Background: an optimization exercise with open tools, aiming at small area and a short achievable clock period. Do not read the settings as production practice. Where RTL was checked, it was by simulation tests only, not by an equivalence proof against the original. Not every run is shown, and edits may drop behaviour that the tests do not exercise. Function not checked in runs 2 to 13: the RTL went through the layout flow alone. No activity file was given, so power comes from the tool's default toggle rates.

## design/flow/design.v

```verilog
module matmul(A,B,y,clk);    
    input logic [31:0] A;
    input logic [31:0] B;
    output logic [31:0] y;
	 input logic clk;
    logic [7:0] A1 [0:1][0:1];
    logic [7:0] B1 [0:1][0:1];
    logic [7:0] y1 [0:1][0:1]; 
    integer i,j,k;
    always @(posedge clk)  
    begin
        {A1[0][0],A1[0][1],A1[1][0],A1[1][1]} = A;
        {B1[0][0],B1[0][1],B1[1][0],B1[1][1]} = B;
        i = 0;
        j = 0;
        k = 0;
        {y1[0][0],y1[0][1],y1[1][0],y1[1][1]} = 32'd0; 
        for(i=0;i < 2;i=i+1)
            for(j=0;j < 2;j=j+1)
                for(k=0;k < 2;k=k+1)
                    y1[i][j] = y1[i][j] + (A1[i][k] * B1[k][j]);
        y = {y1[0][0],y1[0][1],y1[1][0],y1[1][1]};            
    end 
endmodule
```

## design/flow/constraint.sdc

```tcl
create_clock -name core_clock -period 10.0 [get_ports {clk}]
set_input_delay 2.0000 -clock core_clock [delete_from_list [all_inputs] [get_ports {clk}]]
set_output_delay 2.0000 -clock core_clock [all_outputs]
set_load 0.01 [all_outputs]
```

## design/flow/config.mk

```make
export PLATFORM = sky130hd
export DESIGN_NAME = matmul
export DESIGN_NICKNAME = matmul
export VERILOG_FILES = /design/flow/design.v
export SDC_FILE = /design/flow/constraint.sdc
export NUM_CORES = 4
export LEC_CHECK = 0
export CAP_MARGIN = 20
export CORE_MARGIN = 2
export CORE_UTILIZATION = 40
export SLEW_MARGIN = 20
```

## design/flow/run.sh

```bash
#!/bin/bash
# synth_recipe.tcl (not shown) runs the flow's synth.tcl, then flattens the netlist and writes it again
# the make line also repeats each setting of config.mk as NAME=value (left out here)
make -C /OpenROAD-flow-scripts/flow DESIGN_CONFIG=/design/flow/config.mk WORK_HOME=/design/flow/orfs CLKGATE_MAP_FILE= SYNTH_SCRIPT=/design/flow/synth_recipe.tcl finish
```

==> flow_metrics.env, run 1 <==
export IMPL_status="no timing/DRC/antenna violations"
export IMPL_place_inst=1280
export IMPL_tapCellCount=275
export IMPL_multi_input_area_share_pct=71.7
export IMPL_synth_ff_type="dfxtp_1"
export IMPL_setup_viol=0
export IMPL_cts_buffers=5
export IMPL_clockBufferDepth=2
export IMPL_async_reset_ff_share_pct=0
export IMPL_cpMaxStageDelayCell="clkdlybuf4s50_1"
export IMPL_path_depth=15
export IMPL_swShare_pct=40.2
export IMPL_end_kind="register"
export IMPL_multi_input_area_mm2=0.00706
export IMPL_pg_seq_mw=0.221
export IMPL_clock_buffers=7
export IMPL_gp_congestion=0.826
export IMPL_power_leader="combinational logic"
export IMPL_synth_xor_area_share_pct=14.5
export IMPL_cp_cell_sequence="clkdlybuf4s50_1 -> nand2_1 -> fa_1 -> fa_1 -> fa_1 -> inv_1 -> fa_1 -> fa_1 -> inv_1 -> fa_1 -> xor2_1 -> xnor2_1 -> xnor2_1 -> xnor3_1 -> xnor3_1"
export IMPL_synthCells=942
export IMPL_inverters=180
export IMPL_synth_edff_count=0
export IMPL_clockPowerShare_pct=8.7
export IMPL_syn_area_per_cell_um2=9.04
export IMPL_gr_usage_all_layers_pct=20.4
export IMPL_drt_met1_wl_um=9420
export IMPL_placed_area_mm2=0.00969
export IMPL_largest_reg_flops=32
export IMPL_clockRootBuffer="clkbuf_16"
export IMPL_yosys_area_top_type="fa_1"
export IMPL_routed_wl_met2_um=10400
export IMPL_synthTopCellsByCount="inv_1 (180), and2_1 (145), nand2_1 (143)"
export IMPL_cp_start_kind="primary input"
export IMPL_final_clk_cell_share_pct=1.55
export IMPL_bufAreaShareNonClock_pct=9.84
export IMPL_min_to="y[16]"
export IMPL_drt_iter0_markers=346
export IMPL_num_multi_input_gates=696
export IMPL_yosysUniqueCellTypes=16
export IMPL_cp_top_family="adder cells"
export IMPL_timing_hold_ws_ns=2.71
export IMPL_die_w_um=150
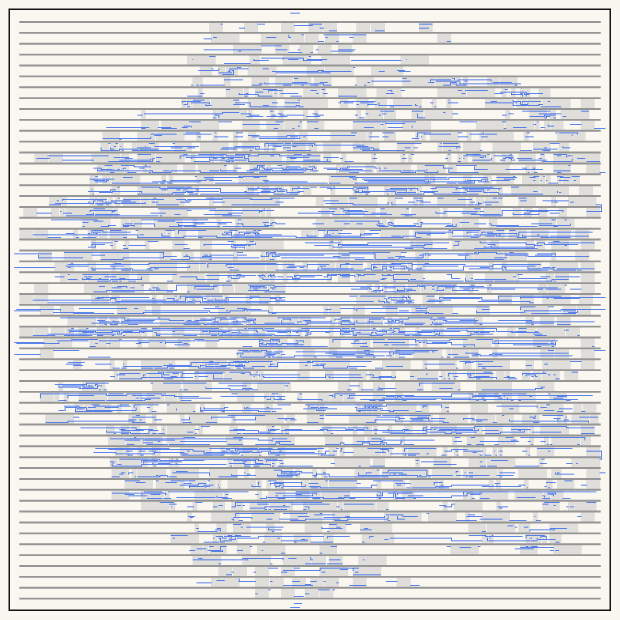
run_1/m1.png
Drawn at 4 px/µm. Supply wires on this layer in grey.
The longest straight run is 53.4 µm. The layer carries 9420 µm of wire. The wires run mostly horizontal.
final WL: 21300 µm
via count: 6168
M1 GR Usage: 27.6%

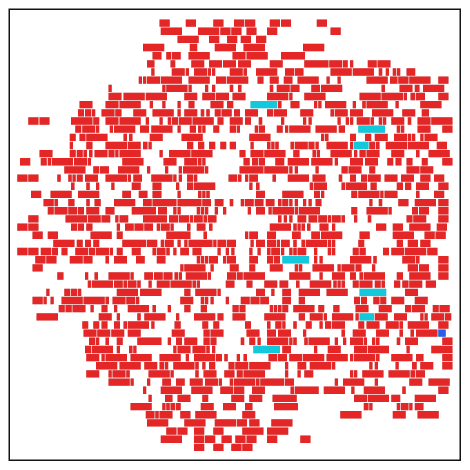
run_1/sizing.png
Drawn at 3 px/µm.
Cyan is x6 and larger, cells 7, share 0.69%, most used clkbuf_16. Red is x1 and smaller, cells 1004, share 99%, most used inv_1. Blue is x3 and x4, cells 1, share 0.099%, most used buf_4.
bufs w/o clock: 97
Area Overhead vs Synth: 15.7%
Worst Setup Slack, final: 3.04 ns
final instance area: 0.00985 mm²

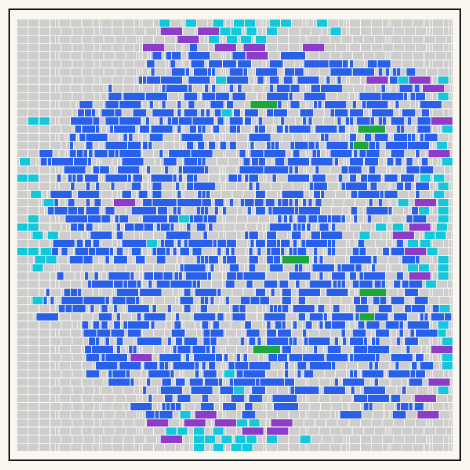
run_1/class_map.png
Drawn at 3 px/µm. Fill, decap, tap and diode cells in grey.
Blue is remaining logic cells, cells 876. Green is clock drivers and dummy loads, cells 7. Purple is registers, cells 32. Cyan is remaining buffers and delay cells, cells 97.
row cnt: 53
Final Util: 47.0%
sequential cell area share: 6.51%

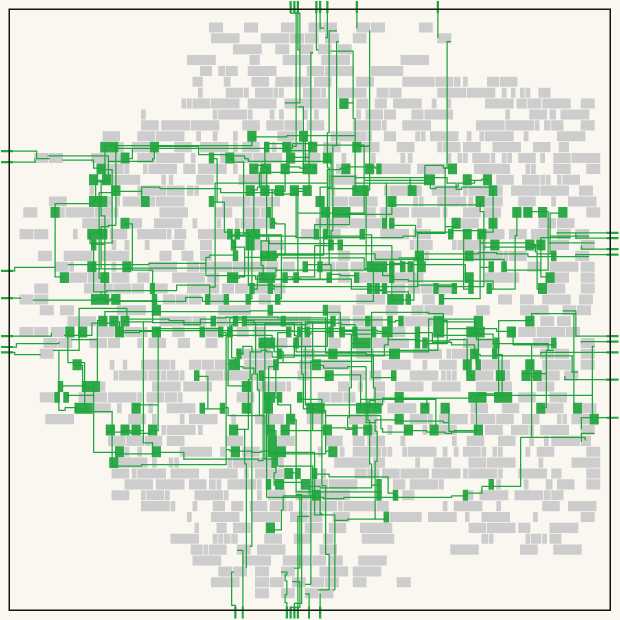
run_1/port_trees.png
Drawn at 4 px/µm.
Green is B, bits 32, direction input, end cells 288, buffers 33, wire 5660 µm.
Ports: 97
number of port buffers: 96

--- run 2 (changed files replaced; the others as in run 1) ---
==> design/flow/design.v <==
module matmul_fa (input logic a, input logic b, input logic c, output logic s, output logic co);
  assign s = a ^ b ^ c;
  assign co = (a & b) | (a & c) | (b & c);
endmodule
module matmul_ha (input logic a, input logic b, output logic s, output logic co);
  assign s = a ^ b;
  assign co = a & b;
endmodule
module matmul_dot2 (input logic [7:0] a0, input logic [7:0] b0,
                    input logic [7:0] a1, input logic [7:0] b1,
                    output logic [7:0] y);
  wire n1 = ~(a0[0] & b0[0]);
  wire n2 = ~(a0[0] & b0[1]);
  wire n3 = ~(a0[0] & b0[2]);
  wire n4 = ~(a0[0] & b0[3]);
  wire n5 = ~(a0[0] & b0[4]);
  wire n6 = ~(a0[0] & b0[5]);
  wire n7 = ~(a0[0] & b0[6]);
  wire n8 = a0[0] & b0[7];
  wire n9 = ~(a0[1] & b0[0]);
  wire n10 = ~(a0[1] & b0[1]);
  wire n11 = ~(a0[1] & b0[2]);
  wire n12 = ~(a0[1] & b0[3]);
  wire n13 = ~(a0[1] & b0[4]);
  wire n14 = ~(a0[1] & b0[5]);
  wire n15 = a0[1] & b0[6];
  wire n16 = ~(a0[2] & b0[0]);
  wire n17 = ~(a0[2] & b0[1]);
  wire n18 = ~(a0[2] & b0[2]);
  wire n19 = ~(a0[2] & b0[3]);
  wire n20 = ~(a0[2] & b0[4]);
  wire n21 = a0[2] & b0[5];
  wire n22 = ~(a0[3] & b0[0]);
  wire n23 = ~(a0[3] & b0[1]);
  wire n24 = ~(a0[3] & b0[2]);
  wire n25 = ~(a0[3] & b0[3]);
  wire n26 = a0[3] & b0[4];
  wire n27 = ~(a0[4] & b0[0]);
  wire n28 = ~(a0[4] & b0[1]);
  wire n29 = ~(a0[4] & b0[2]);
  wire n30 = a0[4] & b0[3];
  wire n31 = ~(a0[5] & b0[0]);
  wire n32 = ~(a0[5] & b0[1]);
  wire n33 = a0[5] & b0[2];
  wire n34 = ~(a0[6] & b0[0]);
  wire n35 = a0[6] & b0[1];
  wire n36 = a0[7] & b0[0];
  wire n37 = ~(a1[0] & b1[0]);
  wire n38 = ~(a1[0] & b1[1]);
  wire n39 = ~(a1[0] & b1[2]);
  wire n40 = ~(a1[0] & b1[3]);
  wire n41 = ~(a1[0] & b1[4]);
  wire n42 = ~(a1[0] & b1[5]);
  wire n43 = ~(a1[0] & b1[6]);
  wire n44 = a1[0] & b1[7];
  wire n45 = ~(a1[1] & b1[0]);
  wire n46 = ~(a1[1] & b1[1]);
  wire n47 = ~(a1[1] & b1[2]);
  wire n48 = ~(a1[1] & b1[3]);
  wire n49 = ~(a1[1] & b1[4]);
  wire n50 = ~(a1[1] & b1[5]);
  wire n51 = a1[1] & b1[6];
  wire n52 = ~(a1[2] & b1[0]);
  wire n53 = ~(a1[2] & b1[1]);
  wire n54 = ~(a1[2] & b1[2]);
  wire n55 = ~(a1[2] & b1[3]);
  wire n56 = ~(a1[2] & b1[4]);
  wire n57 = a1[2] & b1[5];
  wire n58 = ~(a1[3] & b1[0]);
  wire n59 = ~(a1[3] & b1[1]);
  wire n60 = ~(a1[3] & b1[2]);
  wire n61 = ~(a1[3] & b1[3]);
  wire n62 = a1[3] & b1[4];
  wire n63 = ~(a1[4] & b1[0]);
  wire n64 = ~(a1[4] & b1[1]);
  wire n65 = ~(a1[4] & b1[2]);
  wire n66 = a1[4] & b1[3];
  wire n67 = ~(a1[5] & b1[0]);
  wire n68 = ~(a1[5] & b1[1]);
  wire n69 = a1[5] & b1[2];
  wire n70 = ~(a1[6] & b1[0]);
  wire n71 = a1[6] & b1[1];
  wire n72 = a1[7] & b1[0];
  wire n73 = n1 ^ n37;
  wire n74 = n1 | n37;
  wire n75, n76;
  matmul_fa fn75 (.a(n2), .b(n9), .c(n38), .s(n75), .co(n76));
  wire n77, n78;
  matmul_fa fn77 (.a(n45), .b(n74), .c(n75), .s(n77), .co(n78));
  wire n79, n80;
  matmul_fa fn79 (.a(n3), .b(n10), .c(n16), .s(n79), .co(n80));
  wire n81, n82;
  matmul_fa fn81 (.a(n39), .b(n46), .c(n52), .s(n81), .co(n82));
  wire n83, n84;
  matmul_fa fn83 (.a(n76), .b(n79), .c(n81), .s(n83), .co(n84));
  wire n85 = n78 ^ n83;
  wire n86 = n78 | n83;
  wire n87, n88;
  matmul_fa fn87 (.a(n4), .b(n11), .c(n17), .s(n87), .co(n88));
  wire n89, n90;
  matmul_fa fn89 (.a(n22), .b(n40), .c(n47), .s(n89), .co(n90));
  wire n91, n92;
  matmul_fa fn91 (.a(n53), .b(n58), .c(n80), .s(n91), .co(n92));
  wire n93, n94;
  matmul_fa fn93 (.a(n82), .b(n87), .c(n89), .s(n93), .co(n94));
  wire n95, n96;
  matmul_fa fn95 (.a(n84), .b(n91), .c(n93), .s(n95), .co(n96));
  wire n97 = n86 ^ n95;
  wire n98 = n86 | n95;
  wire n99, n100;
  matmul_fa fn99 (.a(n5), .b(n12), .c(n18), .s(n99), .co(n100));
  wire n101, n102;
  matmul_fa fn101 (.a(n23), .b(n27), .c(n41), .s(n101), .co(n102));
  wire n103, n104;
  matmul_fa fn103 (.a(n48), .b(n54), .c(n59), .s(n103), .co(n104));
  wire n105, n106;
  matmul_fa fn105 (.a(n63), .b(n88), .c(n90), .s(n105), .co(n106));
  wire n107, n108;
  matmul_fa fn107 (.a(n99), .b(n101), .c(n103), .s(n107), .co(n108));
  wire n109, n110;
  matmul_fa fn109 (.a(n92), .b(n94), .c(n105), .s(n109), .co(n110));
  wire n111, n112;
  matmul_fa fn111 (.a(n107), .b(n96), .c(n109), .s(n111), .co(n112));
  wire n113 = n98 ^ n111;
  wire n114 = n98 | n111;
  wire n115, n116;
  matmul_fa fn115 (.a(n6), .b(n13), .c(n19), .s(n115), .co(n116));
  wire n117, n118;
  matmul_fa fn117 (.a(n24), .b(n28), .c(n31), .s(n117), .co(n118));
  wire n119, n120;
  matmul_fa fn119 (.a(n42), .b(n49), .c(n55), .s(n119), .co(n120));
  wire n121, n122;
  matmul_fa fn121 (.a(n60), .b(n64), .c(n67), .s(n121), .co(n122));
  wire n123, n124;
  matmul_fa fn123 (.a(n100), .b(n102), .c(n104), .s(n123), .co(n124));
  wire n125, n126;
  matmul_fa fn125 (.a(n115), .b(n117), .c(n119), .s(n125), .co(n126));
  wire n127, n128;
  matmul_fa fn127 (.a(n121), .b(n106), .c(n108), .s(n127), .co(n128));
  wire n129, n130;
  matmul_fa fn129 (.a(n123), .b(n125), .c(n110), .s(n129), .co(n130));
  wire n131, n132;
  matmul_fa fn131 (.a(n127), .b(n112), .c(n129), .s(n131), .co(n132));
  wire n133 = n114 ^ n131;
  wire n134 = n114 | n131;
  wire n135, n136;
  matmul_fa fn135 (.a(n7), .b(n14), .c(n20), .s(n135), .co(n136));
  wire n137, n138;
  matmul_fa fn137 (.a(n25), .b(n29), .c(n32), .s(n137), .co(n138));
  wire n139, n140;
  matmul_fa fn139 (.a(n34), .b(n43), .c(n50), .s(n139), .co(n140));
  wire n141, n142;
  matmul_fa fn141 (.a(n56), .b(n61), .c(n65), .s(n141), .co(n142));
  wire n143, n144;
  matmul_fa fn143 (.a(n68), .b(n70), .c(n116), .s(n143), .co(n144));
  wire n145, n146;
  matmul_fa fn145 (.a(n118), .b(n120), .c(n122), .s(n145), .co(n146));
  wire n147, n148;
  matmul_fa fn147 (.a(n135), .b(n137), .c(n139), .s(n147), .co(n148));
  wire n149, n150;
  matmul_fa fn149 (.a(n141), .b(n124), .c(n126), .s(n149), .co(n150));
  wire n151, n152;
  matmul_fa fn151 (.a(n143), .b(n145), .c(n147), .s(n151), .co(n152));
  wire n153, n154;
  matmul_fa fn153 (.a(n128), .b(n149), .c(n151), .s(n153), .co(n154));
  wire n155, n156;
  matmul_fa fn155 (.a(n130), .b(n153), .c(n132), .s(n155), .co(n156));
  wire n157 = n134 ^ n155;
  wire n158 = n134 | n155;
  wire n159 = n8 ^ n15;
  wire n160 = n21 ^ n26;
  wire n161 = n30 ^ n33;
  wire n162 = n35 ^ n36;
  wire n163 = n44 ^ n51;
  wire n164 = n57 ^ n62;
  wire n165 = n66 ^ n69;
  wire n166 = n71 ^ n72;
  wire n167 = n159 ^ n160;
  wire n168 = n161 ^ n162;
  wire n169 = n163 ^ n164;
  wire n170 = n165 ^ n166;
  wire n171 = n136 ^ n138;
  wire n172 = n140 ^ n142;
  wire n173 = n167 ^ n168;
  wire n174 = n169 ^ n170;
  wire n175 = n171 ^ n172;
  wire n176 = n173 ^ n174;
  wire n177 = n144 ^ n146;
  wire n178 = n148 ^ n175;
  wire n179 = n176 ^ n177;
  wire n180 = n178 ^ n150;
  wire n181 = n179 ^ n152;
  wire n182 = n180 ^ n181;
  wire n183 = n154 ^ n182;
  wire n184 = n183 ^ n156;
  wire n185 = n184 ^ n158;
  assign y = {n185, n157, n133, n113, n97, n85, ~n77, n73};
endmodule
module matmul(A,B,y,clk);
    input logic [31:0] A;
    input logic [31:0] B;
    output logic [31:0] y;
    input logic clk;
    logic [7:0] y00, y01, y10, y11;
    matmul_dot2 u00 (.a0(A[31:24]), .b0(B[31:24]), .a1(A[23:16]), .b1(B[15:8]), .y(y00));
    matmul_dot2 u01 (.a0(A[31:24]), .b0(B[23:16]), .a1(A[23:16]), .b1(B[7:0]),  .y(y01));
    matmul_dot2 u10 (.a0(A[15:8]),  .b0(B[31:24]), .a1(A[7:0]),   .b1(B[15:8]), .y(y10));
    matmul_dot2 u11 (.a0(A[15:8]),  .b0(B[23:16]), .a1(A[7:0]),   .b1(B[7:0]),  .y(y11));
    always_ff @(posedge clk)
        y <= {y00, y01, y10, y11};
endmodule
==> design/flow/config.mk <==
export PLATFORM = sky130hd
export DESIGN_NAME = matmul
export DESIGN_NICKNAME = matmul
export VERILOG_FILES = /design/flow/design.v
export SDC_FILE = /design/flow/constraint.sdc
export NUM_CORES = 4
export LEC_CHECK = 0
export CAP_MARGIN = 20
export CORE_MARGIN = 2
export CORE_UTILIZATION = 40
export SLEW_MARGIN = 20
export SYNTH_HIERARCHICAL = 1
export SYNTH_MINIMUM_KEEP_SIZE = 0
==> flow_metrics.env, run 2 <==
export IMPL_status="no timing/DRC/antenna violations"
export IMPL_path_depth=15
export IMPL_grt_max_degree=17
export IMPL_inverters=32
export IMPL_die_w_um=130
export IMPL_hold_viol_final=0
export IMPL_tapCellCount=216
export IMPL_grt_pass1_wl_um=28000
export IMPL_power_leader="combinational logic"
export IMPL_clockRootBuffer="clkbuf_16"
export IMPL_synth_ff_type="dfxtp_1"
export IMPL_synth_edff_count=0
export IMPL_syn_area_per_cell_um2=9.72
export IMPL_critPathCapture="y[15]"
export IMPL_bufAreaShareNonClock_pct=12.9
export IMPL_clockBufferDepth=2
export IMPL_yosys_area_top_type="fa_1"
export IMPL_vias=4796
export IMPL_drt_iter0_markers=355
export IMPL_gr_usage_met1_pct=29.2
export IMPL_gp_congestion=0.866
export IMPL_leakagePower_nw=2.89
export IMPL_synthCells=656
export IMPL_async_reset_ff_share_pct=0
export IMPL_dpl_hpwl_um=13400
export IMPL_cp_max_fo=16
export IMPL_p_total_mw=1.47
export IMPL_power_frac_comb_pct=75.1
export IMPL_signal_buffers=98
export IMPL_timing_hold_ws_ns=2.68
export IMPL_place_inst=942
export IMPL_routed_wl_met2_um=8870
export IMPL_utilization_pct=48.0
export IMPL_num_multi_input_gates=564
export IMPL_antenna_found_initial=0
export IMPL_seqCellArea_um2=641
export IMPL_std_cell_rows=46
export IMPL_setup_viol=0
export IMPL_cp_cell_sequence="clkdlybuf4s50_1 -> nand2_1 -> fa_1 -> fa_1 -> fa_1 -> fa_1 -> fa_1 -> fa_1 -> inv_1 -> ha_1 -> xnor2_1 -> xnor2_1 -> xnor2_1 -> xnor2_1 -> xnor3_1"
export IMPL_min_to="y[9]"
export IMPL_synthTopCellsByCount="nand2_1 (276), fa_1 (148), xnor2_1 (72)"
export IMPL_top_level_ports=97
export IMPL_yosysUniqueCellTypes=13
export IMPL_tightest_slew_ns=0.743
export IMPL_final_clk_cell_share_pct=1.77
export IMPL_cp_top_family="adder cells"
export IMPL_cpMaxStageDelayCell="clkdlybuf4s50_1"
export IMPL_end_kind="register"
export IMPL_seq_share_pct=8.49
export IMPL_drt_total_wl_um=17500
export IMPL_drt_met1_wl_um=6820
export IMPL_largest_reg_flops=32
export IMPL_gr_usage_all_layers_pct=22.1
export IMPL_swShare_pct=38.6
export IMPL_grt_overflow=0
export IMPL_placed_area_mm2=0.00741
export IMPL_io_buffers=96
export IMPL_synth_xor_area_share_pct=16.1
export IMPL_clockPowerShare_pct=10.4
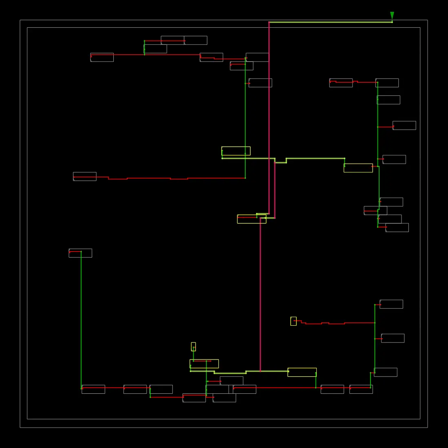
run_2/clock_nets.png
Clk power: 0.152 mW
number of clock sinks: 32
clkbuf count: 6
number of buffers created by CTS: 5

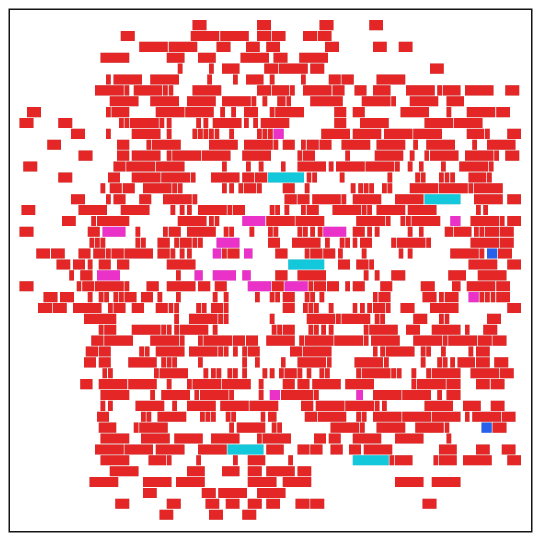
run_2/sizing.png
Drawn at 4 px/µm.
Magenta is x2, cells 17, share 2.3%, most used xnor2_2. Red is x1 and smaller, cells 709, share 97%, most used nand2_1. Cyan is x6 and larger, cells 5, share 0.68%, most used clkbuf_16. Blue is x3 and x4, cells 2, share 0.27%, most used buf_4.
Area Overhead vs Synth: 18.3%
Worst Setup Slack, final: 2.92 ns
final instance area: 0.00755 mm²

==> inputs of run 3 (changes only) <==
==> design/flow/flow/run.sh (new file) <==
#!/bin/bash
# The standard layout (standard.sh), except that buffer_ports uses
# sky130_fd_sc_hd__buf_1 for the port buffers instead of the delay-buffer cell it picks by default.
set -e
export BUFFER_PORTS_ARGS="-buffer_cell sky130_fd_sc_hd__buf_1"
bash standard.sh > standard.log 2>&1
==> design/flow/standard.sh (new file) <==
#!/bin/bash
# synth_recipe.tcl (not shown) runs the flow's synth.tcl, then flattens the netlist and writes it again
# the make line also repeats each setting of config.mk as NAME=value (left out here)
make -C /OpenROAD-flow-scripts/flow DESIGN_CONFIG=/design/flow/config.mk WORK_HOME=/design/flow/orfs CLKGATE_MAP_FILE= SYNTH_SCRIPT=/design/flow/synth_recipe.tcl "${@:-finish}"
--- a/design/flow/config.mk
+++ b/design/flow/config.mk
@@ -8,6 +8,7 @@
 export CAP_MARGIN = 20
 export CORE_MARGIN = 2
 export CORE_UTILIZATION = 40
+export SETUP_SLACK_MARGIN = 1.5
 export SLEW_MARGIN = 20
 export SYNTH_HIERARCHICAL = 1
 export SYNTH_MINIMUM_KEEP_SIZE = 0
removed: design/flow/run.sh
==> flow_metrics.env, run 3 <==
export IMPL_syn_area_per_cell_um2=9.72
export IMPL_gr_usage_all_layers_pct=20.9
export IMPL_routed_wl_met2_um=8170
export IMPL_leakagePower_nw=2.66
export IMPL_gp_congestion=0.834
export IMPL_dpl_hpwl_um=13000
export IMPL_p_total_mw=1.38
export IMPL_power_frac_comb_pct=72.6
export IMPL_cts_buffers=5
export IMPL_drt_iter0_markers=423
export IMPL_synthCells=656
export IMPL_grt_overflow=0
export IMPL_tapCellCount=216
export IMPL_p_clk_mw=0.167
export IMPL_cpMaxStageDelayCell="buf_1"
export IMPL_io_buffers=96
export IMPL_cts_sinks=32
export IMPL_vias=4772
export IMPL_antenna_found_initial=0
export IMPL_swShare_pct=40.3
export IMPL_pg_seq_mw=0.212
export IMPL_synth_edff_count=0
export IMPL_synth_xor_area_share_pct=16.1
export IMPL_final_clk_cell_share_pct=2.18
export IMPL_die_w_um=130
export IMPL_largest_reg_flops=32
export IMPL_multi_input_area_share_pct=77.3
export IMPL_tightest_slew_ns=0.893
export IMPL_bufAreaShareNonClock_pct=5.80
export IMPL_yosysUniqueCellTypes=13
export IMPL_critPathCapture="y[31]"
export IMPL_seqCellArea_um2=641
export IMPL_cp_cell_sequence="buf_1 -> nand2_1 -> fa_1 -> fa_1 -> fa_1 -> fa_1 -> fa_1 -> fa_1 -> inv_1 -> ha_1 -> xnor2_1 -> xnor2_1 -> xnor2_1 -> xnor2_1 -> xnor3_1"
export IMPL_status="no timing/DRC/antenna violations"
export IMPL_inverters=32
export IMPL_num_multi_input_gates=564
export IMPL_signal_buffers=102
export IMPL_clockPowerShare_pct=12.1
export IMPL_power_leader="combinational logic"
export IMPL_clockRootBuffer="clkbuf_16"
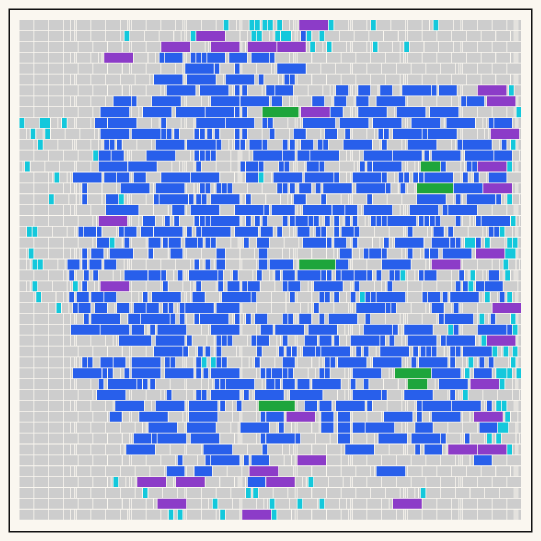
run_3/class_map.png
Drawn at 4 px/µm. Fill, decap, tap and diode cells in grey.
Green is clock drivers and dummy loads, cells 7. Blue is remaining logic cells, cells 596. Cyan is remaining buffers and delay cells, cells 102. Purple is registers, cells 32.
final instance area: 0.00699 mm²
row cnt: 46

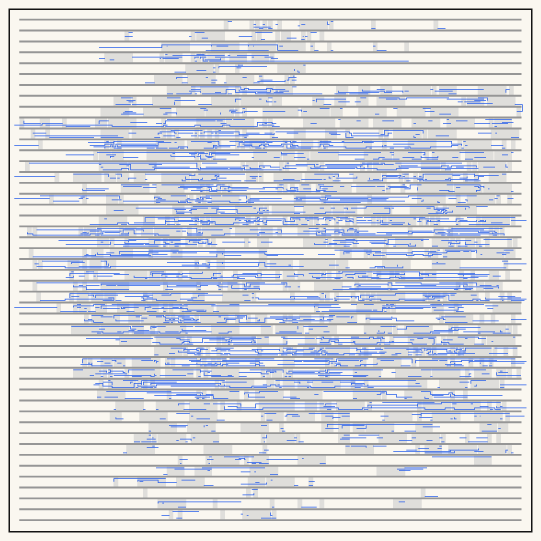
run_3/m1.png
Drawn at 4 px/µm. Supply wires on this layer in grey.
806 nets have wire on it. The longest straight run is 49.7 µm. The layer holds 42% of the routed length.
final WL: 16800 µm
M1 GR Usage: 29.4%

==> inputs of run 4 (changes only) <==
--- a/design/flow/config.mk
+++ b/design/flow/config.mk
@@ -8,7 +8,7 @@
 export CAP_MARGIN = 20
 export CORE_MARGIN = 2
 export CORE_UTILIZATION = 40
-export SETUP_SLACK_MARGIN = 1.5
+export SETUP_SLACK_MARGIN = 3.5
 export SLEW_MARGIN = 20
 export SYNTH_HIERARCHICAL = 1
 export SYNTH_MINIMUM_KEEP_SIZE = 0
==> flow_metrics.env, run 4 <==
export IMPL_place_inst=946
export IMPL_cp_start_kind="primary input"
export IMPL_top_level_ports=97
export IMPL_clockBufferDepth=2
export IMPL_min_to="y[8]"
export IMPL_cp_top_family="adder cells"
export IMPL_bufAreaShareNonClock_pct=7.04
export IMPL_status="no timing/DRC/antenna violations"
export IMPL_path_depth=15
export IMPL_setup_viol=0
export IMPL_grt_overflow=0
export IMPL_pg_seq_mw=0.212
export IMPL_clockRootBuffer="clkbuf_16"
export IMPL_power_frac_comb_pct=72.7
export IMPL_drt_iter0_markers=449
export IMPL_drt_met1_wl_um=6990
export IMPL_power_leader="combinational logic"
export IMPL_design_area_mm2=0.00709
export IMPL_critPathCapture="y[23]"
export IMPL_syn_to_final_growth_pct=11.2
export IMPL_seqCellArea_um2=641
export IMPL_yosys_area_top_type="fa_1"
export IMPL_num_multi_input_gates=564
export IMPL_vias=4792
export IMPL_tapCellCount=216
export IMPL_io_buffers=96
export IMPL_hold_viol_final=0
export IMPL_final_clk_cell_share_pct=2.15
export IMPL_fin_ws_ns=3.73
export IMPL_synthTopCellsByCount="nand2_1 (276), fa_1 (148), xnor2_1 (72)"
export IMPL_seq_share_pct=9.04
export IMPL_routed_wl_met2_um=8290
export IMPL_inverters=32
export IMPL_antenna_found_initial=0
export IMPL_leakagePower_nw=2.75
export IMPL_syn_area_per_cell_um2=9.72
export IMPL_largest_reg_flops=32
export IMPL_dpl_hpwl_um=13000
export IMPL_synthCells=656
export IMPL_p_total_mw=1.39
export IMPL_utilization_pct=45.1
export IMPL_gr_usage_met1_pct=29.4
export IMPL_gr_usage_all_layers_pct=20.9
export IMPL_cpMaxStageDelayCell="fa_1"
export IMPL_multi_input_area_share_pct=76.3
export IMPL_yosysUniqueCellTypes=13
export IMPL_cp_max_fo=14
export IMPL_drt_total_wl_um=16900
export IMPL_swShare_pct=40.3
export IMPL_tightest_slew_ns=0.631
export IMPL_synth_ff_type="dfxtp_1"
export IMPL_async_reset_ff_share_pct=0
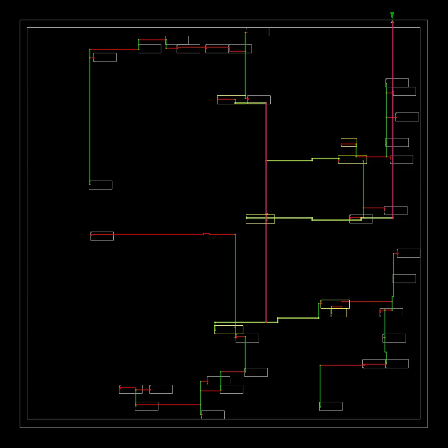
run_4/clock_nets.png
clkbuf count: 7
Clk power: 0.166 mW
Seq Cell Count: 32

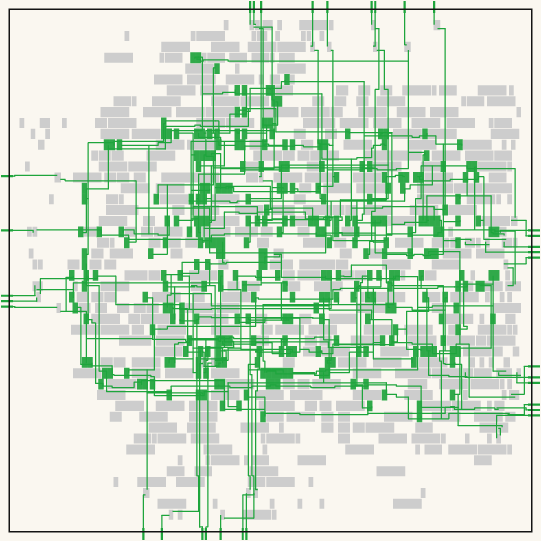
run_4/port_trees.png
Drawn at 4 px/µm.
Green is B, bits 32, direction input, end cells 288, buffers 39, wire 5030 µm.

==> inputs of run 5 (changes only) <==
--- a/design/flow/config.mk
+++ b/design/flow/config.mk
@@ -8,7 +8,7 @@
 export CAP_MARGIN = 20
 export CORE_MARGIN = 2
 export CORE_UTILIZATION = 40
-export SETUP_SLACK_MARGIN = 3.5
+export SETUP_SLACK_MARGIN = 5
 export SLEW_MARGIN = 20
 export SYNTH_HIERARCHICAL = 1
 export SYNTH_MINIMUM_KEEP_SIZE = 0
==> flow_metrics.env, run 5 <==
export IMPL_synthCells=656
export IMPL_clockBufferDepth=2
export IMPL_pg_seq_mw=0.214
export IMPL_synth_edff_count=0
export IMPL_largest_reg_flops=32
export IMPL_timing_hold_ws_ns=2.13
export IMPL_synth_ff_type="dfxtp_1"
export IMPL_clockPowerShare_pct=11.6
export IMPL_routed_wl_met2_um=8930
export IMPL_min_to="y[16]"
export IMPL_bufAreaShareNonClock_pct=10.5
export IMPL_utilization_pct=48.8
export IMPL_grt_max_degree=17
export IMPL_grt_overflow=0
export IMPL_leakagePower_nw=2.94
export IMPL_die_w_um=130
export IMPL_synthTopCellsByCount="nand2_1 (276), fa_1 (148), xnor2_1 (72)"
export IMPL_yosys_area_top_type="fa_1"
export IMPL_drt_total_wl_um=18000
export IMPL_gp_congestion=0.836
export IMPL_async_reset_ff_share_pct=0
export IMPL_drt_iter0_markers=349
export IMPL_io_buffers=96
export IMPL_multi_input_area_share_pct=74.2
export IMPL_gr_usage_met1_pct=29.6
export IMPL_cpMaxStageDelayCell="fa_1"
export IMPL_seqCellArea_um2=641
export IMPL_inverters=32
export IMPL_p_total_mw=1.42
export IMPL_seq_cell_count=32
export IMPL_cts_buffers=5
export IMPL_cp_cell_sequence="buf_6 -> buf_12 -> buf_6 -> nand2_1 -> fa_1 -> fa_1 -> fa_1 -> fa_1 -> fa_1 -> inv_2 -> ha_4 -> xnor2_2 -> xnor2_1 -> xnor2_1 -> xnor2_1 -> xnor3_1"
export IMPL_status="no timing/DRC/antenna violations"
export IMPL_yosysUniqueCellTypes=13
export IMPL_top_level_ports=97
export IMPL_seq_share_pct=8.35
export IMPL_synth_xor_area_share_pct=16.1
export IMPL_gr_usage_all_layers_pct=22.5
export IMPL_place_inst=942
export IMPL_tightest_slew_ns=0.410
export IMPL_multi_input_area_mm2=0.00569
export IMPL_tapCellCount=216
export IMPL_drt_met1_wl_um=7470
export IMPL_cp_max_fo=7
export IMPL_setup_viol=0
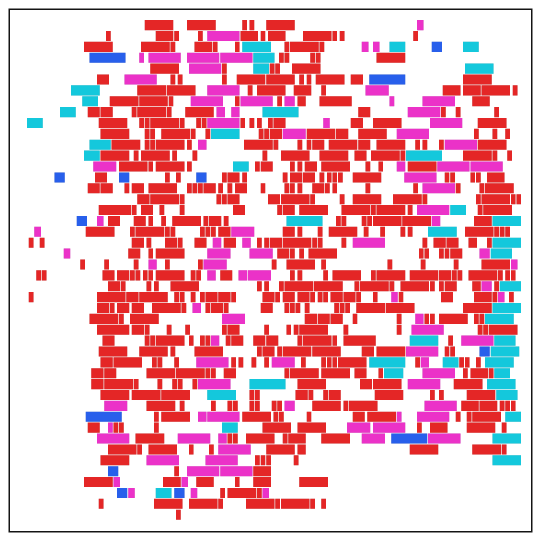
run_5/sizing.png
Drawn at 4 px/µm.
Cyan is x6 and larger, cells 42, share 5.7%, most used buf_6. Magenta is x2, cells 92, share 12%, most used fa_2. Red is x1 and smaller, cells 591, share 80%, most used nand2_1. Blue is x3 and x4, cells 13, share 1.8%, most used buf_4.
Worst Setup Slack, final: 4.21 ns
bufs w/o clock: 102
final instance area: 0.00767 mm²
Area Overhead vs Synth: 20.3%

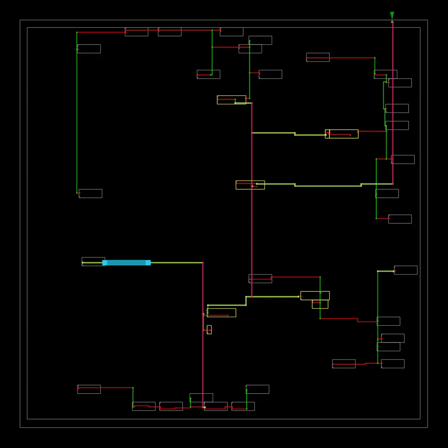
run_5/clock_nets.png
clkbuf count: 8
Clk power: 0.165 mW

==> inputs of run 6 (changes only) <==
--- a/design/flow/config.mk
+++ b/design/flow/config.mk
@@ -7,8 +7,9 @@
 export LEC_CHECK = 0
 export CAP_MARGIN = 20
 export CORE_MARGIN = 2
-export CORE_UTILIZATION = 40
-export SETUP_SLACK_MARGIN = 5
+export CORE_UTILIZATION = 70
+export PLACE_DENSITY = 0.8
+export SETUP_SLACK_MARGIN = 3.5
 export SLEW_MARGIN = 20
 export SYNTH_HIERARCHICAL = 1
 export SYNTH_MINIMUM_KEEP_SIZE = 0
==> flow_metrics.env, run 6 <==
export IMPL_power_frac_comb_pct=76.2
export IMPL_clockPowerShare_pct=8.5
export IMPL_yosys_area_top_type="fa_1"
export IMPL_synth_xor_area_share_pct=16.1
export IMPL_std_cell_rows=34
export IMPL_tightest_slew_ns=0.642
export IMPL_num_multi_input_gates=564
export IMPL_final_clk_cell_share_pct=1.40
export IMPL_synthCells=656
export IMPL_cp_start_kind="primary input"
export IMPL_leakagePower_nw=2.72
export IMPL_status="no timing/DRC/antenna violations"
export IMPL_die_w_um=99.4
export IMPL_synthTopCellsByCount="nand2_1 (276), fa_1 (148), xnor2_1 (72)"
export IMPL_syn_area_per_cell_um2=9.72
export IMPL_p_total_mw=1.38
export IMPL_synth_edff_count=0
export IMPL_tapCellCount=108
export IMPL_critPathCapture="y[7]"
export IMPL_cp_cell_sequence="buf_1 -> buf_6 -> nand2_1 -> fa_1 -> fa_1 -> fa_1 -> fa_1 -> fa_1 -> fa_1 -> inv_1 -> ha_1 -> xnor2_1 -> xnor2_1 -> xnor2_1 -> xnor2_1 -> xnor3_1"
export IMPL_signal_buffers=103
export IMPL_pg_seq_mw=0.212
export IMPL_min_to="y[8]"
export IMPL_cpMaxStageDelayCell="fa_1"
export IMPL_synth_ff_type="dfxtp_1"
export IMPL_top_level_ports=97
export IMPL_seq_cell_count=32
export IMPL_drt_met1_wl_um=6010
export IMPL_io_buffers=96
export IMPL_drt_iter0_markers=451
export IMPL_placed_area_mm2=0.00670
export IMPL_grt_overflow=0
export IMPL_routed_wl_met2_um=7730
export IMPL_clockBufferDepth=2
export IMPL_cp_top_family="adder cells"
export IMPL_place_inst=837
export IMPL_multi_input_area_mm2=0.00541
export IMPL_dpl_hpwl_um=12100
export IMPL_clock_buffers=7
export IMPL_largest_reg_flops=32
export IMPL_seqCellArea_um2=641
export IMPL_syn_to_final_growth_pct=7.95
export IMPL_fin_ws_ns=3.63
export IMPL_multi_input_area_share_pct=78.5
export IMPL_yosysUniqueCellTypes=13
export IMPL_design_area_mm2=0.00688
export IMPL_utilization_pct=78.5
export IMPL_cp_max_fo=16
export IMPL_grt_pass1_wl_um=27300
export IMPL_p_clk_mw=0.118
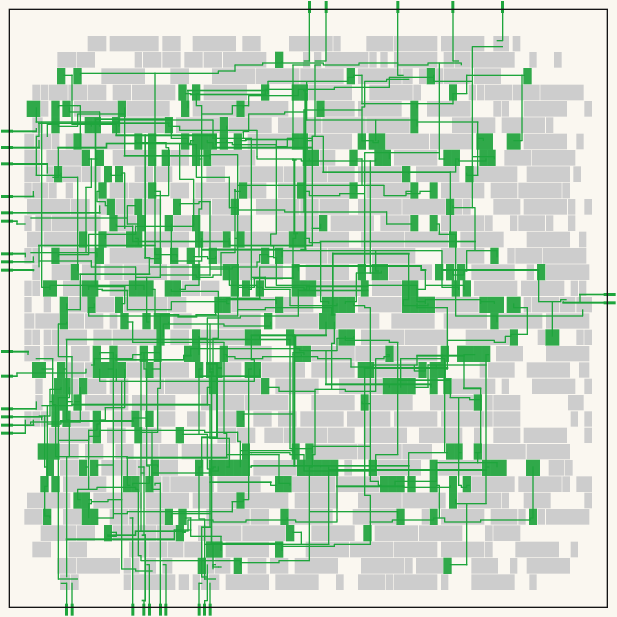
run_6/port_trees.png
Drawn at 6 px/µm.
Green is B, bits 32, direction input, end cells 288, buffers 33, wire 4330 µm.

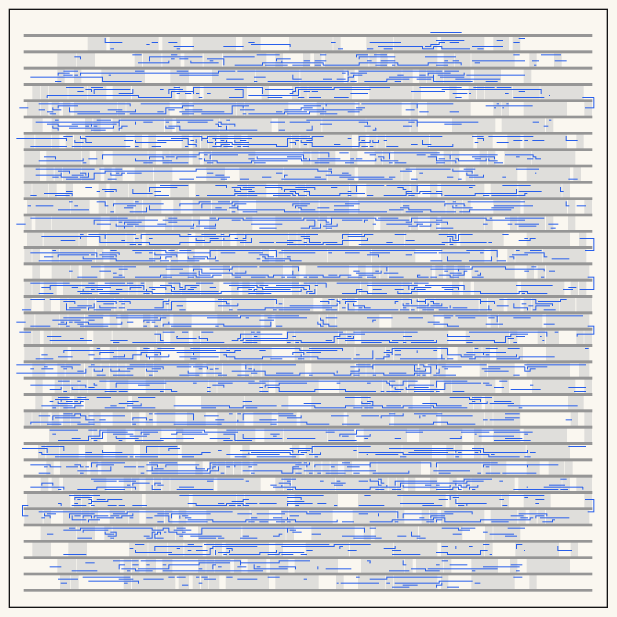
run_6/m1.png
Drawn at 6 px/µm. Supply wires on this layer in grey.
The longest straight run is 36.3 µm. The wires run mostly horizontal.
final WL: 17100 µm
M1 GR Usage: 48.0%
via count: 5051

## Run 7: files that changed since run 6, shown whole
==> design/flow/design.v <==
module matmul_fa (input logic a, input logic b, input logic c, output logic s, output logic co);
  assign s = a ^ b ^ c;
  assign co = (a & b) | (a & c) | (b & c);
endmodule
module matmul_maj (input logic a, input logic b, input logic c, output logic y);
  assign y = (a & b) | (a & c) | (b & c);
endmodule
module matmul_xor (input logic a, input logic b, output logic y);
  assign y = a ^ b;
endmodule
module matmul_xnor (input logic a, input logic b, output logic y);
  assign y = ~(a ^ b);
endmodule
module matmul_or (input logic a, input logic b, output logic y);
  assign y = a | b;
endmodule
module matmul_and (input logic a, input logic b, output logic y);
  assign y = a & b;
endmodule
module matmul_nand (input logic a, input logic b, output logic y);
  assign y = ~(a & b);
endmodule
module matmul_nor (input logic a, input logic b, output logic y);
  assign y = ~(a | b);
endmodule
module matmul_aoi (input logic a1, input logic a2, input logic b1, output logic y);
  assign y = ~((a1 & a2) | b1);
endmodule
module matmul_oai (input logic a1, input logic a2, input logic b1, output logic y);
  assign y = ~((a1 | a2) & b1);
endmodule
module matmul_dot2 (input logic [7:0] a0, input logic [7:0] b0,
                    input logic [7:0] a1, input logic [7:0] b1,
                    output logic [7:0] y);
  wire n1 = ~(a0[0] & b0[0]);
  wire n2 = ~(a1[0] & b1[0]);
  wire n3 = ~(a0[0] & b0[1]);
  wire n4 = ~(a0[1] & b0[0]);
  wire n5 = ~(a1[0] & b1[1]);
  wire n6 = ~(a1[1] & b1[0]);
  wire n7, n8;
  matmul_fa un7 (.a(n3), .b(n4), .c(n5), .s(n7), .co(n8));
  wire n9 = ~(a0[0] & b0[2]);
  wire n10 = ~(a0[1] & b0[1]);
  wire n11 = ~(a0[2] & b0[0]);
  wire n12 = ~(a1[0] & b1[2]);
  wire n13 = ~(a1[1] & b1[1]);
  wire n14 = ~(a1[2] & b1[0]);
  wire n15, n16;
  matmul_fa un15 (.a(n9), .b(n10), .c(n11), .s(n15), .co(n16));
  wire n17, n18;
  matmul_fa un17 (.a(n12), .b(n13), .c(n14), .s(n17), .co(n18));
  wire n19;
  matmul_xnor un19 (.a(n8), .b(n15), .y(n19));
  wire n20;
  matmul_or un20 (.a(n8), .b(n15), .y(n20));
  wire n21 = ~(a0[0] & b0[3]);
  wire n22 = ~(a0[1] & b0[2]);
  wire n23 = ~(a0[2] & b0[1]);
  wire n24 = ~(a0[3] & b0[0]);
  wire n25 = ~(a1[0] & b1[3]);
  wire n26 = ~(a1[1] & b1[2]);
  wire n27 = ~(a1[2] & b1[1]);
  wire n28 = ~(a1[3] & b1[0]);
  wire n29, n30;
  matmul_fa un29 (.a(n21), .b(n22), .c(n23), .s(n29), .co(n30));
  wire n31, n32;
  matmul_fa un31 (.a(n24), .b(n25), .c(n26), .s(n31), .co(n32));
  wire n33, n34;
  matmul_fa un33 (.a(n27), .b(n28), .c(n16), .s(n33), .co(n34));
  wire n35, n36;
  matmul_fa un35 (.a(n18), .b(n29), .c(n31), .s(n35), .co(n36));
  wire n37;
  matmul_xnor un37 (.a(n20), .b(n33), .y(n37));
  wire n38;
  matmul_or un38 (.a(n20), .b(n33), .y(n38));
  wire n39 = ~(a0[0] & b0[4]);
  wire n40 = ~(a0[1] & b0[3]);
  wire n41 = ~(a0[2] & b0[2]);
  wire n42 = ~(a0[3] & b0[1]);
  wire n43 = ~(a0[4] & b0[0]);
  wire n44 = ~(a1[0] & b1[4]);
  wire n45 = ~(a1[1] & b1[3]);
  wire n46 = ~(a1[2] & b1[2]);
  wire n47 = ~(a1[3] & b1[1]);
  wire n48 = ~(a1[4] & b1[0]);
  wire n49, n50;
  matmul_fa un49 (.a(n39), .b(n40), .c(n41), .s(n49), .co(n50));
  wire n51, n52;
  matmul_fa un51 (.a(n42), .b(n43), .c(n44), .s(n51), .co(n52));
  wire n53, n54;
  matmul_fa un53 (.a(n45), .b(n46), .c(n47), .s(n53), .co(n54));
  wire n55, n56;
  matmul_fa un55 (.a(n48), .b(n30), .c(n32), .s(n55), .co(n56));
  wire n57, n58;
  matmul_fa un57 (.a(n49), .b(n51), .c(n53), .s(n57), .co(n58));
  wire n59;
  matmul_xor un59 (.a(n34), .b(n55), .y(n59));
  wire n60;
  matmul_xor un60 (.a(n59), .b(n36), .y(n60));
  wire n61;
  matmul_maj un61 (.a(n34), .b(n55), .c(n36), .y(n61));
  wire n62;
  matmul_xnor un62 (.a(n57), .b(n38), .y(n62));
  wire n63;
  matmul_or un63 (.a(n57), .b(n38), .y(n63));
  wire n64 = ~(a0[0] & b0[5]);
  wire n65 = ~(a0[1] & b0[4]);
  wire n66 = ~(a0[2] & b0[3]);
  wire n67 = ~(a0[3] & b0[2]);
  wire n68 = ~(a0[4] & b0[1]);
  wire n69 = ~(a0[5] & b0[0]);
  wire n70 = ~(a1[0] & b1[5]);
  wire n71 = ~(a1[1] & b1[4]);
  wire n72 = ~(a1[2] & b1[3]);
  wire n73 = ~(a1[3] & b1[2]);
  wire n74 = ~(a1[4] & b1[1]);
  wire n75 = ~(a1[5] & b1[0]);
  wire n76, n77;
  matmul_fa un76 (.a(n64), .b(n65), .c(n66), .s(n76), .co(n77));
  wire n78, n79;
  matmul_fa un78 (.a(n67), .b(n68), .c(n69), .s(n78), .co(n79));
  wire n80, n81;
  matmul_fa un80 (.a(n70), .b(n71), .c(n72), .s(n80), .co(n81));
  wire n82, n83;
  matmul_fa un82 (.a(n73), .b(n74), .c(n75), .s(n82), .co(n83));
  wire n84, n85;
  matmul_fa un84 (.a(n50), .b(n52), .c(n54), .s(n84), .co(n85));
  wire n86, n87;
  matmul_fa un86 (.a(n76), .b(n78), .c(n80), .s(n86), .co(n87));
  wire n88;
  matmul_xor un88 (.a(n82), .b(n56), .y(n88));
  wire n89;
  matmul_xor un89 (.a(n88), .b(n58), .y(n89));
  wire n90;
  matmul_maj un90 (.a(n82), .b(n56), .c(n58), .y(n90));
  wire n91;
  matmul_xor un91 (.a(n84), .b(n86), .y(n91));
  wire n92;
  matmul_xor un92 (.a(n91), .b(n89), .y(n92));
  wire n93;
  matmul_maj un93 (.a(n84), .b(n86), .c(n89), .y(n93));
  wire n94;
  matmul_xnor un94 (.a(n61), .b(n63), .y(n94));
  wire n95;
  matmul_or un95 (.a(n61), .b(n63), .y(n95));
  wire n96 = ~(a0[0] & b0[6]);
  wire n97 = ~(a0[1] & b0[5]);
  wire n98 = ~(a0[2] & b0[4]);
  wire n99 = ~(a0[3] & b0[3]);
  wire n100 = ~(a0[4] & b0[2]);
  wire n101 = ~(a0[5] & b0[1]);
  wire n102 = ~(a0[6] & b0[0]);
  wire n103 = ~(a1[0] & b1[6]);
  wire n104 = ~(a1[1] & b1[5]);
  wire n105 = ~(a1[2] & b1[4]);
  wire n106 = ~(a1[3] & b1[3]);
  wire n107 = ~(a1[4] & b1[2]);
  wire n108 = ~(a1[5] & b1[1]);
  wire n109 = ~(a1[6] & b1[0]);
  wire n110, n111;
  matmul_fa un110 (.a(n96), .b(n97), .c(n98), .s(n110), .co(n111));
  wire n112, n113;
  matmul_fa un112 (.a(n99), .b(n100), .c(n101), .s(n112), .co(n113));
  wire n114, n115;
  matmul_fa un114 (.a(n102), .b(n103), .c(n104), .s(n114), .co(n115));
  wire n116, n117;
  matmul_fa un116 (.a(n105), .b(n106), .c(n107), .s(n116), .co(n117));
  wire n118, n119;
  matmul_fa un118 (.a(n108), .b(n109), .c(n77), .s(n118), .co(n119));
  wire n120, n121;
  matmul_fa un120 (.a(n79), .b(n81), .c(n83), .s(n120), .co(n121));
  wire n122, n123;
  matmul_fa un122 (.a(n110), .b(n112), .c(n114), .s(n122), .co(n123));
  wire n124, n125;
  matmul_fa un124 (.a(n116), .b(n85), .c(n118), .s(n124), .co(n125));
  wire n126;
  matmul_xor un126 (.a(n87), .b(n120), .y(n126));
  wire n127;
  matmul_xor un127 (.a(n126), .b(n122), .y(n127));
  wire n128;
  matmul_maj un128 (.a(n87), .b(n120), .c(n122), .y(n128));
  wire n129;
  matmul_xor un129 (.a(n90), .b(n127), .y(n129));
  wire n130;
  matmul_xor un130 (.a(n129), .b(n124), .y(n130));
  wire n131;
  matmul_maj un131 (.a(n90), .b(n127), .c(n124), .y(n131));
  wire n132;
  matmul_xnor un132 (.a(n93), .b(n95), .y(n132));
  wire n133;
  matmul_or un133 (.a(n93), .b(n95), .y(n133));
  wire n134 = ~(a0[0] & b0[7]);
  wire n135 = ~(a0[1] & b0[6]);
  wire n136 = ~(a0[2] & b0[5]);
  wire n137 = ~(a0[3] & b0[4]);
  wire n138 = ~(a0[4] & b0[3]);
  wire n139 = ~(a0[5] & b0[2]);
  wire n140 = ~(a0[6] & b0[1]);
  wire n141 = ~(a0[7] & b0[0]);
  wire n142 = ~(a1[0] & b1[7]);
  wire n143 = ~(a1[1] & b1[6]);
  wire n144 = ~(a1[2] & b1[5]);
  wire n145 = ~(a1[3] & b1[4]);
  wire n146 = ~(a1[4] & b1[3]);
  wire n147 = ~(a1[5] & b1[2]);
  wire n148 = ~(a1[6] & b1[1]);
  wire n149 = ~(a1[7] & b1[0]);
  wire n150;
  matmul_xor un150 (.a(n134), .b(n135), .y(n150));
  wire n151;
  matmul_xor un151 (.a(n136), .b(n137), .y(n151));
  wire n152;
  matmul_xor un152 (.a(n138), .b(n139), .y(n152));
  wire n153;
  matmul_xor un153 (.a(n140), .b(n141), .y(n153));
  wire n154;
  matmul_xor un154 (.a(n142), .b(n143), .y(n154));
  wire n155;
  matmul_xor un155 (.a(n144), .b(n145), .y(n155));
  wire n156;
  matmul_xor un156 (.a(n146), .b(n147), .y(n156));
  wire n157;
  matmul_xor un157 (.a(n148), .b(n149), .y(n157));
  wire n158;
  matmul_xor un158 (.a(n150), .b(n151), .y(n158));
  wire n159;
  matmul_xor un159 (.a(n152), .b(n153), .y(n159));
  wire n160;
  matmul_xor un160 (.a(n154), .b(n155), .y(n160));
  wire n161;
  matmul_xor un161 (.a(n156), .b(n157), .y(n161));
  wire n162;
  matmul_xor un162 (.a(n158), .b(n159), .y(n162));
  wire n163;
  matmul_xor un163 (.a(n160), .b(n161), .y(n163));
  wire n164;
  matmul_xor un164 (.a(n111), .b(n113), .y(n164));
  wire n165;
  matmul_xor un165 (.a(n115), .b(n117), .y(n165));
  wire n166;
  matmul_xor un166 (.a(n162), .b(n163), .y(n166));
  wire n167;
  matmul_xor un167 (.a(n164), .b(n165), .y(n167));
  wire n168;
  matmul_xor un168 (.a(n166), .b(n167), .y(n168));
  wire n169;
  matmul_xor un169 (.a(n119), .b(n121), .y(n169));
  wire n170;
  matmul_xor un170 (.a(n123), .b(n168), .y(n170));
  wire n171;
  matmul_xor un171 (.a(n169), .b(n170), .y(n171));
  wire n172;
  matmul_xor un172 (.a(n125), .b(n171), .y(n172));
  wire n173;
  matmul_xor un173 (.a(n128), .b(n172), .y(n173));
  wire n174;
  matmul_xor un174 (.a(n131), .b(n173), .y(n174));
  wire n175;
  matmul_xor un175 (.a(n133), .b(n174), .y(n175));
  wire n176;
  matmul_xor un176 (.a(n1), .b(n2), .y(n176));
  wire n177;
  matmul_or un177 (.a(n1), .b(n2), .y(n177));
  wire n178, n179;
  matmul_fa un178 (.a(n6), .b(n7), .c(n177), .s(n178), .co(n179));
  wire n180 = ~n178;
  wire n181, n182;
  matmul_fa un181 (.a(n17), .b(n19), .c(n179), .s(n181), .co(n182));
  wire n183 = ~n181;
  wire n184;
  matmul_xor un184 (.a(n35), .b(n37), .y(n184));
  wire n185;
  matmul_xor un185 (.a(n184), .b(n182), .y(n185));
  wire n186;
  matmul_maj un186 (.a(n35), .b(n37), .c(n182), .y(n186));
  wire n187 = ~n185;
  wire n188;
  matmul_xor un188 (.a(n60), .b(n62), .y(n188));
  wire n189;
  matmul_and un189 (.a(n60), .b(n62), .y(n189));
  wire n190;
  matmul_or un190 (.a(n60), .b(n62), .y(n190));
  wire n191;
  matmul_oai un191 (.a1(n189), .a2(n186), .b1(n190), .y(n191));
  wire n192;
  matmul_xnor un192 (.a(n188), .b(n186), .y(n192));
  wire n193;
  matmul_xor un193 (.a(n92), .b(n94), .y(n193));
  wire n194;
  matmul_nand un194 (.a(n92), .b(n94), .y(n194));
  wire n195;
  matmul_nor un195 (.a(n92), .b(n94), .y(n195));
  wire n196;
  matmul_aoi un196 (.a1(n194), .a2(n191), .b1(n195), .y(n196));
  wire n197;
  matmul_xor un197 (.a(n193), .b(n191), .y(n197));
  wire n198;
  matmul_xor un198 (.a(n130), .b(n132), .y(n198));
  wire n199;
  matmul_and un199 (.a(n130), .b(n132), .y(n199));
  wire n200;
  matmul_or un200 (.a(n130), .b(n132), .y(n200));
  wire n201;
  matmul_oai un201 (.a1(n199), .a2(n196), .b1(n200), .y(n201));
  wire n202;
  matmul_xnor un202 (.a(n198), .b(n196), .y(n202));
  wire n203;
  matmul_xnor un203 (.a(n175), .b(n201), .y(n203));
  assign y = {n203, n202, n197, n192, n187, n183, n180, n176};
endmodule
module matmul(A,B,y,clk);
    input logic [31:0] A;
    input logic [31:0] B;
    output logic [31:0] y;
    input logic clk;
    logic [7:0] y00, y01, y10, y11;
    matmul_dot2 u00 (.a0(A[31:24]), .b0(B[31:24]), .a1(A[23:16]), .b1(B[15:8]), .y(y00));
    matmul_dot2 u01 (.a0(A[31:24]), .b0(B[23:16]), .a1(A[23:16]), .b1(B[7:0]),  .y(y01));
    matmul_dot2 u10 (.a0(A[15:8]),  .b0(B[31:24]), .a1(A[7:0]),   .b1(B[15:8]), .y(y10));
    matmul_dot2 u11 (.a0(A[15:8]),  .b0(B[23:16]), .a1(A[7:0]),   .b1(B[7:0]),  .y(y11));
    always_ff @(posedge clk)
        y <= {y00, y01, y10, y11};
endmodule
==> design/flow/flow/run.sh <==
#!/bin/bash
# The standard layout (standard.sh), except that buffer_ports uses
# sky130_fd_sc_hd__buf_1 for the port buffers instead of the delay-buffer cell it picks by default.
set -e
export BUFFER_PORTS_ARGS="-buffer_cell sky130_fd_sc_hd__buf_1"
bash standard.sh  finish > standard.log 2>&1
==> design/flow/config.mk <==
export PLATFORM = sky130hd
export DESIGN_NAME = matmul
export DESIGN_NICKNAME = matmul
export VERILOG_FILES = /design/flow/design.v
export SDC_FILE = /design/flow/constraint.sdc
export NUM_CORES = 4
export LEC_CHECK = 0
export CAP_MARGIN = 20
export CORE_MARGIN = 2
export CORE_UTILIZATION = 40
export SETUP_SLACK_MARGIN = 5
export SLEW_MARGIN = 20
export SYNTH_HIERARCHICAL = 1
export SYNTH_MINIMUM_KEEP_SIZE = 0
==> flow_metrics.env, run 7 <==
export IMPL_status="no timing/DRC/antenna violations"
export IMPL_grt_pass1_wl_um=27900
export IMPL_yosysUniqueCellTypes=14
export IMPL_p_total_mw=1.43
export IMPL_bufAreaShareNonClock_pct=5.92
export IMPL_gr_usage_all_layers_pct=19.9
export IMPL_synth_ff_type="dfxtp_1"
export IMPL_placed_area_mm2=0.00706
export IMPL_grt_max_degree=17
export IMPL_min_to="y[24]"
export IMPL_num_multi_input_gates=688
export IMPL_top_level_ports=97
export IMPL_final_clk_cell_share_pct=2.01
export IMPL_multi_input_area_share_pct=78.9
export IMPL_seqCellArea_um2=641
export IMPL_power_frac_comb_pct=74.7
export IMPL_io_buffers=96
export IMPL_utilization_pct=44.0
export IMPL_synth_edff_count=0
export IMPL_inverters=12
export IMPL_multi_input_area_mm2=0.00574
export IMPL_cts_buffers=5
export IMPL_synthTopCellsByCount="nand2_1 (292), xor2_1 (172), fa_1 (112)"
export IMPL_gp_congestion=0.886
export IMPL_cp_start_kind="primary input"
export IMPL_clock_buffers=8
export IMPL_die_w_um=134
export IMPL_hold_viol_final=0
export IMPL_cp_top_family="XOR/XNOR gates"
export IMPL_syn_area_per_cell_um2=8.64
export IMPL_power_leader="combinational logic"
export IMPL_async_reset_ff_share_pct=0
export IMPL_clockBufferDepth=2
export IMPL_path_depth=13
export IMPL_seq_share_pct=8.81
export IMPL_routed_wl_met2_um=7940
export IMPL_pg_seq_mw=0.213
export IMPL_synth_xor_area_share_pct=26.5
export IMPL_cpMaxStageDelayCell="clkdlybuf4s18_2"
export IMPL_place_inst=1049
export IMPL_clockPowerShare_pct=10.4
export IMPL_critPathCapture="y[23]"
export IMPL_clockRootBuffer="clkbuf_16"
export IMPL_leakagePower_nw=2.70
export IMPL_drt_met1_wl_um=7980
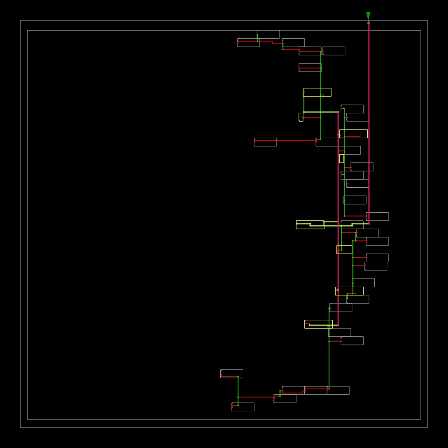
run_7/clock_nets.png
Clk power: 0.149 mW

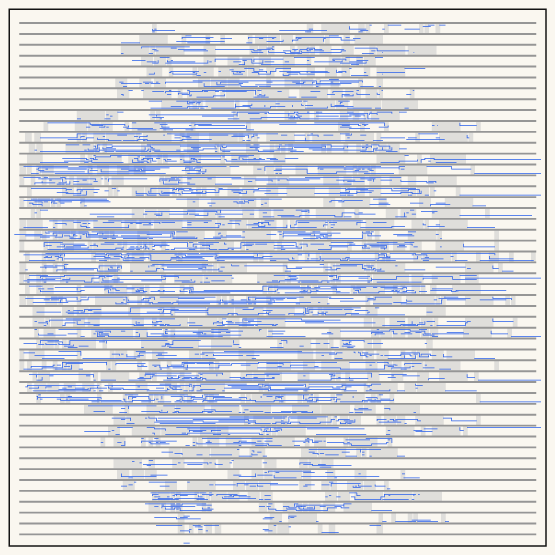
run_7/m1.png
Drawn at 4 px/µm. Supply wires on this layer in grey.
The layer carries 7980 µm of wire. The wires run mostly horizontal.
via count: 5228
final WL: 17600 µm
M1 GR Usage: 29.0%

==> inputs of run 8 (changes only) <==
==> design/flow/flow/run.sh (replaced) <==
#!/bin/bash
# The standard layout (standard.sh), except that buffer_ports uses
# sky130_fd_sc_hd__buf_1 for the port buffers instead of the delay-buffer cell it picks by default.
set -e
export BUFFER_PORTS_ARGS="-buffer_cell sky130_fd_sc_hd__buf_1"
bash standard.sh SETUP_SLACK_MARGIN=5.4 finish > standard.log 2>&1
--- a/design/flow/config.mk
+++ b/design/flow/config.mk
@@ -8,7 +8,6 @@
 export CAP_MARGIN = 20
 export CORE_MARGIN = 2
 export CORE_UTILIZATION = 40
-export SETUP_SLACK_MARGIN = 5
 export SLEW_MARGIN = 20
 export SYNTH_HIERARCHICAL = 1
 export SYNTH_MINIMUM_KEEP_SIZE = 0
==> flow_metrics.env, run 8 <==
export IMPL_cts_buffers=5
export IMPL_timing_hold_ws_ns=2.07
export IMPL_gr_usage_all_layers_pct=20.5
export IMPL_seq_cell_count=32
export IMPL_design_area_mm2=0.00758
export IMPL_io_buffers=96
export IMPL_swShare_pct=45.1
export IMPL_tightest_slew_ns=0.331
export IMPL_drt_iter0_markers=263
export IMPL_fin_ws_ns=5.52
export IMPL_synthTopCellsByCount="nand2_1 (292), xor2_1 (172), fa_1 (112)"
export IMPL_hold_depth=3
export IMPL_leakagePower_nw=2.88
export IMPL_final_clk_cell_share_pct=1.96
export IMPL_hold_viol_final=0
export IMPL_num_multi_input_gates=688
export IMPL_place_inst=1050
export IMPL_critPathCapture="y[23]"
export IMPL_pg_seq_mw=0.216
export IMPL_synth_xor_area_share_pct=26.5
export IMPL_yosys_area_top_type="fa_1"
export IMPL_bufAreaShareNonClock_pct=8.45
export IMPL_cp_start_kind="primary input"
export IMPL_cpMaxStageDelayCell="fa_1"
export IMPL_gp_congestion=0.858
export IMPL_power_frac_comb_pct=74.3
export IMPL_seqCellArea_um2=641
export IMPL_tapCellCount=220
export IMPL_cp_max_fo=14
export IMPL_clockRootBuffer="clkbuf_16"
export IMPL_grt_overflow=0
export IMPL_utilization_pct=45.9
export IMPL_routed_wl_met2_um=9140
export IMPL_clockPowerShare_pct=10.9
export IMPL_largest_reg_flops=32
export IMPL_power_leader="combinational logic"
export IMPL_grt_pass1_wl_um=28500
export IMPL_drt_met1_wl_um=7620
export IMPL_synth_ff_type="dfxtp_1"
export IMPL_multi_input_area_mm2=0.00583
export IMPL_synth_top_family_by_area="adder cells"
export IMPL_syn_area_per_cell_um2=8.64
export IMPL_end_kind="register"
export IMPL_inverters=12
export IMPL_placed_area_mm2=0.00713
export IMPL_die_w_um=134
export IMPL_cp_cell_sequence="clkbuf_4 -> nand2_1 -> fa_1 -> fa_1 -> fa_1 -> maj3_2 -> o21ai_2 -> a21oi_2 -> o21ai_1 -> xnor2_1"
export IMPL_p_total_mw=1.47
export IMPL_yosysUniqueCellTypes=14
export IMPL_signal_buffers=104
export IMPL_seq_share_pct=8.45
export IMPL_p_clk_mw=0.160
export IMPL_synthCells=780
export IMPL_synthAdderAreaFrac_pct=37.3
export IMPL_top_level_ports=97
export IMPL_async_reset_ff_share_pct=0
export IMPL_status="no timing/DRC/antenna violations"
export IMPL_min_to="y[8]"
export IMPL_grt_max_degree=17
export IMPL_route_met3_wl_um=1060
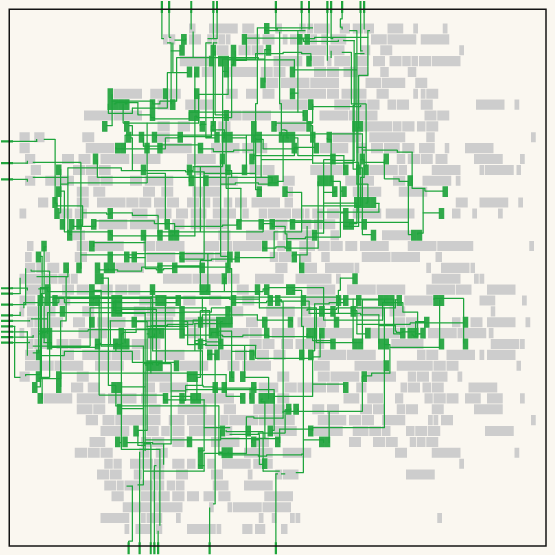
run_8/port_trees.png
Drawn at 4 px/µm.
Green is B, bits 32, direction input, end cells 288, buffers 39, wire 4920 µm.

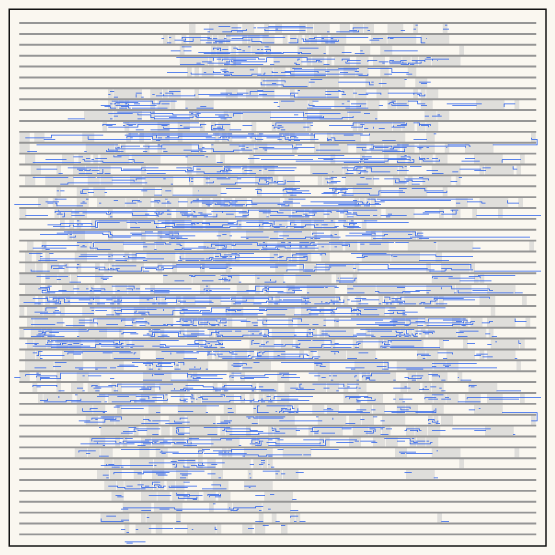
run_8/m1.png
Drawn at 4 px/µm. Supply wires on this layer in grey.
The longest straight run is 72.5 µm. The layer carries 7620 µm of wire. The wires run mostly horizontal.
via count: 5334
final WL: 18100 µm

==> inputs of run 9 (changes only) <==
==> design/flow/flow/run.sh (replaced) <==
#!/bin/bash
# The standard layout (standard.sh), except that buffer_ports uses
# sky130_fd_sc_hd__buf_2 for the port buffers instead of the delay-buffer cell it picks by default.
set -e
export BUFFER_PORTS_ARGS="-buffer_cell sky130_fd_sc_hd__buf_2"
bash standard.sh  finish > standard.log 2>&1
==> flow_metrics.env, run 9 <==
export IMPL_end_kind="register"
export IMPL_pg_seq_mw=0.212
export IMPL_gr_usage_all_layers_pct=20.1
export IMPL_multi_input_area_share_pct=78.3
export IMPL_seq_cell_count=32
export IMPL_cts_sinks=32
export IMPL_drt_iter0_markers=358
export IMPL_clockRootBuffer="clkbuf_16"
export IMPL_seq_share_pct=8.74
export IMPL_synthAdderAreaFrac_pct=37.3
export IMPL_timing_hold_ws_ns=2.20
export IMPL_top_level_ports=97
export IMPL_routed_wl_met2_um=7700
export IMPL_multi_input_area_mm2=0.00574
export IMPL_path_depth=10
export IMPL_yosysUniqueCellTypes=14
export IMPL_std_cell_rows=47
export IMPL_hold_viol_final=0
export IMPL_leakagePower_nw=2.87
export IMPL_inverters=12
export IMPL_tightest_slew_ns=0.404
export IMPL_cp_max_fo=16
export IMPL_synthCells=780
export IMPL_status="no timing/DRC/antenna violations"
export IMPL_synthTopCellsByCount="nand2_1 (292), xor2_1 (172), fa_1 (112)"
export IMPL_setup_viol=0
export IMPL_swShare_pct=44.4
export IMPL_hold_depth=3
export IMPL_grt_overflow=0
export IMPL_gp_congestion=0.874
export IMPL_clock_buffers=7
export IMPL_seqCellArea_um2=641
export IMPL_num_multi_input_gates=688
export IMPL_power_leader="combinational logic"
export IMPL_yosys_area_top_type="fa_1"
export IMPL_cp_cell_sequence="buf_2 -> nand2_1 -> fa_1 -> fa_1 -> fa_1 -> maj3_2 -> o21ai_1 -> a21oi_2 -> o21ai_1 -> xnor2_1"
export IMPL_clockPowerShare_pct=10.8
export IMPL_synth_ff_type="dfxtp_1"
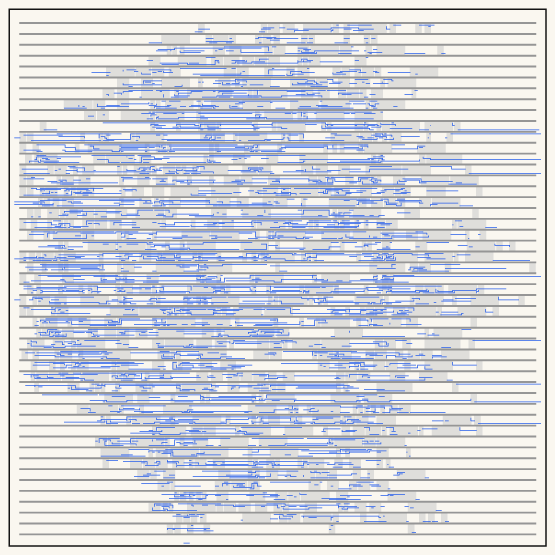
run_9/m1.png
Drawn at 4 px/µm. Supply wires on this layer in grey.
The wires run mostly horizontal. The layer holds 48% of the routed length. The longest straight run is 54.7 µm. 883 nets have wire on it. The layer carries 8330 µm of wire.
via count: 5171
M1 GR Usage: 30.8%
final WL: 17500 µm

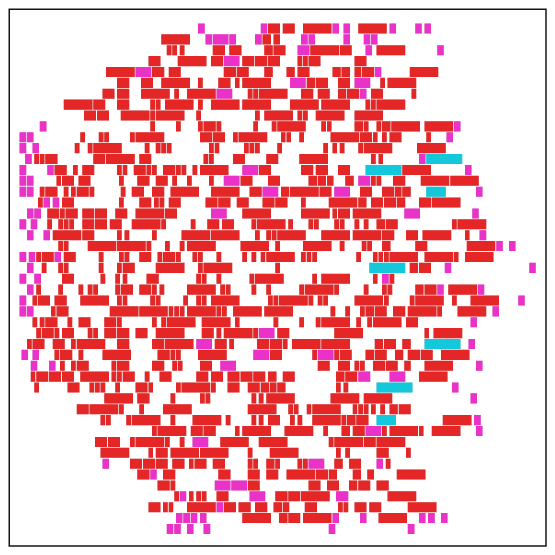
run_9/sizing.png
Drawn at 4 px/µm.
Magenta is x2, cells 124, share 15%, most used buf_2. Cyan is x6 and larger, cells 7, share 0.84%, most used clkbuf_16. Red is x1 and smaller, cells 704, share 84%, most used nand2_1.
Worst Setup Slack, final: 5.29 ns
Area Overhead vs Synth: 8.72%
final instance area: 0.00733 mm²

==> inputs of run 10 (changes only) <==
==> design/flow/flow/run.sh (replaced) <==
#!/bin/bash
# The standard layout (standard.sh) with two changes to the port buffers:
# buffer_ports uses sky130_fd_sc_hd__buf_2 for them instead of the delay-buffer cell it picks by
# default, and after global placement flow/outbuf.tcl sets the output ports'
# buffers to buf_1 (they only drive the pin load).
set -e
export BUFFER_PORTS_ARGS="-buffer_cell sky130_fd_sc_hd__buf_2"
export POST_GLOBAL_PLACE_TCL="$(pwd)/flow/outbuf.tcl"
bash standard.sh  finish > standard.log 2>&1
==> design/flow/flow/outbuf.tcl (new file) <==
# Output ports only drive their pin load: their port buffers get the smallest
# buffer cell (the input ports keep the cell buffer_ports used).
set outbuf sky130_fd_sc_hd__buf_1
set n 0
foreach port [all_outputs] {
  set net [get_nets [get_full_name $port]]
  foreach pin [get_pins -of_objects $net -filter "direction == output"] {
    set inst [get_cells -of_objects $pin]
    set cell [get_property [get_property $inst liberty_cell] name]
    if {[string match "sky130_fd_sc_hd__buf_*" $cell] && $cell ne $outbuf} {
      replace_cell $inst $outbuf
      incr n
    }
  }
}
puts "outbuf.tcl: $n output port buffers set to $outbuf"
==> flow_metrics.env, run 10 <==
export IMPL_cts_sinks=32
export IMPL_multi_input_area_share_pct=78.7
export IMPL_dpl_hpwl_um=13100
export IMPL_p_total_mw=1.44
export IMPL_top_level_ports=97
export IMPL_yosys_area_top_type="fa_1"
export IMPL_synth_edff_count=0
export IMPL_syn_to_final_growth_pct=8.13
export IMPL_end_kind="register"
export IMPL_place_inst=1048
export IMPL_signal_buffers=96
export IMPL_p_clk_mw=0.156
export IMPL_synth_top_family_by_area="adder cells"
export IMPL_syn_area_per_cell_um2=8.64
export IMPL_final_clk_cell_share_pct=2.09
export IMPL_multi_input_area_mm2=0.00574
export IMPL_io_buffers=96
export IMPL_synth_xor_area_share_pct=26.5
export IMPL_seq_cell_count=32
export IMPL_synth_ff_type="dfxtp_1"
export IMPL_bufAreaShareNonClock_pct=6.04
export IMPL_grt_max_degree=17
export IMPL_synthAdderAreaFrac_pct=37.3
export IMPL_drt_met1_wl_um=8360
export IMPL_async_reset_ff_share_pct=0
export IMPL_routed_wl_met2_um=7670
export IMPL_seq_share_pct=8.79
export IMPL_seqCellArea_um2=641
export IMPL_grt_overflow=0
export IMPL_cp_cell_sequence="buf_2 -> nand2_1 -> fa_1 -> fa_1 -> or2_1 -> or2_1 -> or2_1 -> xnor2_1 -> and2_1 -> o21ai_1 -> xnor2_1"
export IMPL_cp_top_family="simple AND/OR/NAND/NOR gates"
export IMPL_leakagePower_nw=2.78
export IMPL_die_w_um=134
export IMPL_cts_buffers=5
export IMPL_tightest_slew_ns=0.401
export IMPL_path_depth=11
export IMPL_largest_reg_flops=32
export IMPL_fin_ws_ns=5.30
export IMPL_placed_area_mm2=0.00714
export IMPL_clockPowerShare_pct=10.8
export IMPL_swShare_pct=45.1
export IMPL_clockBufferDepth=2
export IMPL_antenna_found_initial=0
export IMPL_critPathCapture="y[23]"
export IMPL_gr_usage_all_layers_pct=20.2
export IMPL_utilization_pct=44.1
export IMPL_route_met3_wl_um=1210
export IMPL_status="no timing/DRC/antenna violations"
export IMPL_hold_viol_final=0
export IMPL_timing_hold_ws_ns=2.20
export IMPL_synthCells=780
export IMPL_clockRootBuffer="clkbuf_16"
export IMPL_cp_max_fo=16
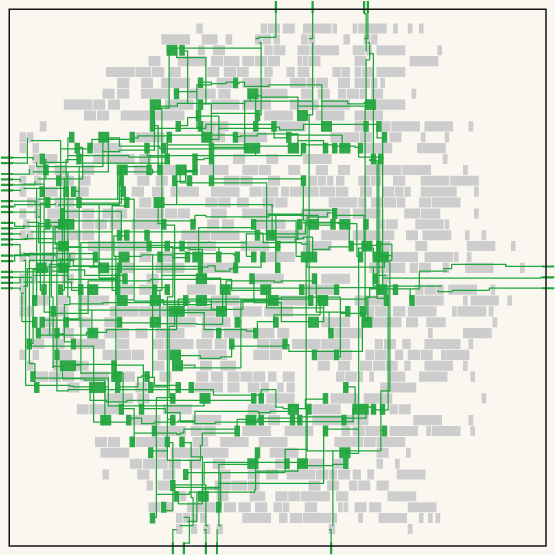
run_10/port_trees.png
Drawn at 4 px/µm.
Green is B, bits 32, direction input, end cells 288, buffers 32, wire 5240 µm.

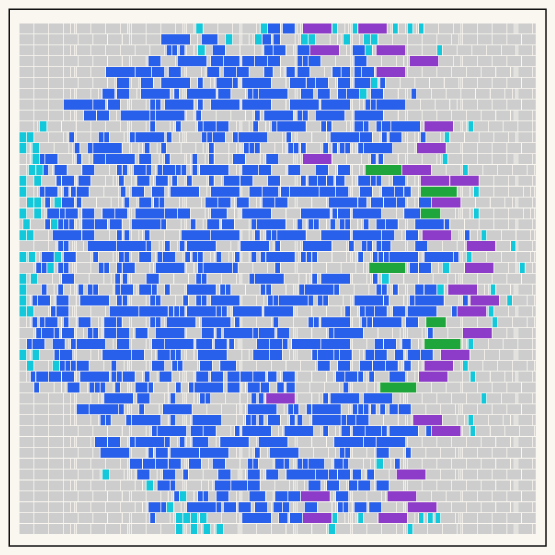
run_10/class_map.png
Drawn at 4 px/µm. Fill, decap, tap and diode cells in grey.
Cyan is remaining buffers and delay cells, cells 96. Blue is remaining logic cells, cells 700. Purple is registers, cells 32. Green is clock drivers and dummy loads, cells 7.
final instance area: 0.00729 mm²
row cnt: 47

==> inputs of run 11 (changes only) <==
==> design/flow/flow/run.sh (replaced) <==
#!/bin/bash
# The standard layout (standard.sh) with two changes to the port buffers:
# buffer_ports uses sky130_fd_sc_hd__buf_4 for them instead of the delay-buffer cell it picks by
# default, and after global placement flow/outbuf.tcl sets the output ports'
# buffers to buf_1 (they only drive the pin load).
set -e
export BUFFER_PORTS_ARGS="-buffer_cell sky130_fd_sc_hd__buf_4"
export POST_GLOBAL_PLACE_TCL="$(pwd)/flow/outbuf.tcl"
bash standard.sh  finish > standard.log 2>&1
==> flow_metrics.env, run 11 <==
export IMPL_status="no timing/DRC/antenna violations"
export IMPL_route_met3_wl_um=1260
export IMPL_synth_edff_count=0
export IMPL_clockRootBuffer="clkbuf_16"
export IMPL_cp_cell_sequence="buf_4 -> nand2_1 -> fa_1 -> fa_1 -> or2_1 -> or2_1 -> or2_1 -> xnor2_1 -> and2_1 -> o21ai_1 -> xnor2_1"
export IMPL_placed_area_mm2=0.00730
export IMPL_p_total_mw=1.44
export IMPL_yosysUniqueCellTypes=14
export IMPL_antenna_found_initial=0
export IMPL_cts_buffers=5
export IMPL_seqCellArea_um2=641
export IMPL_async_reset_ff_share_pct=0
export IMPL_final_clk_cell_share_pct=2.05
export IMPL_cp_max_fo=16
export IMPL_largest_reg_flops=32
export IMPL_hold_depth=3
export IMPL_cts_sinks=32
export IMPL_grt_overflow=0
export IMPL_min_to="y[0]"
export IMPL_tapCellCount=220
export IMPL_gr_usage_all_layers_pct=20.0
export IMPL_signal_buffers=96
export IMPL_pg_seq_mw=0.214
export IMPL_grt_pass1_wl_um=28100
export IMPL_synth_top_family_by_area="adder cells"
export IMPL_routed_wl_met2_um=7820
export IMPL_hold_viol_final=0
export IMPL_seq_cell_count=32
export IMPL_multi_input_area_share_pct=77.0
export IMPL_seq_share_pct=8.60
export IMPL_io_buffers=96
export IMPL_top_level_ports=97
export IMPL_num_multi_input_gates=688
export IMPL_bufAreaShareNonClock_pct=8.06
export IMPL_setup_viol=0
export IMPL_critPathCapture="y[23]"
export IMPL_synthAdderAreaFrac_pct=37.3
export IMPL_power_frac_comb_pct=74.3
export IMPL_std_cell_rows=47
export IMPL_path_depth=11
export IMPL_die_w_um=134
export IMPL_synth_xor_area_share_pct=26.5
export IMPL_synthCells=780
export IMPL_synth_ff_type="dfxtp_1"
export IMPL_cp_top_family="simple AND/OR/NAND/NOR gates"
export IMPL_syn_to_final_growth_pct=10.5
export IMPL_timing_hold_ws_ns=2.13
export IMPL_yosys_area_top_type="fa_1"
export IMPL_design_area_mm2=0.00745
export IMPL_power_leader="combinational logic"
export IMPL_dpl_hpwl_um=13200
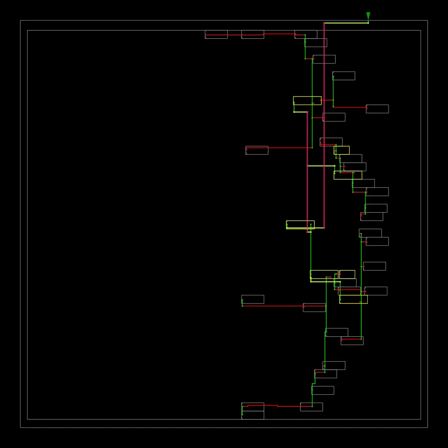
run_11/clock_nets.png
clkbuf count: 7
Clk power: 0.156 mW

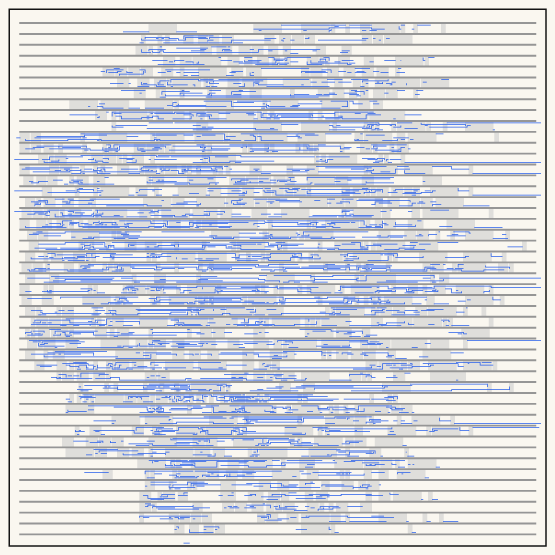
run_11/m1.png
Drawn at 4 px/µm. Supply wires on this layer in grey.
876 nets have wire on it. The longest straight run is 51.1 µm. The wires run mostly horizontal. The layer carries 8410 µm of wire.
final WL: 17700 µm
M1 GR Usage: 30.2%
via count: 5201

==> run 12: a larger rewrite; changed files in full <==
removed: design/flow/flow/outbuf.tcl
==> design/flow/design.v <==
module matmul_fa (input logic a, input logic b, input logic c, output logic s, output logic co);
  assign s = a ^ b ^ c;
  assign co = (a & b) | (a & c) | (b & c);
endmodule
module matmul_dot2 (input logic [7:0] a0, input logic [7:0] b0,
                    input logic [7:0] a1, input logic [7:0] b1,
                    output logic [7:0] y);
  wire n1 = ~(a0[0] & b0[0]);
  wire n2 = ~(a1[0] & b1[0]);
  wire n3 = n1 ^ n2;
  wire n4 = ~(a0[0] & b0[0] & a1[0] & b1[0]);
  wire n5 = ~(a0[0] & b0[1]);
  wire n6 = ~(a0[1] & b0[0]);
  wire n7 = ~(a1[0] & b1[1]);
  wire n8 = ~(a1[1] & b1[0]);
  wire n9, n10;
  matmul_fa un9 (.a(n4), .b(n5), .c(n6), .s(n9), .co(n10));
  wire n11, n12;
  matmul_fa un11 (.a(n7), .b(n8), .c(n9), .s(n11), .co(n12));
  wire n13 = ~n11;
  wire n14 = ~(a0[0] & b0[2]);
  wire n15 = ~(a0[1] & b0[1]);
  wire n16 = ~(n14 ^ n15);
  wire n17 = ~(a0[0] & b0[2] & a0[1] & b0[1]);
  wire n18 = ~(a0[2] & b0[0]);
  wire n19 = ~(a1[0] & b1[2]);
  wire n20 = ~(a1[1] & b1[1]);
  wire n21 = ~(a1[2] & b1[0]);
  wire n22, n23;
  matmul_fa un22 (.a(n18), .b(n19), .c(n20), .s(n22), .co(n23));
  wire n24, n25;
  matmul_fa un24 (.a(n21), .b(n16), .c(n10), .s(n24), .co(n25));
  wire n26, n27;
  matmul_fa un26 (.a(n22), .b(n24), .c(n12), .s(n26), .co(n27));
  wire n28 = ~n26;
  wire n29 = ~(a0[0] & b0[3]);
  wire n30 = ~(a0[1] & b0[2]);
  wire n31 = ~(n29 ^ n30);
  wire n32 = ~(a0[0] & b0[3] & a0[1] & b0[2]);
  wire n33 = ~(a0[2] & b0[1]);
  wire n34 = ~(a0[3] & b0[0]);
  wire n35 = ~(a1[0] & b1[3]);
  wire n36 = ~(a1[1] & b1[2]);
  wire n37 = ~(a1[2] & b1[1]);
  wire n38 = ~(a1[3] & b1[0]);
  wire n39, n40;
  matmul_fa un39 (.a(n17), .b(n33), .c(n34), .s(n39), .co(n40));
  wire n41, n42;
  matmul_fa un41 (.a(n35), .b(n36), .c(n37), .s(n41), .co(n42));
  wire n43, n44;
  matmul_fa un43 (.a(n38), .b(n31), .c(n23), .s(n43), .co(n44));
  wire n45, n46;
  matmul_fa un45 (.a(n39), .b(n41), .c(n25), .s(n45), .co(n46));
  wire n47, n48;
  matmul_fa un47 (.a(n43), .b(n45), .c(n27), .s(n47), .co(n48));
  wire n49 = ~n47;
  wire n50 = ~(a0[0] & b0[4]);
  wire n51 = ~(a0[1] & b0[3]);
  wire n52 = ~(n50 ^ n51);
  wire n53 = ~(a0[0] & b0[4] & a0[1] & b0[3]);
  wire n54 = ~(a0[2] & b0[2]);
  wire n55 = ~(a0[3] & b0[1]);
  wire n56 = ~(a0[4] & b0[0]);
  wire n57 = ~(a1[0] & b1[4]);
  wire n58 = ~(a1[1] & b1[3]);
  wire n59 = ~(a1[2] & b1[2]);
  wire n60 = ~(a1[3] & b1[1]);
  wire n61 = ~(a1[4] & b1[0]);
  wire n62, n63;
  matmul_fa un62 (.a(n32), .b(n54), .c(n55), .s(n62), .co(n63));
  wire n64, n65;
  matmul_fa un64 (.a(n56), .b(n57), .c(n58), .s(n64), .co(n65));
  wire n66, n67;
  matmul_fa un66 (.a(n59), .b(n60), .c(n61), .s(n66), .co(n67));
  wire n68, n69;
  matmul_fa un68 (.a(n52), .b(n40), .c(n42), .s(n68), .co(n69));
  wire n70, n71;
  matmul_fa un70 (.a(n62), .b(n64), .c(n66), .s(n70), .co(n71));
  wire n72, n73;
  matmul_fa un72 (.a(n44), .b(n68), .c(n70), .s(n72), .co(n73));
  wire n74, n75;
  matmul_fa un74 (.a(n46), .b(n72), .c(n48), .s(n74), .co(n75));
  wire n76 = ~n74;
  wire n77 = ~(a0[0] & b0[5]);
  wire n78 = ~(a0[1] & b0[4]);
  wire n79 = ~(n77 ^ n78);
  wire n80 = ~(a0[0] & b0[5] & a0[1] & b0[4]);
  wire n81 = ~(a0[2] & b0[3]);
  wire n82 = ~(a0[3] & b0[2]);
  wire n83 = ~(a0[4] & b0[1]);
  wire n84 = ~(a0[5] & b0[0]);
  wire n85 = ~(a1[0] & b1[5]);
  wire n86 = ~(a1[1] & b1[4]);
  wire n87 = ~(a1[2] & b1[3]);
  wire n88 = ~(a1[3] & b1[2]);
  wire n89 = ~(a1[4] & b1[1]);
  wire n90 = ~(a1[5] & b1[0]);
  wire n91, n92;
  matmul_fa un91 (.a(n53), .b(n81), .c(n82), .s(n91), .co(n92));
  wire n93, n94;
  matmul_fa un93 (.a(n83), .b(n84), .c(n85), .s(n93), .co(n94));
  wire n95, n96;
  matmul_fa un95 (.a(n86), .b(n87), .c(n88), .s(n95), .co(n96));
  wire n97, n98;
  matmul_fa un97 (.a(n89), .b(n90), .c(n79), .s(n97), .co(n98));
  wire n99, n100;
  matmul_fa un99 (.a(n63), .b(n65), .c(n67), .s(n99), .co(n100));
  wire n101, n102;
  matmul_fa un101 (.a(n91), .b(n93), .c(n95), .s(n101), .co(n102));
  wire n103, n104;
  matmul_fa un103 (.a(n97), .b(n69), .c(n71), .s(n103), .co(n104));
  wire n105, n106;
  matmul_fa un105 (.a(n99), .b(n101), .c(n103), .s(n105), .co(n106));
  wire n107, n108;
  matmul_fa un107 (.a(n73), .b(n105), .c(n75), .s(n107), .co(n108));
  wire n109 = ~n107;
  wire n110 = ~(a0[0] & b0[6]);
  wire n111 = ~(a0[1] & b0[5]);
  wire n112 = ~(n110 ^ n111);
  wire n113 = ~(a0[0] & b0[6] & a0[1] & b0[5]);
  wire n114 = ~(a0[2] & b0[4]);
  wire n115 = ~(a0[3] & b0[3]);
  wire n116 = ~(a0[4] & b0[2]);
  wire n117 = ~(a0[5] & b0[1]);
  wire n118 = ~(a0[6] & b0[0]);
  wire n119 = ~(a1[0] & b1[6]);
  wire n120 = ~(a1[1] & b1[5]);
  wire n121 = ~(a1[2] & b1[4]);
  wire n122 = ~(a1[3] & b1[3]);
  wire n123 = ~(a1[4] & b1[2]);
  wire n124 = ~(a1[5] & b1[1]);
  wire n125 = ~(a1[6] & b1[0]);
  wire n126, n127;
  matmul_fa un126 (.a(n80), .b(n114), .c(n115), .s(n126), .co(n127));
  wire n128, n129;
  matmul_fa un128 (.a(n116), .b(n117), .c(n118), .s(n128), .co(n129));
  wire n130, n131;
  matmul_fa un130 (.a(n119), .b(n120), .c(n121), .s(n130), .co(n131));
  wire n132, n133;
  matmul_fa un132 (.a(n122), .b(n123), .c(n124), .s(n132), .co(n133));
  wire n134, n135;
  matmul_fa un134 (.a(n125), .b(n112), .c(n92), .s(n134), .co(n135));
  wire n136, n137;
  matmul_fa un136 (.a(n94), .b(n96), .c(n126), .s(n136), .co(n137));
  wire n138, n139;
  matmul_fa un138 (.a(n128), .b(n130), .c(n132), .s(n138), .co(n139));
  wire n140, n141;
  matmul_fa un140 (.a(n98), .b(n100), .c(n134), .s(n140), .co(n141));
  wire n142, n143;
  matmul_fa un142 (.a(n102), .b(n136), .c(n138), .s(n142), .co(n143));
  wire n144, n145;
  matmul_fa un144 (.a(n104), .b(n140), .c(n142), .s(n144), .co(n145));
  wire n146, n147;
  matmul_fa un146 (.a(n106), .b(n144), .c(n108), .s(n146), .co(n147));
  wire n148 = ~n146;
  wire n149 = a0[0] & b0[7];
  wire n150 = a0[1] & b0[6];
  wire n151 = a0[2] & b0[5];
  wire n152 = a0[3] & b0[4];
  wire n153 = a0[4] & b0[3];
  wire n154 = a0[5] & b0[2];
  wire n155 = a0[6] & b0[1];
  wire n156 = a0[7] & b0[0];
  wire n157 = a1[0] & b1[7];
  wire n158 = a1[1] & b1[6];
  wire n159 = a1[2] & b1[5];
  wire n160 = a1[3] & b1[4];
  wire n161 = a1[4] & b1[3];
  wire n162 = a1[5] & b1[2];
  wire n163 = a1[6] & b1[1];
  wire n164 = a1[7] & b1[0];
  wire n165 = n113 ^ n149;
  wire n166 = n150 ^ n151;
  wire n167 = n152 ^ n153;
  wire n168 = n154 ^ n155;
  wire n169 = n156 ^ n157;
  wire n170 = n158 ^ n159;
  wire n171 = n160 ^ n161;
  wire n172 = n162 ^ n163;
  wire n173 = n164 ^ n165;
  wire n174 = n166 ^ n167;
  wire n175 = n168 ^ n169;
  wire n176 = n170 ^ n171;
  wire n177 = n172 ^ n173;
  wire n178 = n174 ^ n175;
  wire n179 = n176 ^ n127;
  wire n180 = n129 ^ n131;
  wire n181 = n133 ^ n177;
  wire n182 = n178 ^ n179;
  wire n183 = n180 ^ n181;
  wire n184 = n182 ^ n135;
  wire n185 = n137 ^ n139;
  wire n186 = n183 ^ n184;
  wire n187 = n185 ^ n186;
  wire n188 = n141 ^ n187;
  wire n189 = n143 ^ n188;
  wire n190 = n189 ^ n145;
  wire n191 = n190 ^ n147;
  assign y = {n191, n148, n109, n76, n49, n28, n13, n3};
endmodule
module matmul(A,B,y,clk);
    input logic [31:0] A;
    input logic [31:0] B;
    output logic [31:0] y;
    input logic clk;
    logic [7:0] y00, y01, y10, y11;
    matmul_dot2 u00 (.a0(A[31:24]), .b0(B[31:24]), .a1(A[23:16]), .b1(B[15:8]), .y(y00));
    matmul_dot2 u01 (.a0(A[31:24]), .b0(B[23:16]), .a1(A[23:16]), .b1(B[7:0]),  .y(y01));
    matmul_dot2 u10 (.a0(A[15:8]),  .b0(B[31:24]), .a1(A[7:0]),   .b1(B[15:8]), .y(y10));
    matmul_dot2 u11 (.a0(A[15:8]),  .b0(B[23:16]), .a1(A[7:0]),   .b1(B[7:0]),  .y(y11));
    always_ff @(posedge clk)
        y <= {y00, y01, y10, y11};
endmodule
==> design/flow/flow/run.sh <==
#!/bin/bash
# The standard layout (standard.sh), except that buffer_ports uses
# sky130_fd_sc_hd__buf_1 for the port buffers instead of the delay-buffer cell it picks by default.
set -e
export BUFFER_PORTS_ARGS="-buffer_cell sky130_fd_sc_hd__buf_1"
bash standard.sh > standard.log 2>&1
==> design/flow/config.mk <==
export PLATFORM = sky130hd
export DESIGN_NAME = matmul
export DESIGN_NICKNAME = matmul
export VERILOG_FILES = /design/flow/design.v
export SDC_FILE = /design/flow/constraint.sdc
export NUM_CORES = 4
export LEC_CHECK = 0
export CAP_MARGIN = 20
export CORE_MARGIN = 2
export CORE_UTILIZATION = 40
export SETUP_SLACK_MARGIN = 5
export SLEW_MARGIN = 20
export SYNTH_HIERARCHICAL = 1
export SYNTH_MINIMUM_KEEP_SIZE = 0
==> flow_metrics.env, run 12 <==
export IMPL_status="no timing/DRC/antenna violations"
export IMPL_cp_cell_sequence="buf_1 -> buf_6 -> buf_4 -> nand2_1 -> fa_1 -> fa_2 -> fa_1 -> fa_2 -> fa_2 -> fa_2 -> xor2_1 -> xnor2_1 -> xnor2_2 -> xnor3_1 -> xnor3_1"
export IMPL_clockRootBuffer="clkbuf_16"
export IMPL_timing_hold_ws_ns=2.05
export IMPL_tightest_slew_ns=0.414
export IMPL_routed_wl_met2_um=9390
export IMPL_end_kind="register"
export IMPL_io_buffers=96
export IMPL_seq_share_pct=8.15
export IMPL_setup_viol=0
export IMPL_synthTopCellsByCount="nand2_1 (288), fa_1 (148), xnor2_1 (88)"
export IMPL_cpMaxStageDelayCell="fa_2"
export IMPL_grt_max_degree=19
export IMPL_pg_seq_mw=0.212
export IMPL_cts_buffers=5
export IMPL_synth_xor_area_share_pct=18.9
export IMPL_std_cell_rows=46
export IMPL_place_inst=960
export IMPL_tapCellCount=216
export IMPL_gr_usage_met1_pct=32.1
export IMPL_largest_reg_flops=32
export IMPL_synthCells=700
export IMPL_seq_cell_count=32
export IMPL_min_to="y[16]"
export IMPL_gr_usage_all_layers_pct=24.0
export IMPL_cp_top_family="adder cells"
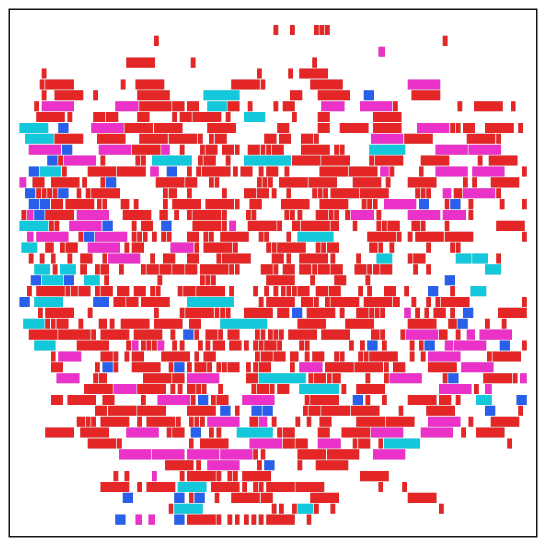
run_12/sizing.png
Drawn at 4 px/µm.
Magenta is x2, cells 74, share 9.4%, most used fa_2. Red is x1 and smaller, cells 635, share 80%, most used nand2_1. Cyan is x6 and larger, cells 34, share 4.3%, most used buf_6. Blue is x3 and x4, cells 47, share 5.9%, most used buf_4.
Area Overhead vs Synth: 20.9%
bufs w/o clock: 142
final instance area: 0.00786 mm²
Worst Setup Slack, final: 4.23 ns

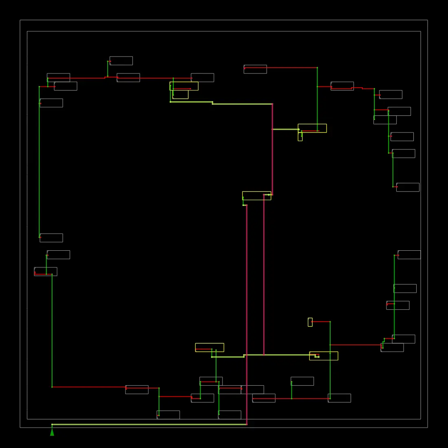
run_12/clock_nets.png
clkbuf count: 8
Clk power: 0.162 mW

==> inputs of run 13 (changes only) <==
--- a/design/flow/config.mk
+++ b/design/flow/config.mk
@@ -8,7 +8,7 @@
 export CAP_MARGIN = 20
 export CORE_MARGIN = 2
 export CORE_UTILIZATION = 40
-export SETUP_SLACK_MARGIN = 5
+export SETUP_SLACK_MARGIN = 3.5
 export SLEW_MARGIN = 20
 export SYNTH_HIERARCHICAL = 1
 export SYNTH_MINIMUM_KEEP_SIZE = 0
==> flow_metrics.env, run 13 <==
export IMPL_yosys_area_top_type="fa_1"
export IMPL_clock_buffers=7
export IMPL_largest_reg_flops=32
export IMPL_multi_input_area_share_pct=74.2
export IMPL_hold_depth=3
export IMPL_gr_usage_all_layers_pct=21.5
export IMPL_leakagePower_nw=2.74
export IMPL_gp_congestion=0.833
export IMPL_antenna_found_initial=0
export IMPL_synth_edff_count=0
export IMPL_gr_usage_met1_pct=27.9
export IMPL_drt_iter0_markers=341
export IMPL_clockPowerShare_pct=13.2
export IMPL_grt_overflow=0
export IMPL_hold_viol_final=0
export IMPL_seqCellArea_um2=641
export IMPL_std_cell_rows=46
export IMPL_tightest_slew_ns=0.700
export IMPL_tapCellCount=216
export IMPL_drt_met1_wl_um=7660
export IMPL_bufAreaShareNonClock_pct=9.72
export IMPL_cp_top_family="adder cells"
export IMPL_clockBufferDepth=2
export IMPL_min_to="y[16]"
export IMPL_synthTopCellsByCount="nand2_1 (288), fa_1 (148), xnor2_1 (88)"
export IMPL_pg_seq_mw=0.215
export IMPL_setup_viol=0
export IMPL_cts_sinks=32
export IMPL_cp_cell_sequence="clkbuf_4 -> buf_8 -> nand4_1 -> fa_2 -> fa_1 -> fa_1 -> fa_1 -> fa_1 -> fa_1 -> fa_1 -> xor2_2 -> xnor2_2 -> xnor2_2 -> xnor3_1 -> xnor3_1"
export IMPL_timing_hold_ws_ns=2.07
export IMPL_final_clk_cell_share_pct=2.48
export IMPL_clockRootBuffer="clkbuf_16"
export IMPL_swShare_pct=38.4
export IMPL_seq_share_pct=8.70
export IMPL_num_multi_input_gates=584
export IMPL_synthCells=700
export IMPL_p_total_mw=1.52
export IMPL_status="no timing/DRC/antenna violations"
export IMPL_place_inst=964
export IMPL_synthAdderAreaFrac_pct=45.6
export IMPL_end_kind="register"
export IMPL_vias=5004
export IMPL_cp_max_fo=11
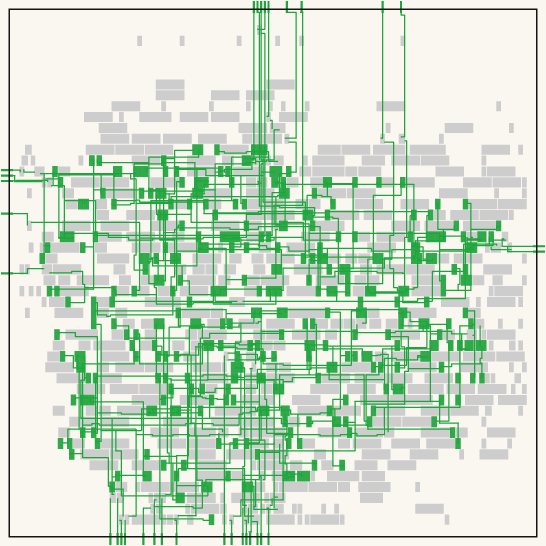
run_13/port_trees.png
Drawn at 4 px/µm.
Green is B, bits 32, direction input, end cells 312, buffers 49, wire 5670 µm.

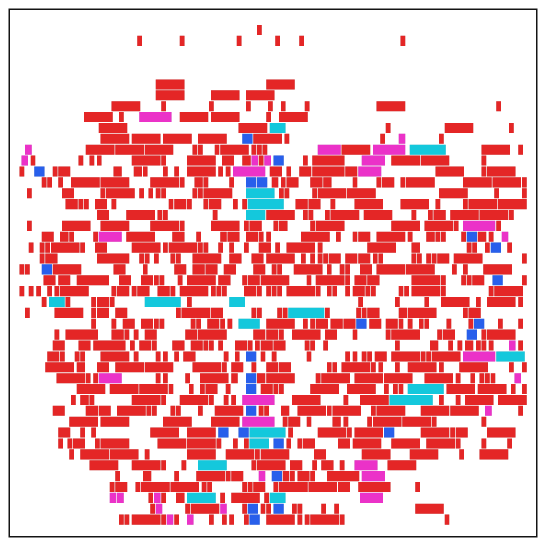
run_13/sizing.png
Drawn at 4 px/µm.
Magenta is x2, cells 32, share 4.1%, most used buf_2. Blue is x3 and x4, cells 24, share 3.1%, most used buf_4. Red is x1 and smaller, cells 701, share 90%, most used nand2_1. Cyan is x6 and larger, cells 18, share 2.3%, most used clkbuf_16.
Area Overhead vs Synth: 13.2%
final instance area: 0.00736 mm²
bufs w/o clock: 127
Worst Setup Slack, final: 3.64 ns

==> inputs of run 14 (changes only) <==
--- a/design/flow/design.v
+++ b/design/flow/design.v
@@ -1,3 +1,6 @@
+module matmul_xor (input logic a, input logic b, output logic y);
+  assign y = a ^ b;
+endmodule
 module matmul_fa (input logic a, input logic b, input logic c, output logic s, output logic co);
   assign s = a ^ b ^ c;
   assign co = (a & b) | (a & c) | (b & c);
@@ -153,49 +156,76 @@
   wire n146, n147;
   matmul_fa un146 (.a(n106), .b(n144), .c(n108), .s(n146), .co(n147));
   wire n148 = ~n146;
-  wire n149 = a0[0] & b0[7];
-  wire n150 = a0[1] & b0[6];
-  wire n151 = a0[2] & b0[5];
-  wire n152 = a0[3] & b0[4];
-  wire n153 = a0[4] & b0[3];
-  wire n154 = a0[5] & b0[2];
-  wire n155 = a0[6] & b0[1];
-  wire n156 = a0[7] & b0[0];
-  wire n157 = a1[0] & b1[7];
-  wire n158 = a1[1] & b1[6];
-  wire n159 = a1[2] & b1[5];
-  wire n160 = a1[3] & b1[4];
-  wire n161 = a1[4] & b1[3];
-  wire n162 = a1[5] & b1[2];
-  wire n163 = a1[6] & b1[1];
-  wire n164 = a1[7] & b1[0];
-  wire n165 = n113 ^ n149;
-  wire n166 = n150 ^ n151;
-  wire n167 = n152 ^ n153;
-  wire n168 = n154 ^ n155;
-  wire n169 = n156 ^ n157;
-  wire n170 = n158 ^ n159;
-  wire n171 = n160 ^ n161;
-  wire n172 = n162 ^ n163;
-  wire n173 = n164 ^ n165;
-  wire n174 = n166 ^ n167;
-  wire n175 = n168 ^ n169;
-  wire n176 = n170 ^ n171;
-  wire n177 = n172 ^ n173;
-  wire n178 = n174 ^ n175;
-  wire n179 = n176 ^ n127;
-  wire n180 = n129 ^ n131;
-  wire n181 = n133 ^ n177;
-  wire n182 = n178 ^ n179;
-  wire n183 = n180 ^ n181;
-  wire n184 = n182 ^ n135;
-  wire n185 = n137 ^ n139;
-  wire n186 = n183 ^ n184;
-  wire n187 = n185 ^ n186;
-  wire n188 = n141 ^ n187;
-  wire n189 = n143 ^ n188;
-  wire n190 = n189 ^ n145;
-  wire n191 = n190 ^ n147;
+  wire n149 = ~(a0[0] & b0[7]);
+  wire n150 = ~(a0[1] & b0[6]);
+  wire n151 = ~(a0[2] & b0[5]);
+  wire n152 = ~(a0[3] & b0[4]);
+  wire n153 = ~(a0[4] & b0[3]);
+  wire n154 = ~(a0[5] & b0[2]);
+  wire n155 = ~(a0[6] & b0[1]);
+  wire n156 = ~(a0[7] & b0[0]);
+  wire n157 = ~(a1[0] & b1[7]);
+  wire n158 = ~(a1[1] & b1[6]);
+  wire n159 = ~(a1[2] & b1[5]);
+  wire n160 = ~(a1[3] & b1[4]);
+  wire n161 = ~(a1[4] & b1[3]);
+  wire n162 = ~(a1[5] & b1[2]);
+  wire n163 = ~(a1[6] & b1[1]);
+  wire n164 = ~(a1[7] & b1[0]);
+  wire n165;
+  matmul_xor un165 (.a(n113), .b(n149), .y(n165));
+  wire n166;
+  matmul_xor un166 (.a(n150), .b(n151), .y(n166));
+  wire n167;
+  matmul_xor un167 (.a(n152), .b(n153), .y(n167));
+  wire n168;
+  matmul_xor un168 (.a(n154), .b(n155), .y(n168));
+  wire n169;
+  matmul_xor un169 (.a(n156), .b(n157), .y(n169));
+  wire n170;
+  matmul_xor un170 (.a(n158), .b(n159), .y(n170));
+  wire n171;
+  matmul_xor un171 (.a(n160), .b(n161), .y(n171));
+  wire n172;
+  matmul_xor un172 (.a(n162), .b(n163), .y(n172));
+  wire n173;
+  matmul_xor un173 (.a(n164), .b(n165), .y(n173));
+  wire n174;
+  matmul_xor un174 (.a(n166), .b(n167), .y(n174));
+  wire n175;
+  matmul_xor un175 (.a(n168), .b(n169), .y(n175));
+  wire n176;
+  matmul_xor un176 (.a(n170), .b(n171), .y(n176));
+  wire n177;
+  matmul_xor un177 (.a(n172), .b(n173), .y(n177));
+  wire n178;
+  matmul_xor un178 (.a(n174), .b(n175), .y(n178));
+  wire n179;
+  matmul_xor un179 (.a(n176), .b(n127), .y(n179));
+  wire n180;
+  matmul_xor un180 (.a(n129), .b(n131), .y(n180));
+  wire n181;
+  matmul_xor un181 (.a(n133), .b(n177), .y(n181));
+  wire n182;
+  matmul_xor un182 (.a(n178), .b(n179), .y(n182));
+  wire n183;
+  matmul_xor un183 (.a(n180), .b(n181), .y(n183));
+  wire n184;
+  matmul_xor un184 (.a(n182), .b(n135), .y(n184));
+  wire n185;
+  matmul_xor un185 (.a(n137), .b(n139), .y(n185));
+  wire n186;
+  matmul_xor un186 (.a(n183), .b(n184), .y(n186));
+  wire n187;
+  matmul_xor un187 (.a(n185), .b(n186), .y(n187));
+  wire n188;
+  matmul_xor un188 (.a(n141), .b(n187), .y(n188));
+  wire n189;
+  matmul_xor un189 (.a(n143), .b(n188), .y(n189));
+  wire n190;
+  matmul_xor un190 (.a(n189), .b(n145), .y(n190));
+  wire n191;
+  matmul_xor un191 (.a(n190), .b(n147), .y(n191));
   assign y = {n191, n148, n109, n76, n49, n28, n13, n3};
 endmodule
 module matmul(A,B,y,clk);
--- a/design/flow/config.mk
+++ b/design/flow/config.mk
@@ -8,7 +8,7 @@
 export CAP_MARGIN = 20
 export CORE_MARGIN = 2
 export CORE_UTILIZATION = 40
-export SETUP_SLACK_MARGIN = 3.5
+export SETUP_SLACK_MARGIN = 5
 export SLEW_MARGIN = 20
 export SYNTH_HIERARCHICAL = 1
 export SYNTH_MINIMUM_KEEP_SIZE = 0
==> flow_metrics.env, run 14 <==
export IMPL_status="no timing/DRC/antenna violations"
export IMPL_pg_seq_mw=0.212
export IMPL_utilization_pct=46.4
export IMPL_dpl_hpwl_um=13100
export IMPL_setup_viol=0
export IMPL_cp_max_fo=8
export IMPL_leakagePower_nw=2.75
export IMPL_multi_input_area_share_pct=74.9
export IMPL_clockPowerShare_pct=11.7
export IMPL_gr_usage_met1_pct=28.5
export IMPL_clockRootBuffer="clkbuf_16"
export IMPL_clock_buffers=5
export IMPL_p_clk_mw=0.141
export IMPL_gp_congestion=0.812
export IMPL_power_frac_comb_pct=70.6
export IMPL_cp_start_kind="primary input"
export IMPL_place_inst=969
export IMPL_final_clk_cell_share_pct=1.71
export IMPL_cpMaxStageDelayCell="fa_1"
export IMPL_critPathCapture="y[7]"
export IMPL_top_level_ports=97
export IMPL_synth_ff_type="dfxtp_1"
export IMPL_synth_top_family_by_area="adder cells"
export IMPL_seq_cell_count=32
export IMPL_cts_buffers=5
export IMPL_drt_iter0_markers=249
export IMPL_synthAdderAreaFrac_pct=45.9
export IMPL_synth_edff_count=0
export IMPL_placed_area_mm2=0.00689
export IMPL_drt_met1_wl_um=7100
export IMPL_seqCellArea_um2=641
export IMPL_syn_area_per_cell_um2=9.11
export IMPL_antenna_found_initial=0
export IMPL_std_cell_rows=46
export IMPL_yosysUniqueCellTypes=11
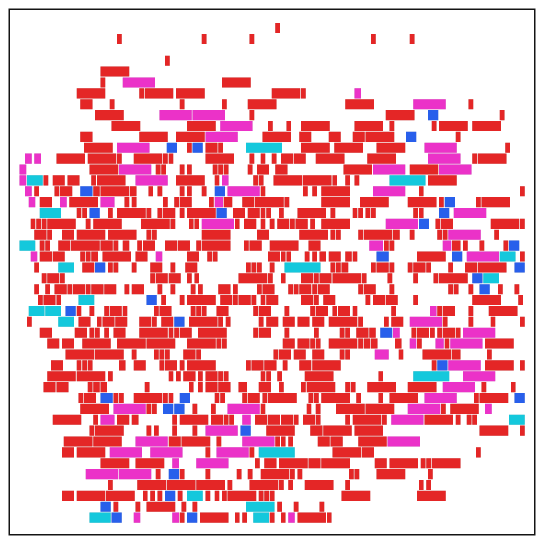
run_14/sizing.png
Drawn at 4 px/µm.
Red is x1 and smaller, cells 656, share 84%, most used nand2_1. Magenta is x2, cells 68, share 8.7%, most used fa_2. Cyan is x6 and larger, cells 20, share 2.6%, most used buf_6. Blue is x3 and x4, cells 34, share 4.4%, most used buf_4.
Area Overhead vs Synth: 13.8%
final instance area: 0.00734 mm²
bufs w/o clock: 121
Worst Setup Slack, final: 5.00 ns

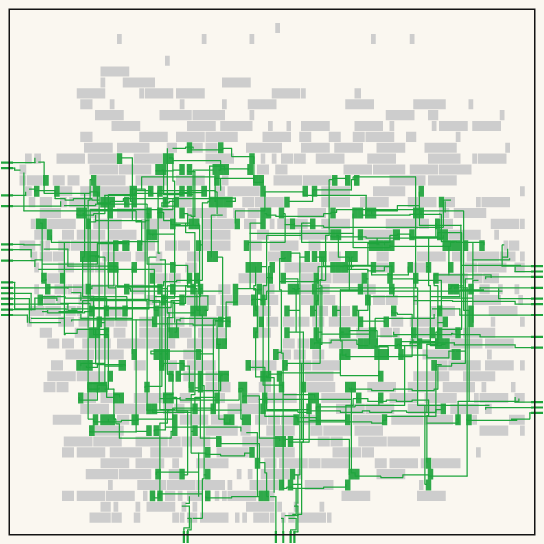
run_14/port_trees.png
Drawn at 4 px/µm.
Green is B, bits 32, direction input, end cells 312, buffers 52, wire 5180 µm.

==> inputs of run 15 (changes only) <==
--- a/design/flow/config.mk
+++ b/design/flow/config.mk
@@ -8,7 +8,7 @@
 export CAP_MARGIN = 20
 export CORE_MARGIN = 2
 export CORE_UTILIZATION = 40
-export SETUP_SLACK_MARGIN = 5
+export SETUP_SLACK_MARGIN = 3.5
 export SLEW_MARGIN = 20
 export SYNTH_HIERARCHICAL = 1
 export SYNTH_MINIMUM_KEEP_SIZE = 0
==> flow_metrics.env, run 15 <==
export IMPL_status="no timing/DRC/antenna violations"
export IMPL_multi_input_area_share_pct=77.9
export IMPL_place_inst=968
export IMPL_final_clk_cell_share_pct=1.82
export IMPL_gr_usage_all_layers_pct=20.4
export IMPL_yosys_area_top_type="fa_1"
export IMPL_hold_depth=4
export IMPL_drt_met1_wl_um=6860
export IMPL_end_kind="register"
export IMPL_cpMaxStageDelayCell="buf_1"
export IMPL_timing_hold_ws_ns=2.19
export IMPL_num_multi_input_gates=596
export IMPL_gr_usage_met1_pct=28.0
export IMPL_cp_top_family="adder cells"
export IMPL_grt_pass1_wl_um=26400
export IMPL_synth_xor_area_share_pct=17.9
export IMPL_signal_buffers=100
export IMPL_swShare_pct=44.5
export IMPL_clockPowerShare_pct=12.2
export IMPL_tightest_slew_ns=0.970
export IMPL_synth_top_family_by_area="adder cells"
export IMPL_synthCells=708
export IMPL_cts_sinks=32
export IMPL_grt_overflow=0
export IMPL_drt_total_wl_um=16200
export IMPL_drt_iter0_markers=290
export IMPL_dpl_hpwl_um=12600
export IMPL_syn_to_final_growth_pct=6.59
export IMPL_path_depth=10
export IMPL_bufAreaShareNonClock_pct=5.68
export IMPL_io_buffers=96
export IMPL_power_leader="combinational logic"
export IMPL_setup_viol=0
export IMPL_synthAdderAreaFrac_pct=45.9
export IMPL_placed_area_mm2=0.00675
export IMPL_synth_edff_count=0
export IMPL_gp_congestion=0.819
export IMPL_clockBufferDepth=2
export IMPL_routed_wl_met2_um=8010
export IMPL_tapCellCount=216
export IMPL_clockRootBuffer="clkbuf_16"
export IMPL_min_to="y[16]"
export IMPL_multi_input_area_mm2=0.00536
export IMPL_route_met3_wl_um=1070
export IMPL_synthTopCellsByCount="nand2_1 (288), fa_1 (148), xor2_1 (112)"
export IMPL_seq_cell_count=32
export IMPL_cp_start_kind="primary input"
export IMPL_hold_viol_final=0
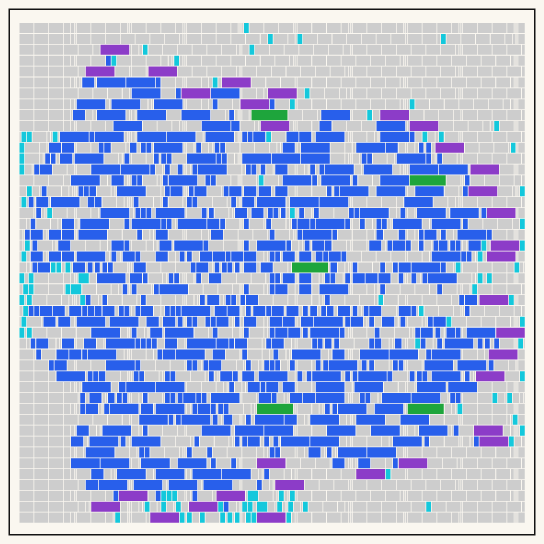
run_15/class_map.png
Drawn at 4 px/µm. Fill, decap, tap and diode cells in grey.
Green is clock-net drivers, cells 5. Blue is remaining logic cells, cells 620. Cyan is remaining buffers and delay cells, cells 100. Purple is registers, cells 32.
sequential cell area share: 9.32%
final instance area: 0.00688 mm²

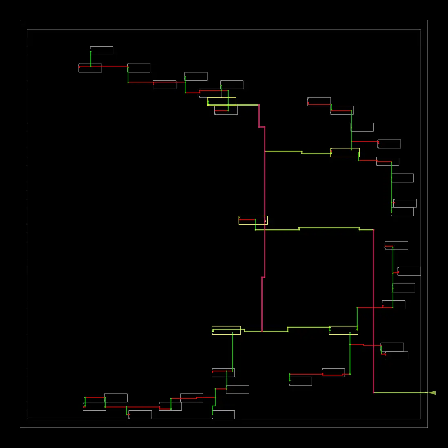
run_15/clock_nets.png
clkbuf count: 5
Clk power: 0.141 mW

==> inputs of run 16 (changes only) <==
==> design/flow/flow/run.sh (replaced) <==
#!/bin/bash
# The standard layout (standard.sh), except that buffer_ports uses
# sky130_fd_sc_hd__buf_1 for the port buffers instead of the delay-buffer cell it picks by default.
set -e
export BUFFER_PORTS_ARGS="-buffer_cell sky130_fd_sc_hd__buf_1"
bash standard.sh SETUP_SLACK_MARGIN=6.5 finish > standard.log 2>&1
--- a/design/flow/config.mk
+++ b/design/flow/config.mk
@@ -8,7 +8,6 @@
 export CAP_MARGIN = 20
 export CORE_MARGIN = 2
 export CORE_UTILIZATION = 40
-export SETUP_SLACK_MARGIN = 3.5
 export SLEW_MARGIN = 20
 export SYNTH_HIERARCHICAL = 1
 export SYNTH_MINIMUM_KEEP_SIZE = 0
==> flow_metrics.env, run 16 <==
export IMPL_status="no timing/DRC/antenna violations"
export IMPL_synthTopCellsByCount="nand2_1 (288), fa_1 (148), xor2_1 (112)"
export IMPL_yosys_area_top_type="fa_1"
export IMPL_dpl_hpwl_um=13100
export IMPL_std_cell_rows=46
export IMPL_inverters=24
export IMPL_timing_hold_ws_ns=2.03
export IMPL_seq_share_pct=8.50
export IMPL_hold_depth=3
export IMPL_clockPowerShare_pct=12.7
export IMPL_cts_sinks=32
export IMPL_antenna_found_initial=0
export IMPL_grt_pass1_wl_um=28400
export IMPL_p_total_mw=1.25
export IMPL_placed_area_mm2=0.00689
export IMPL_syn_area_per_cell_um2=9.11
export IMPL_final_clk_cell_share_pct=1.94
export IMPL_cts_buffers=5
export IMPL_num_multi_input_gates=596
export IMPL_design_area_mm2=0.00754
export IMPL_seqCellArea_um2=641
export IMPL_end_kind="register"
export IMPL_critPathCapture="y[6]"
export IMPL_drt_iter0_markers=356
export IMPL_hold_viol_final=0
export IMPL_clock_fmax_mhz=199
export IMPL_grt_overflow=0
export IMPL_routed_wl_met2_um=8760
export IMPL_power_frac_comb_pct=70.5
export IMPL_cp_cell_sequence="buf_1 -> buf_6 -> nand4_1 -> fa_2 -> fa_2 -> fa_2 -> fa_2 -> fa_2 -> fa_2 -> fa_2 -> inv_1"
export IMPL_setup_viol=0
export IMPL_swShare_pct=44.0
export IMPL_signal_buffers=128
export IMPL_leakagePower_nw=2.84
export IMPL_fin_ws_ns=4.97
export IMPL_cpMaxStageDelayCell="fa_2"
export IMPL_yosysUniqueCellTypes=11
export IMPL_multi_input_area_share_pct=73.1
export IMPL_synth_edff_count=0
export IMPL_min_to="y[24]"
export IMPL_syn_to_final_growth_pct=16.9
export IMPL_cp_top_family="adder cells"
export IMPL_synthCells=708
export IMPL_antenna_cells=0
export IMPL_path_depth=11
export IMPL_largest_reg_flops=32
export IMPL_multi_input_area_mm2=0.00551
export IMPL_gr_usage_all_layers_pct=22.4
export IMPL_top_level_ports=97
export IMPL_route_met3_wl_um=1220
export IMPL_tightest_slew_ns=0.390
export IMPL_drt_met1_wl_um=7580
export IMPL_cp_start_kind="primary input"
export IMPL_synthAdderAreaFrac_pct=45.9
export IMPL_io_buffers=96
export IMPL_die_w_um=131
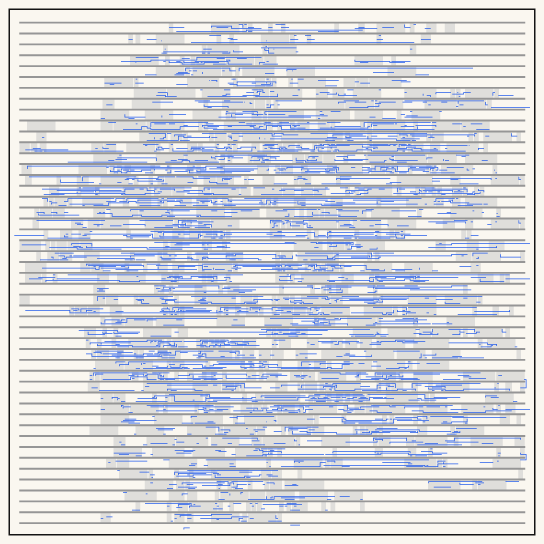
run_16/m1.png
Drawn at 4 px/µm. Supply wires on this layer in grey.
The wires run mostly horizontal. The layer holds 42% of the routed length. The longest straight run is 60.7 µm.
final WL: 18000 µm
M1 GR Usage: 29.5%
via count: 5046

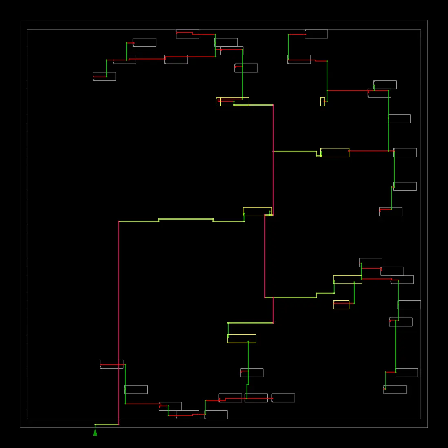
run_16/clock_nets.png
Clk power: 0.159 mW
clkbuf count: 8


==> screenshots <==
Cell sizes after repair.
Drawn at 4 px/µm.
image #1
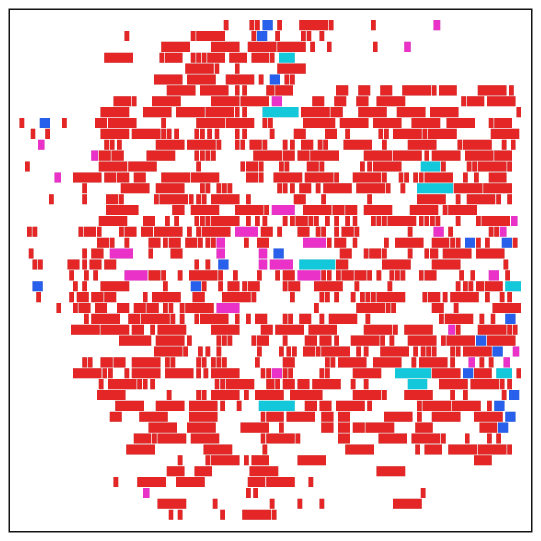
image #2
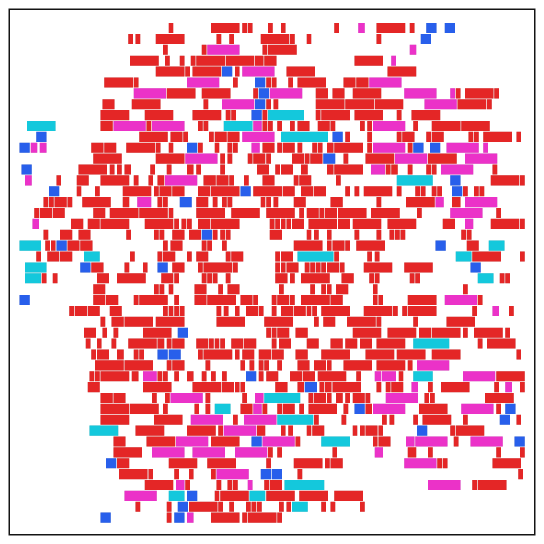
image #3
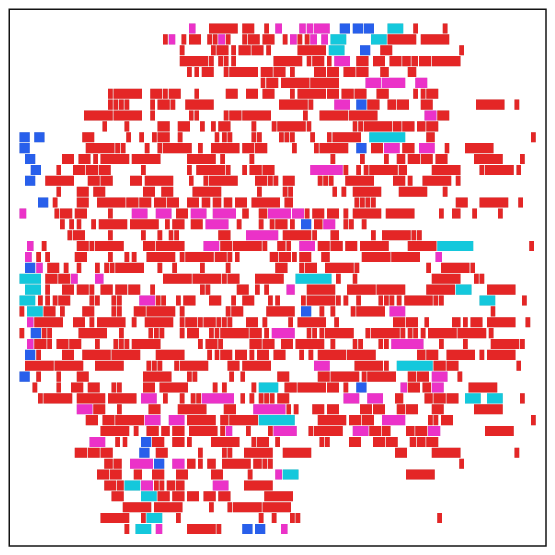
image #4
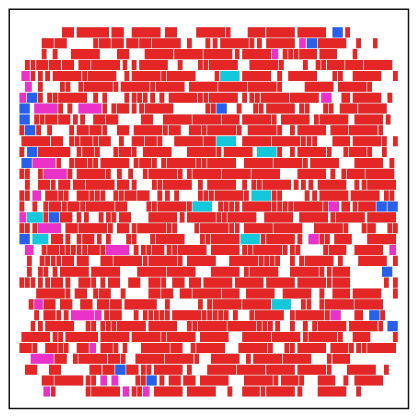
image #5
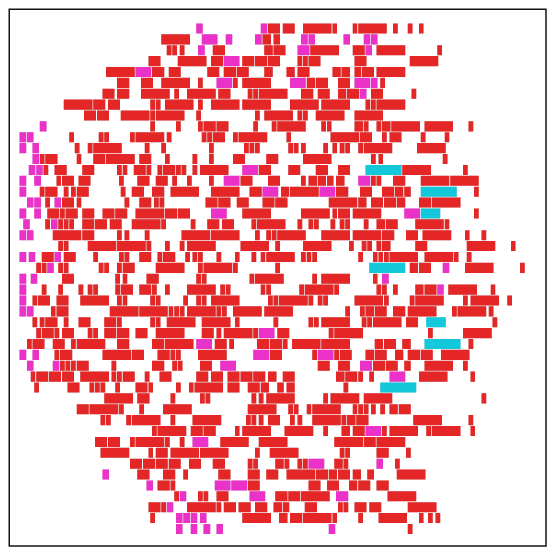
image #6
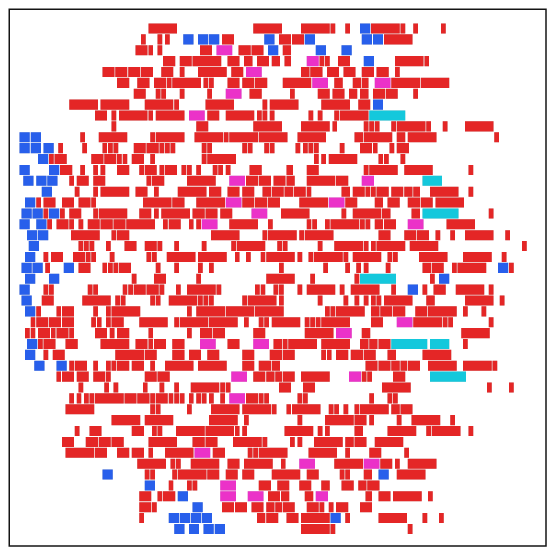
- image #4 = run 6
- image #2 = run 16
- image #6 = run 11
- image #3 = run 8
- image #5 = run 10
- image #1 = run 4
Of these, smallest die: image #4


==> notes/layouts.md <==
Pictures saved along the way, in no particular order.

Placement by cell class.
Drawn at 4 px/µm. Fill, decap, tap and diode cells in grey.
panel A
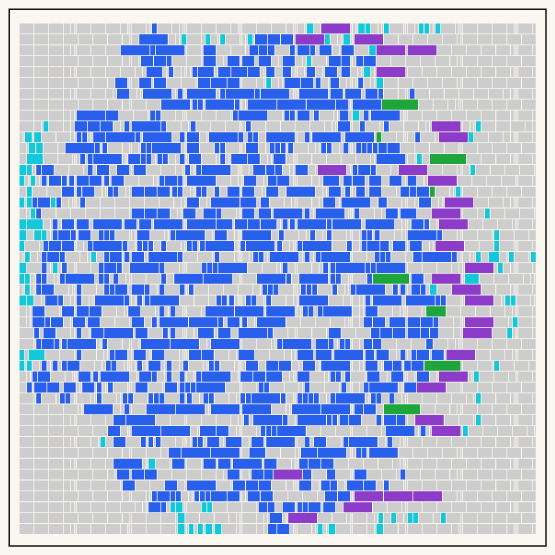
panel B
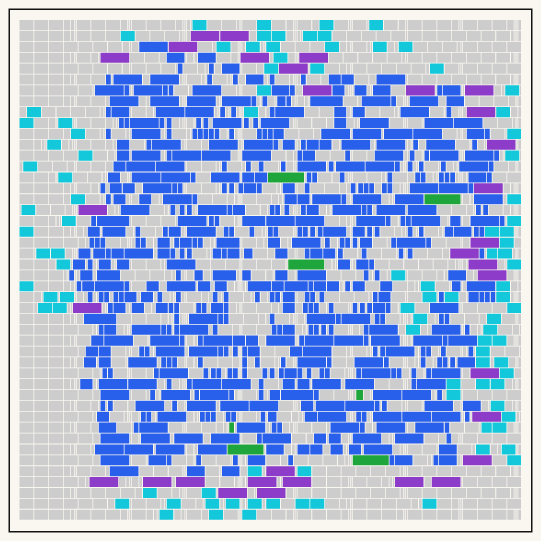
panel C
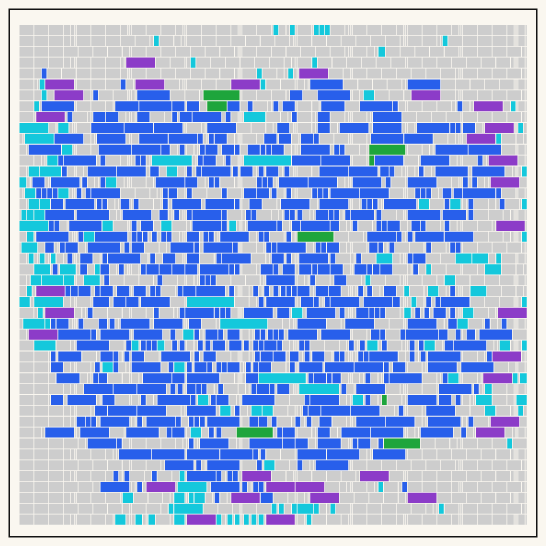
panel D
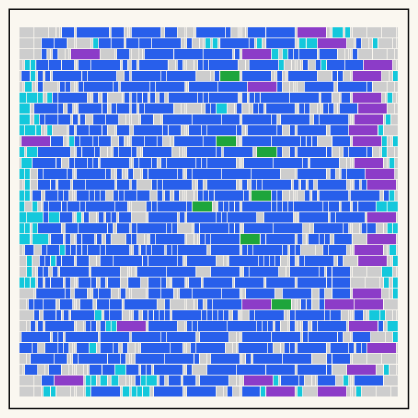
panel E
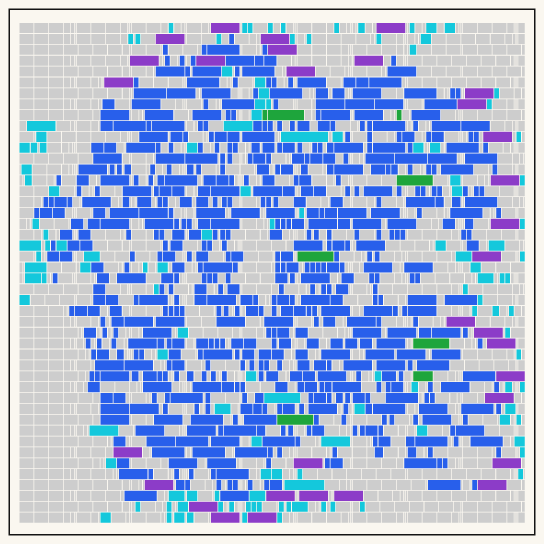
panel F
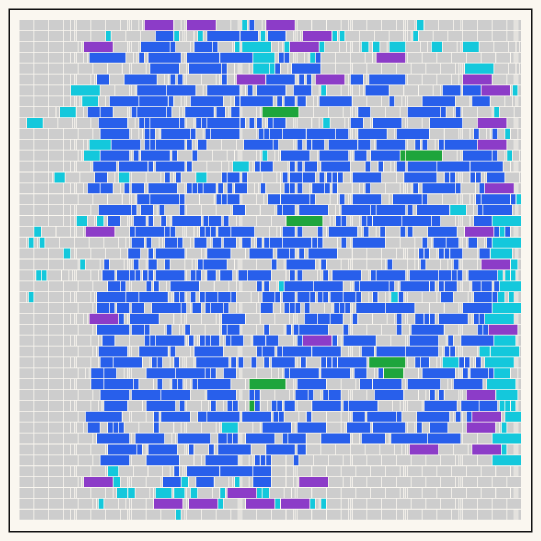
For run 7, see panel A.
For run 12, see panel C.
For run 2, see panel B.
For run 6, see panel D.
For run 5, see panel F.
For run 16, see panel E.

-- afterwards: timing with drivers on the ports --
The flow's constraints put no driver on any port. The routed layouts listed below were extracted and timed again, unchanged, in two steps.
Step 1 sets driving cells, clkbuf_16 on the clock port and buf_2 on the other inputs (assumed; they add their load-dependent delay and slew).
Step 2 also shifts input and output timing later by t, the mid clock arrival at the registers, as if the neighbouring blocks saw the same clock.
Three values: ideal, step 1, step 2; two values: the first two.
run | t (ns) | slack for setup (ns) | hold WS [ns] | slew at the worst register clock pin (ns) | pins driven straight from the clock port
run 1 | 0.340 | 3.041 / 3.061 / 2.721 | 2.707 / 2.687 / 2.753 | 0.06 / 0.06 | 1
run 2 | 0.330 | 2.922 / 2.933 / 2.603 | 2.680 / 2.664 / 2.744 | 0.06 / 0.06 | 1
run 3 | 0.332 | 3.286 / 3.292 / 2.960 | 2.307 / 2.298 / 2.399 | 0.06 / 0.06 | 1
run 4 | 0.331 | 3.729 / 3.746 / 3.415 | 2.258 / 2.252 / 2.399 | 0.06 / 0.06 | 1
run 5 | 0.330 | 4.213 / 4.214 / 3.884 | 2.132 / 2.164 / 2.399 | 0.06 / 0.06 | 1
run 6 | 0.318 | 3.627 / 3.635 / 3.317 | 2.223 / 2.218 / 2.397 | 0.09 / 0.09 | 1
run 7 | 0.308 | 5.125 / 5.127 / 4.818 | 2.236 / 2.232 / 2.402 | 0.05 / 0.05 | 1
run 8 | 0.331 | 5.521 / 5.537 / 5.206 | 2.071 / 2.067 / 2.397 | 0.06 / 0.06 | 1
run 9 | 0.310 | 5.294 / 5.307 / 4.997 | 2.199 / 2.191 / 2.410 | 0.05 / 0.05 | 1
run 10 | 0.309 | 5.301 / 5.318 / 5.009 | 2.195 / 2.185 / 2.399 | 0.05 / 0.05 | 1
run 11 | 0.310 | 5.481 / 5.492 / 5.181 | 2.134 / 2.117 / 2.400 | 0.06 / 0.06 | 1
run 12 | 0.337 | 4.230 / 4.243 / 3.906 | 2.052 / 2.055 / 2.392 | 0.06 / 0.06 | 1
run 13 | 0.335 | 3.639 / 3.656 / 3.322 | 2.070 / 2.051 / 2.386 | 0.07 / 0.07 | 1
run 14 | 0.328 | 5.000 / 5.003 / 4.675 | 2.035 / 2.040 / 2.368 | 0.05 / 0.05 | 1
run 15 | 0.326 | 4.052 / 4.067 / 3.741 | 2.191 / 2.169 / 2.399 | 0.05 / 0.05 | 1
run 16 | 0.332 | 4.975 / 4.937 / 4.605 | 2.031 / 2.044 / 2.376 | 0.05 / 0.05 | 1
After both steps every run listed still meets setup and hold. The setup slack of run 16, which loses most, moves by -0.038 ns with the drivers and by -0.370 ns with both steps.
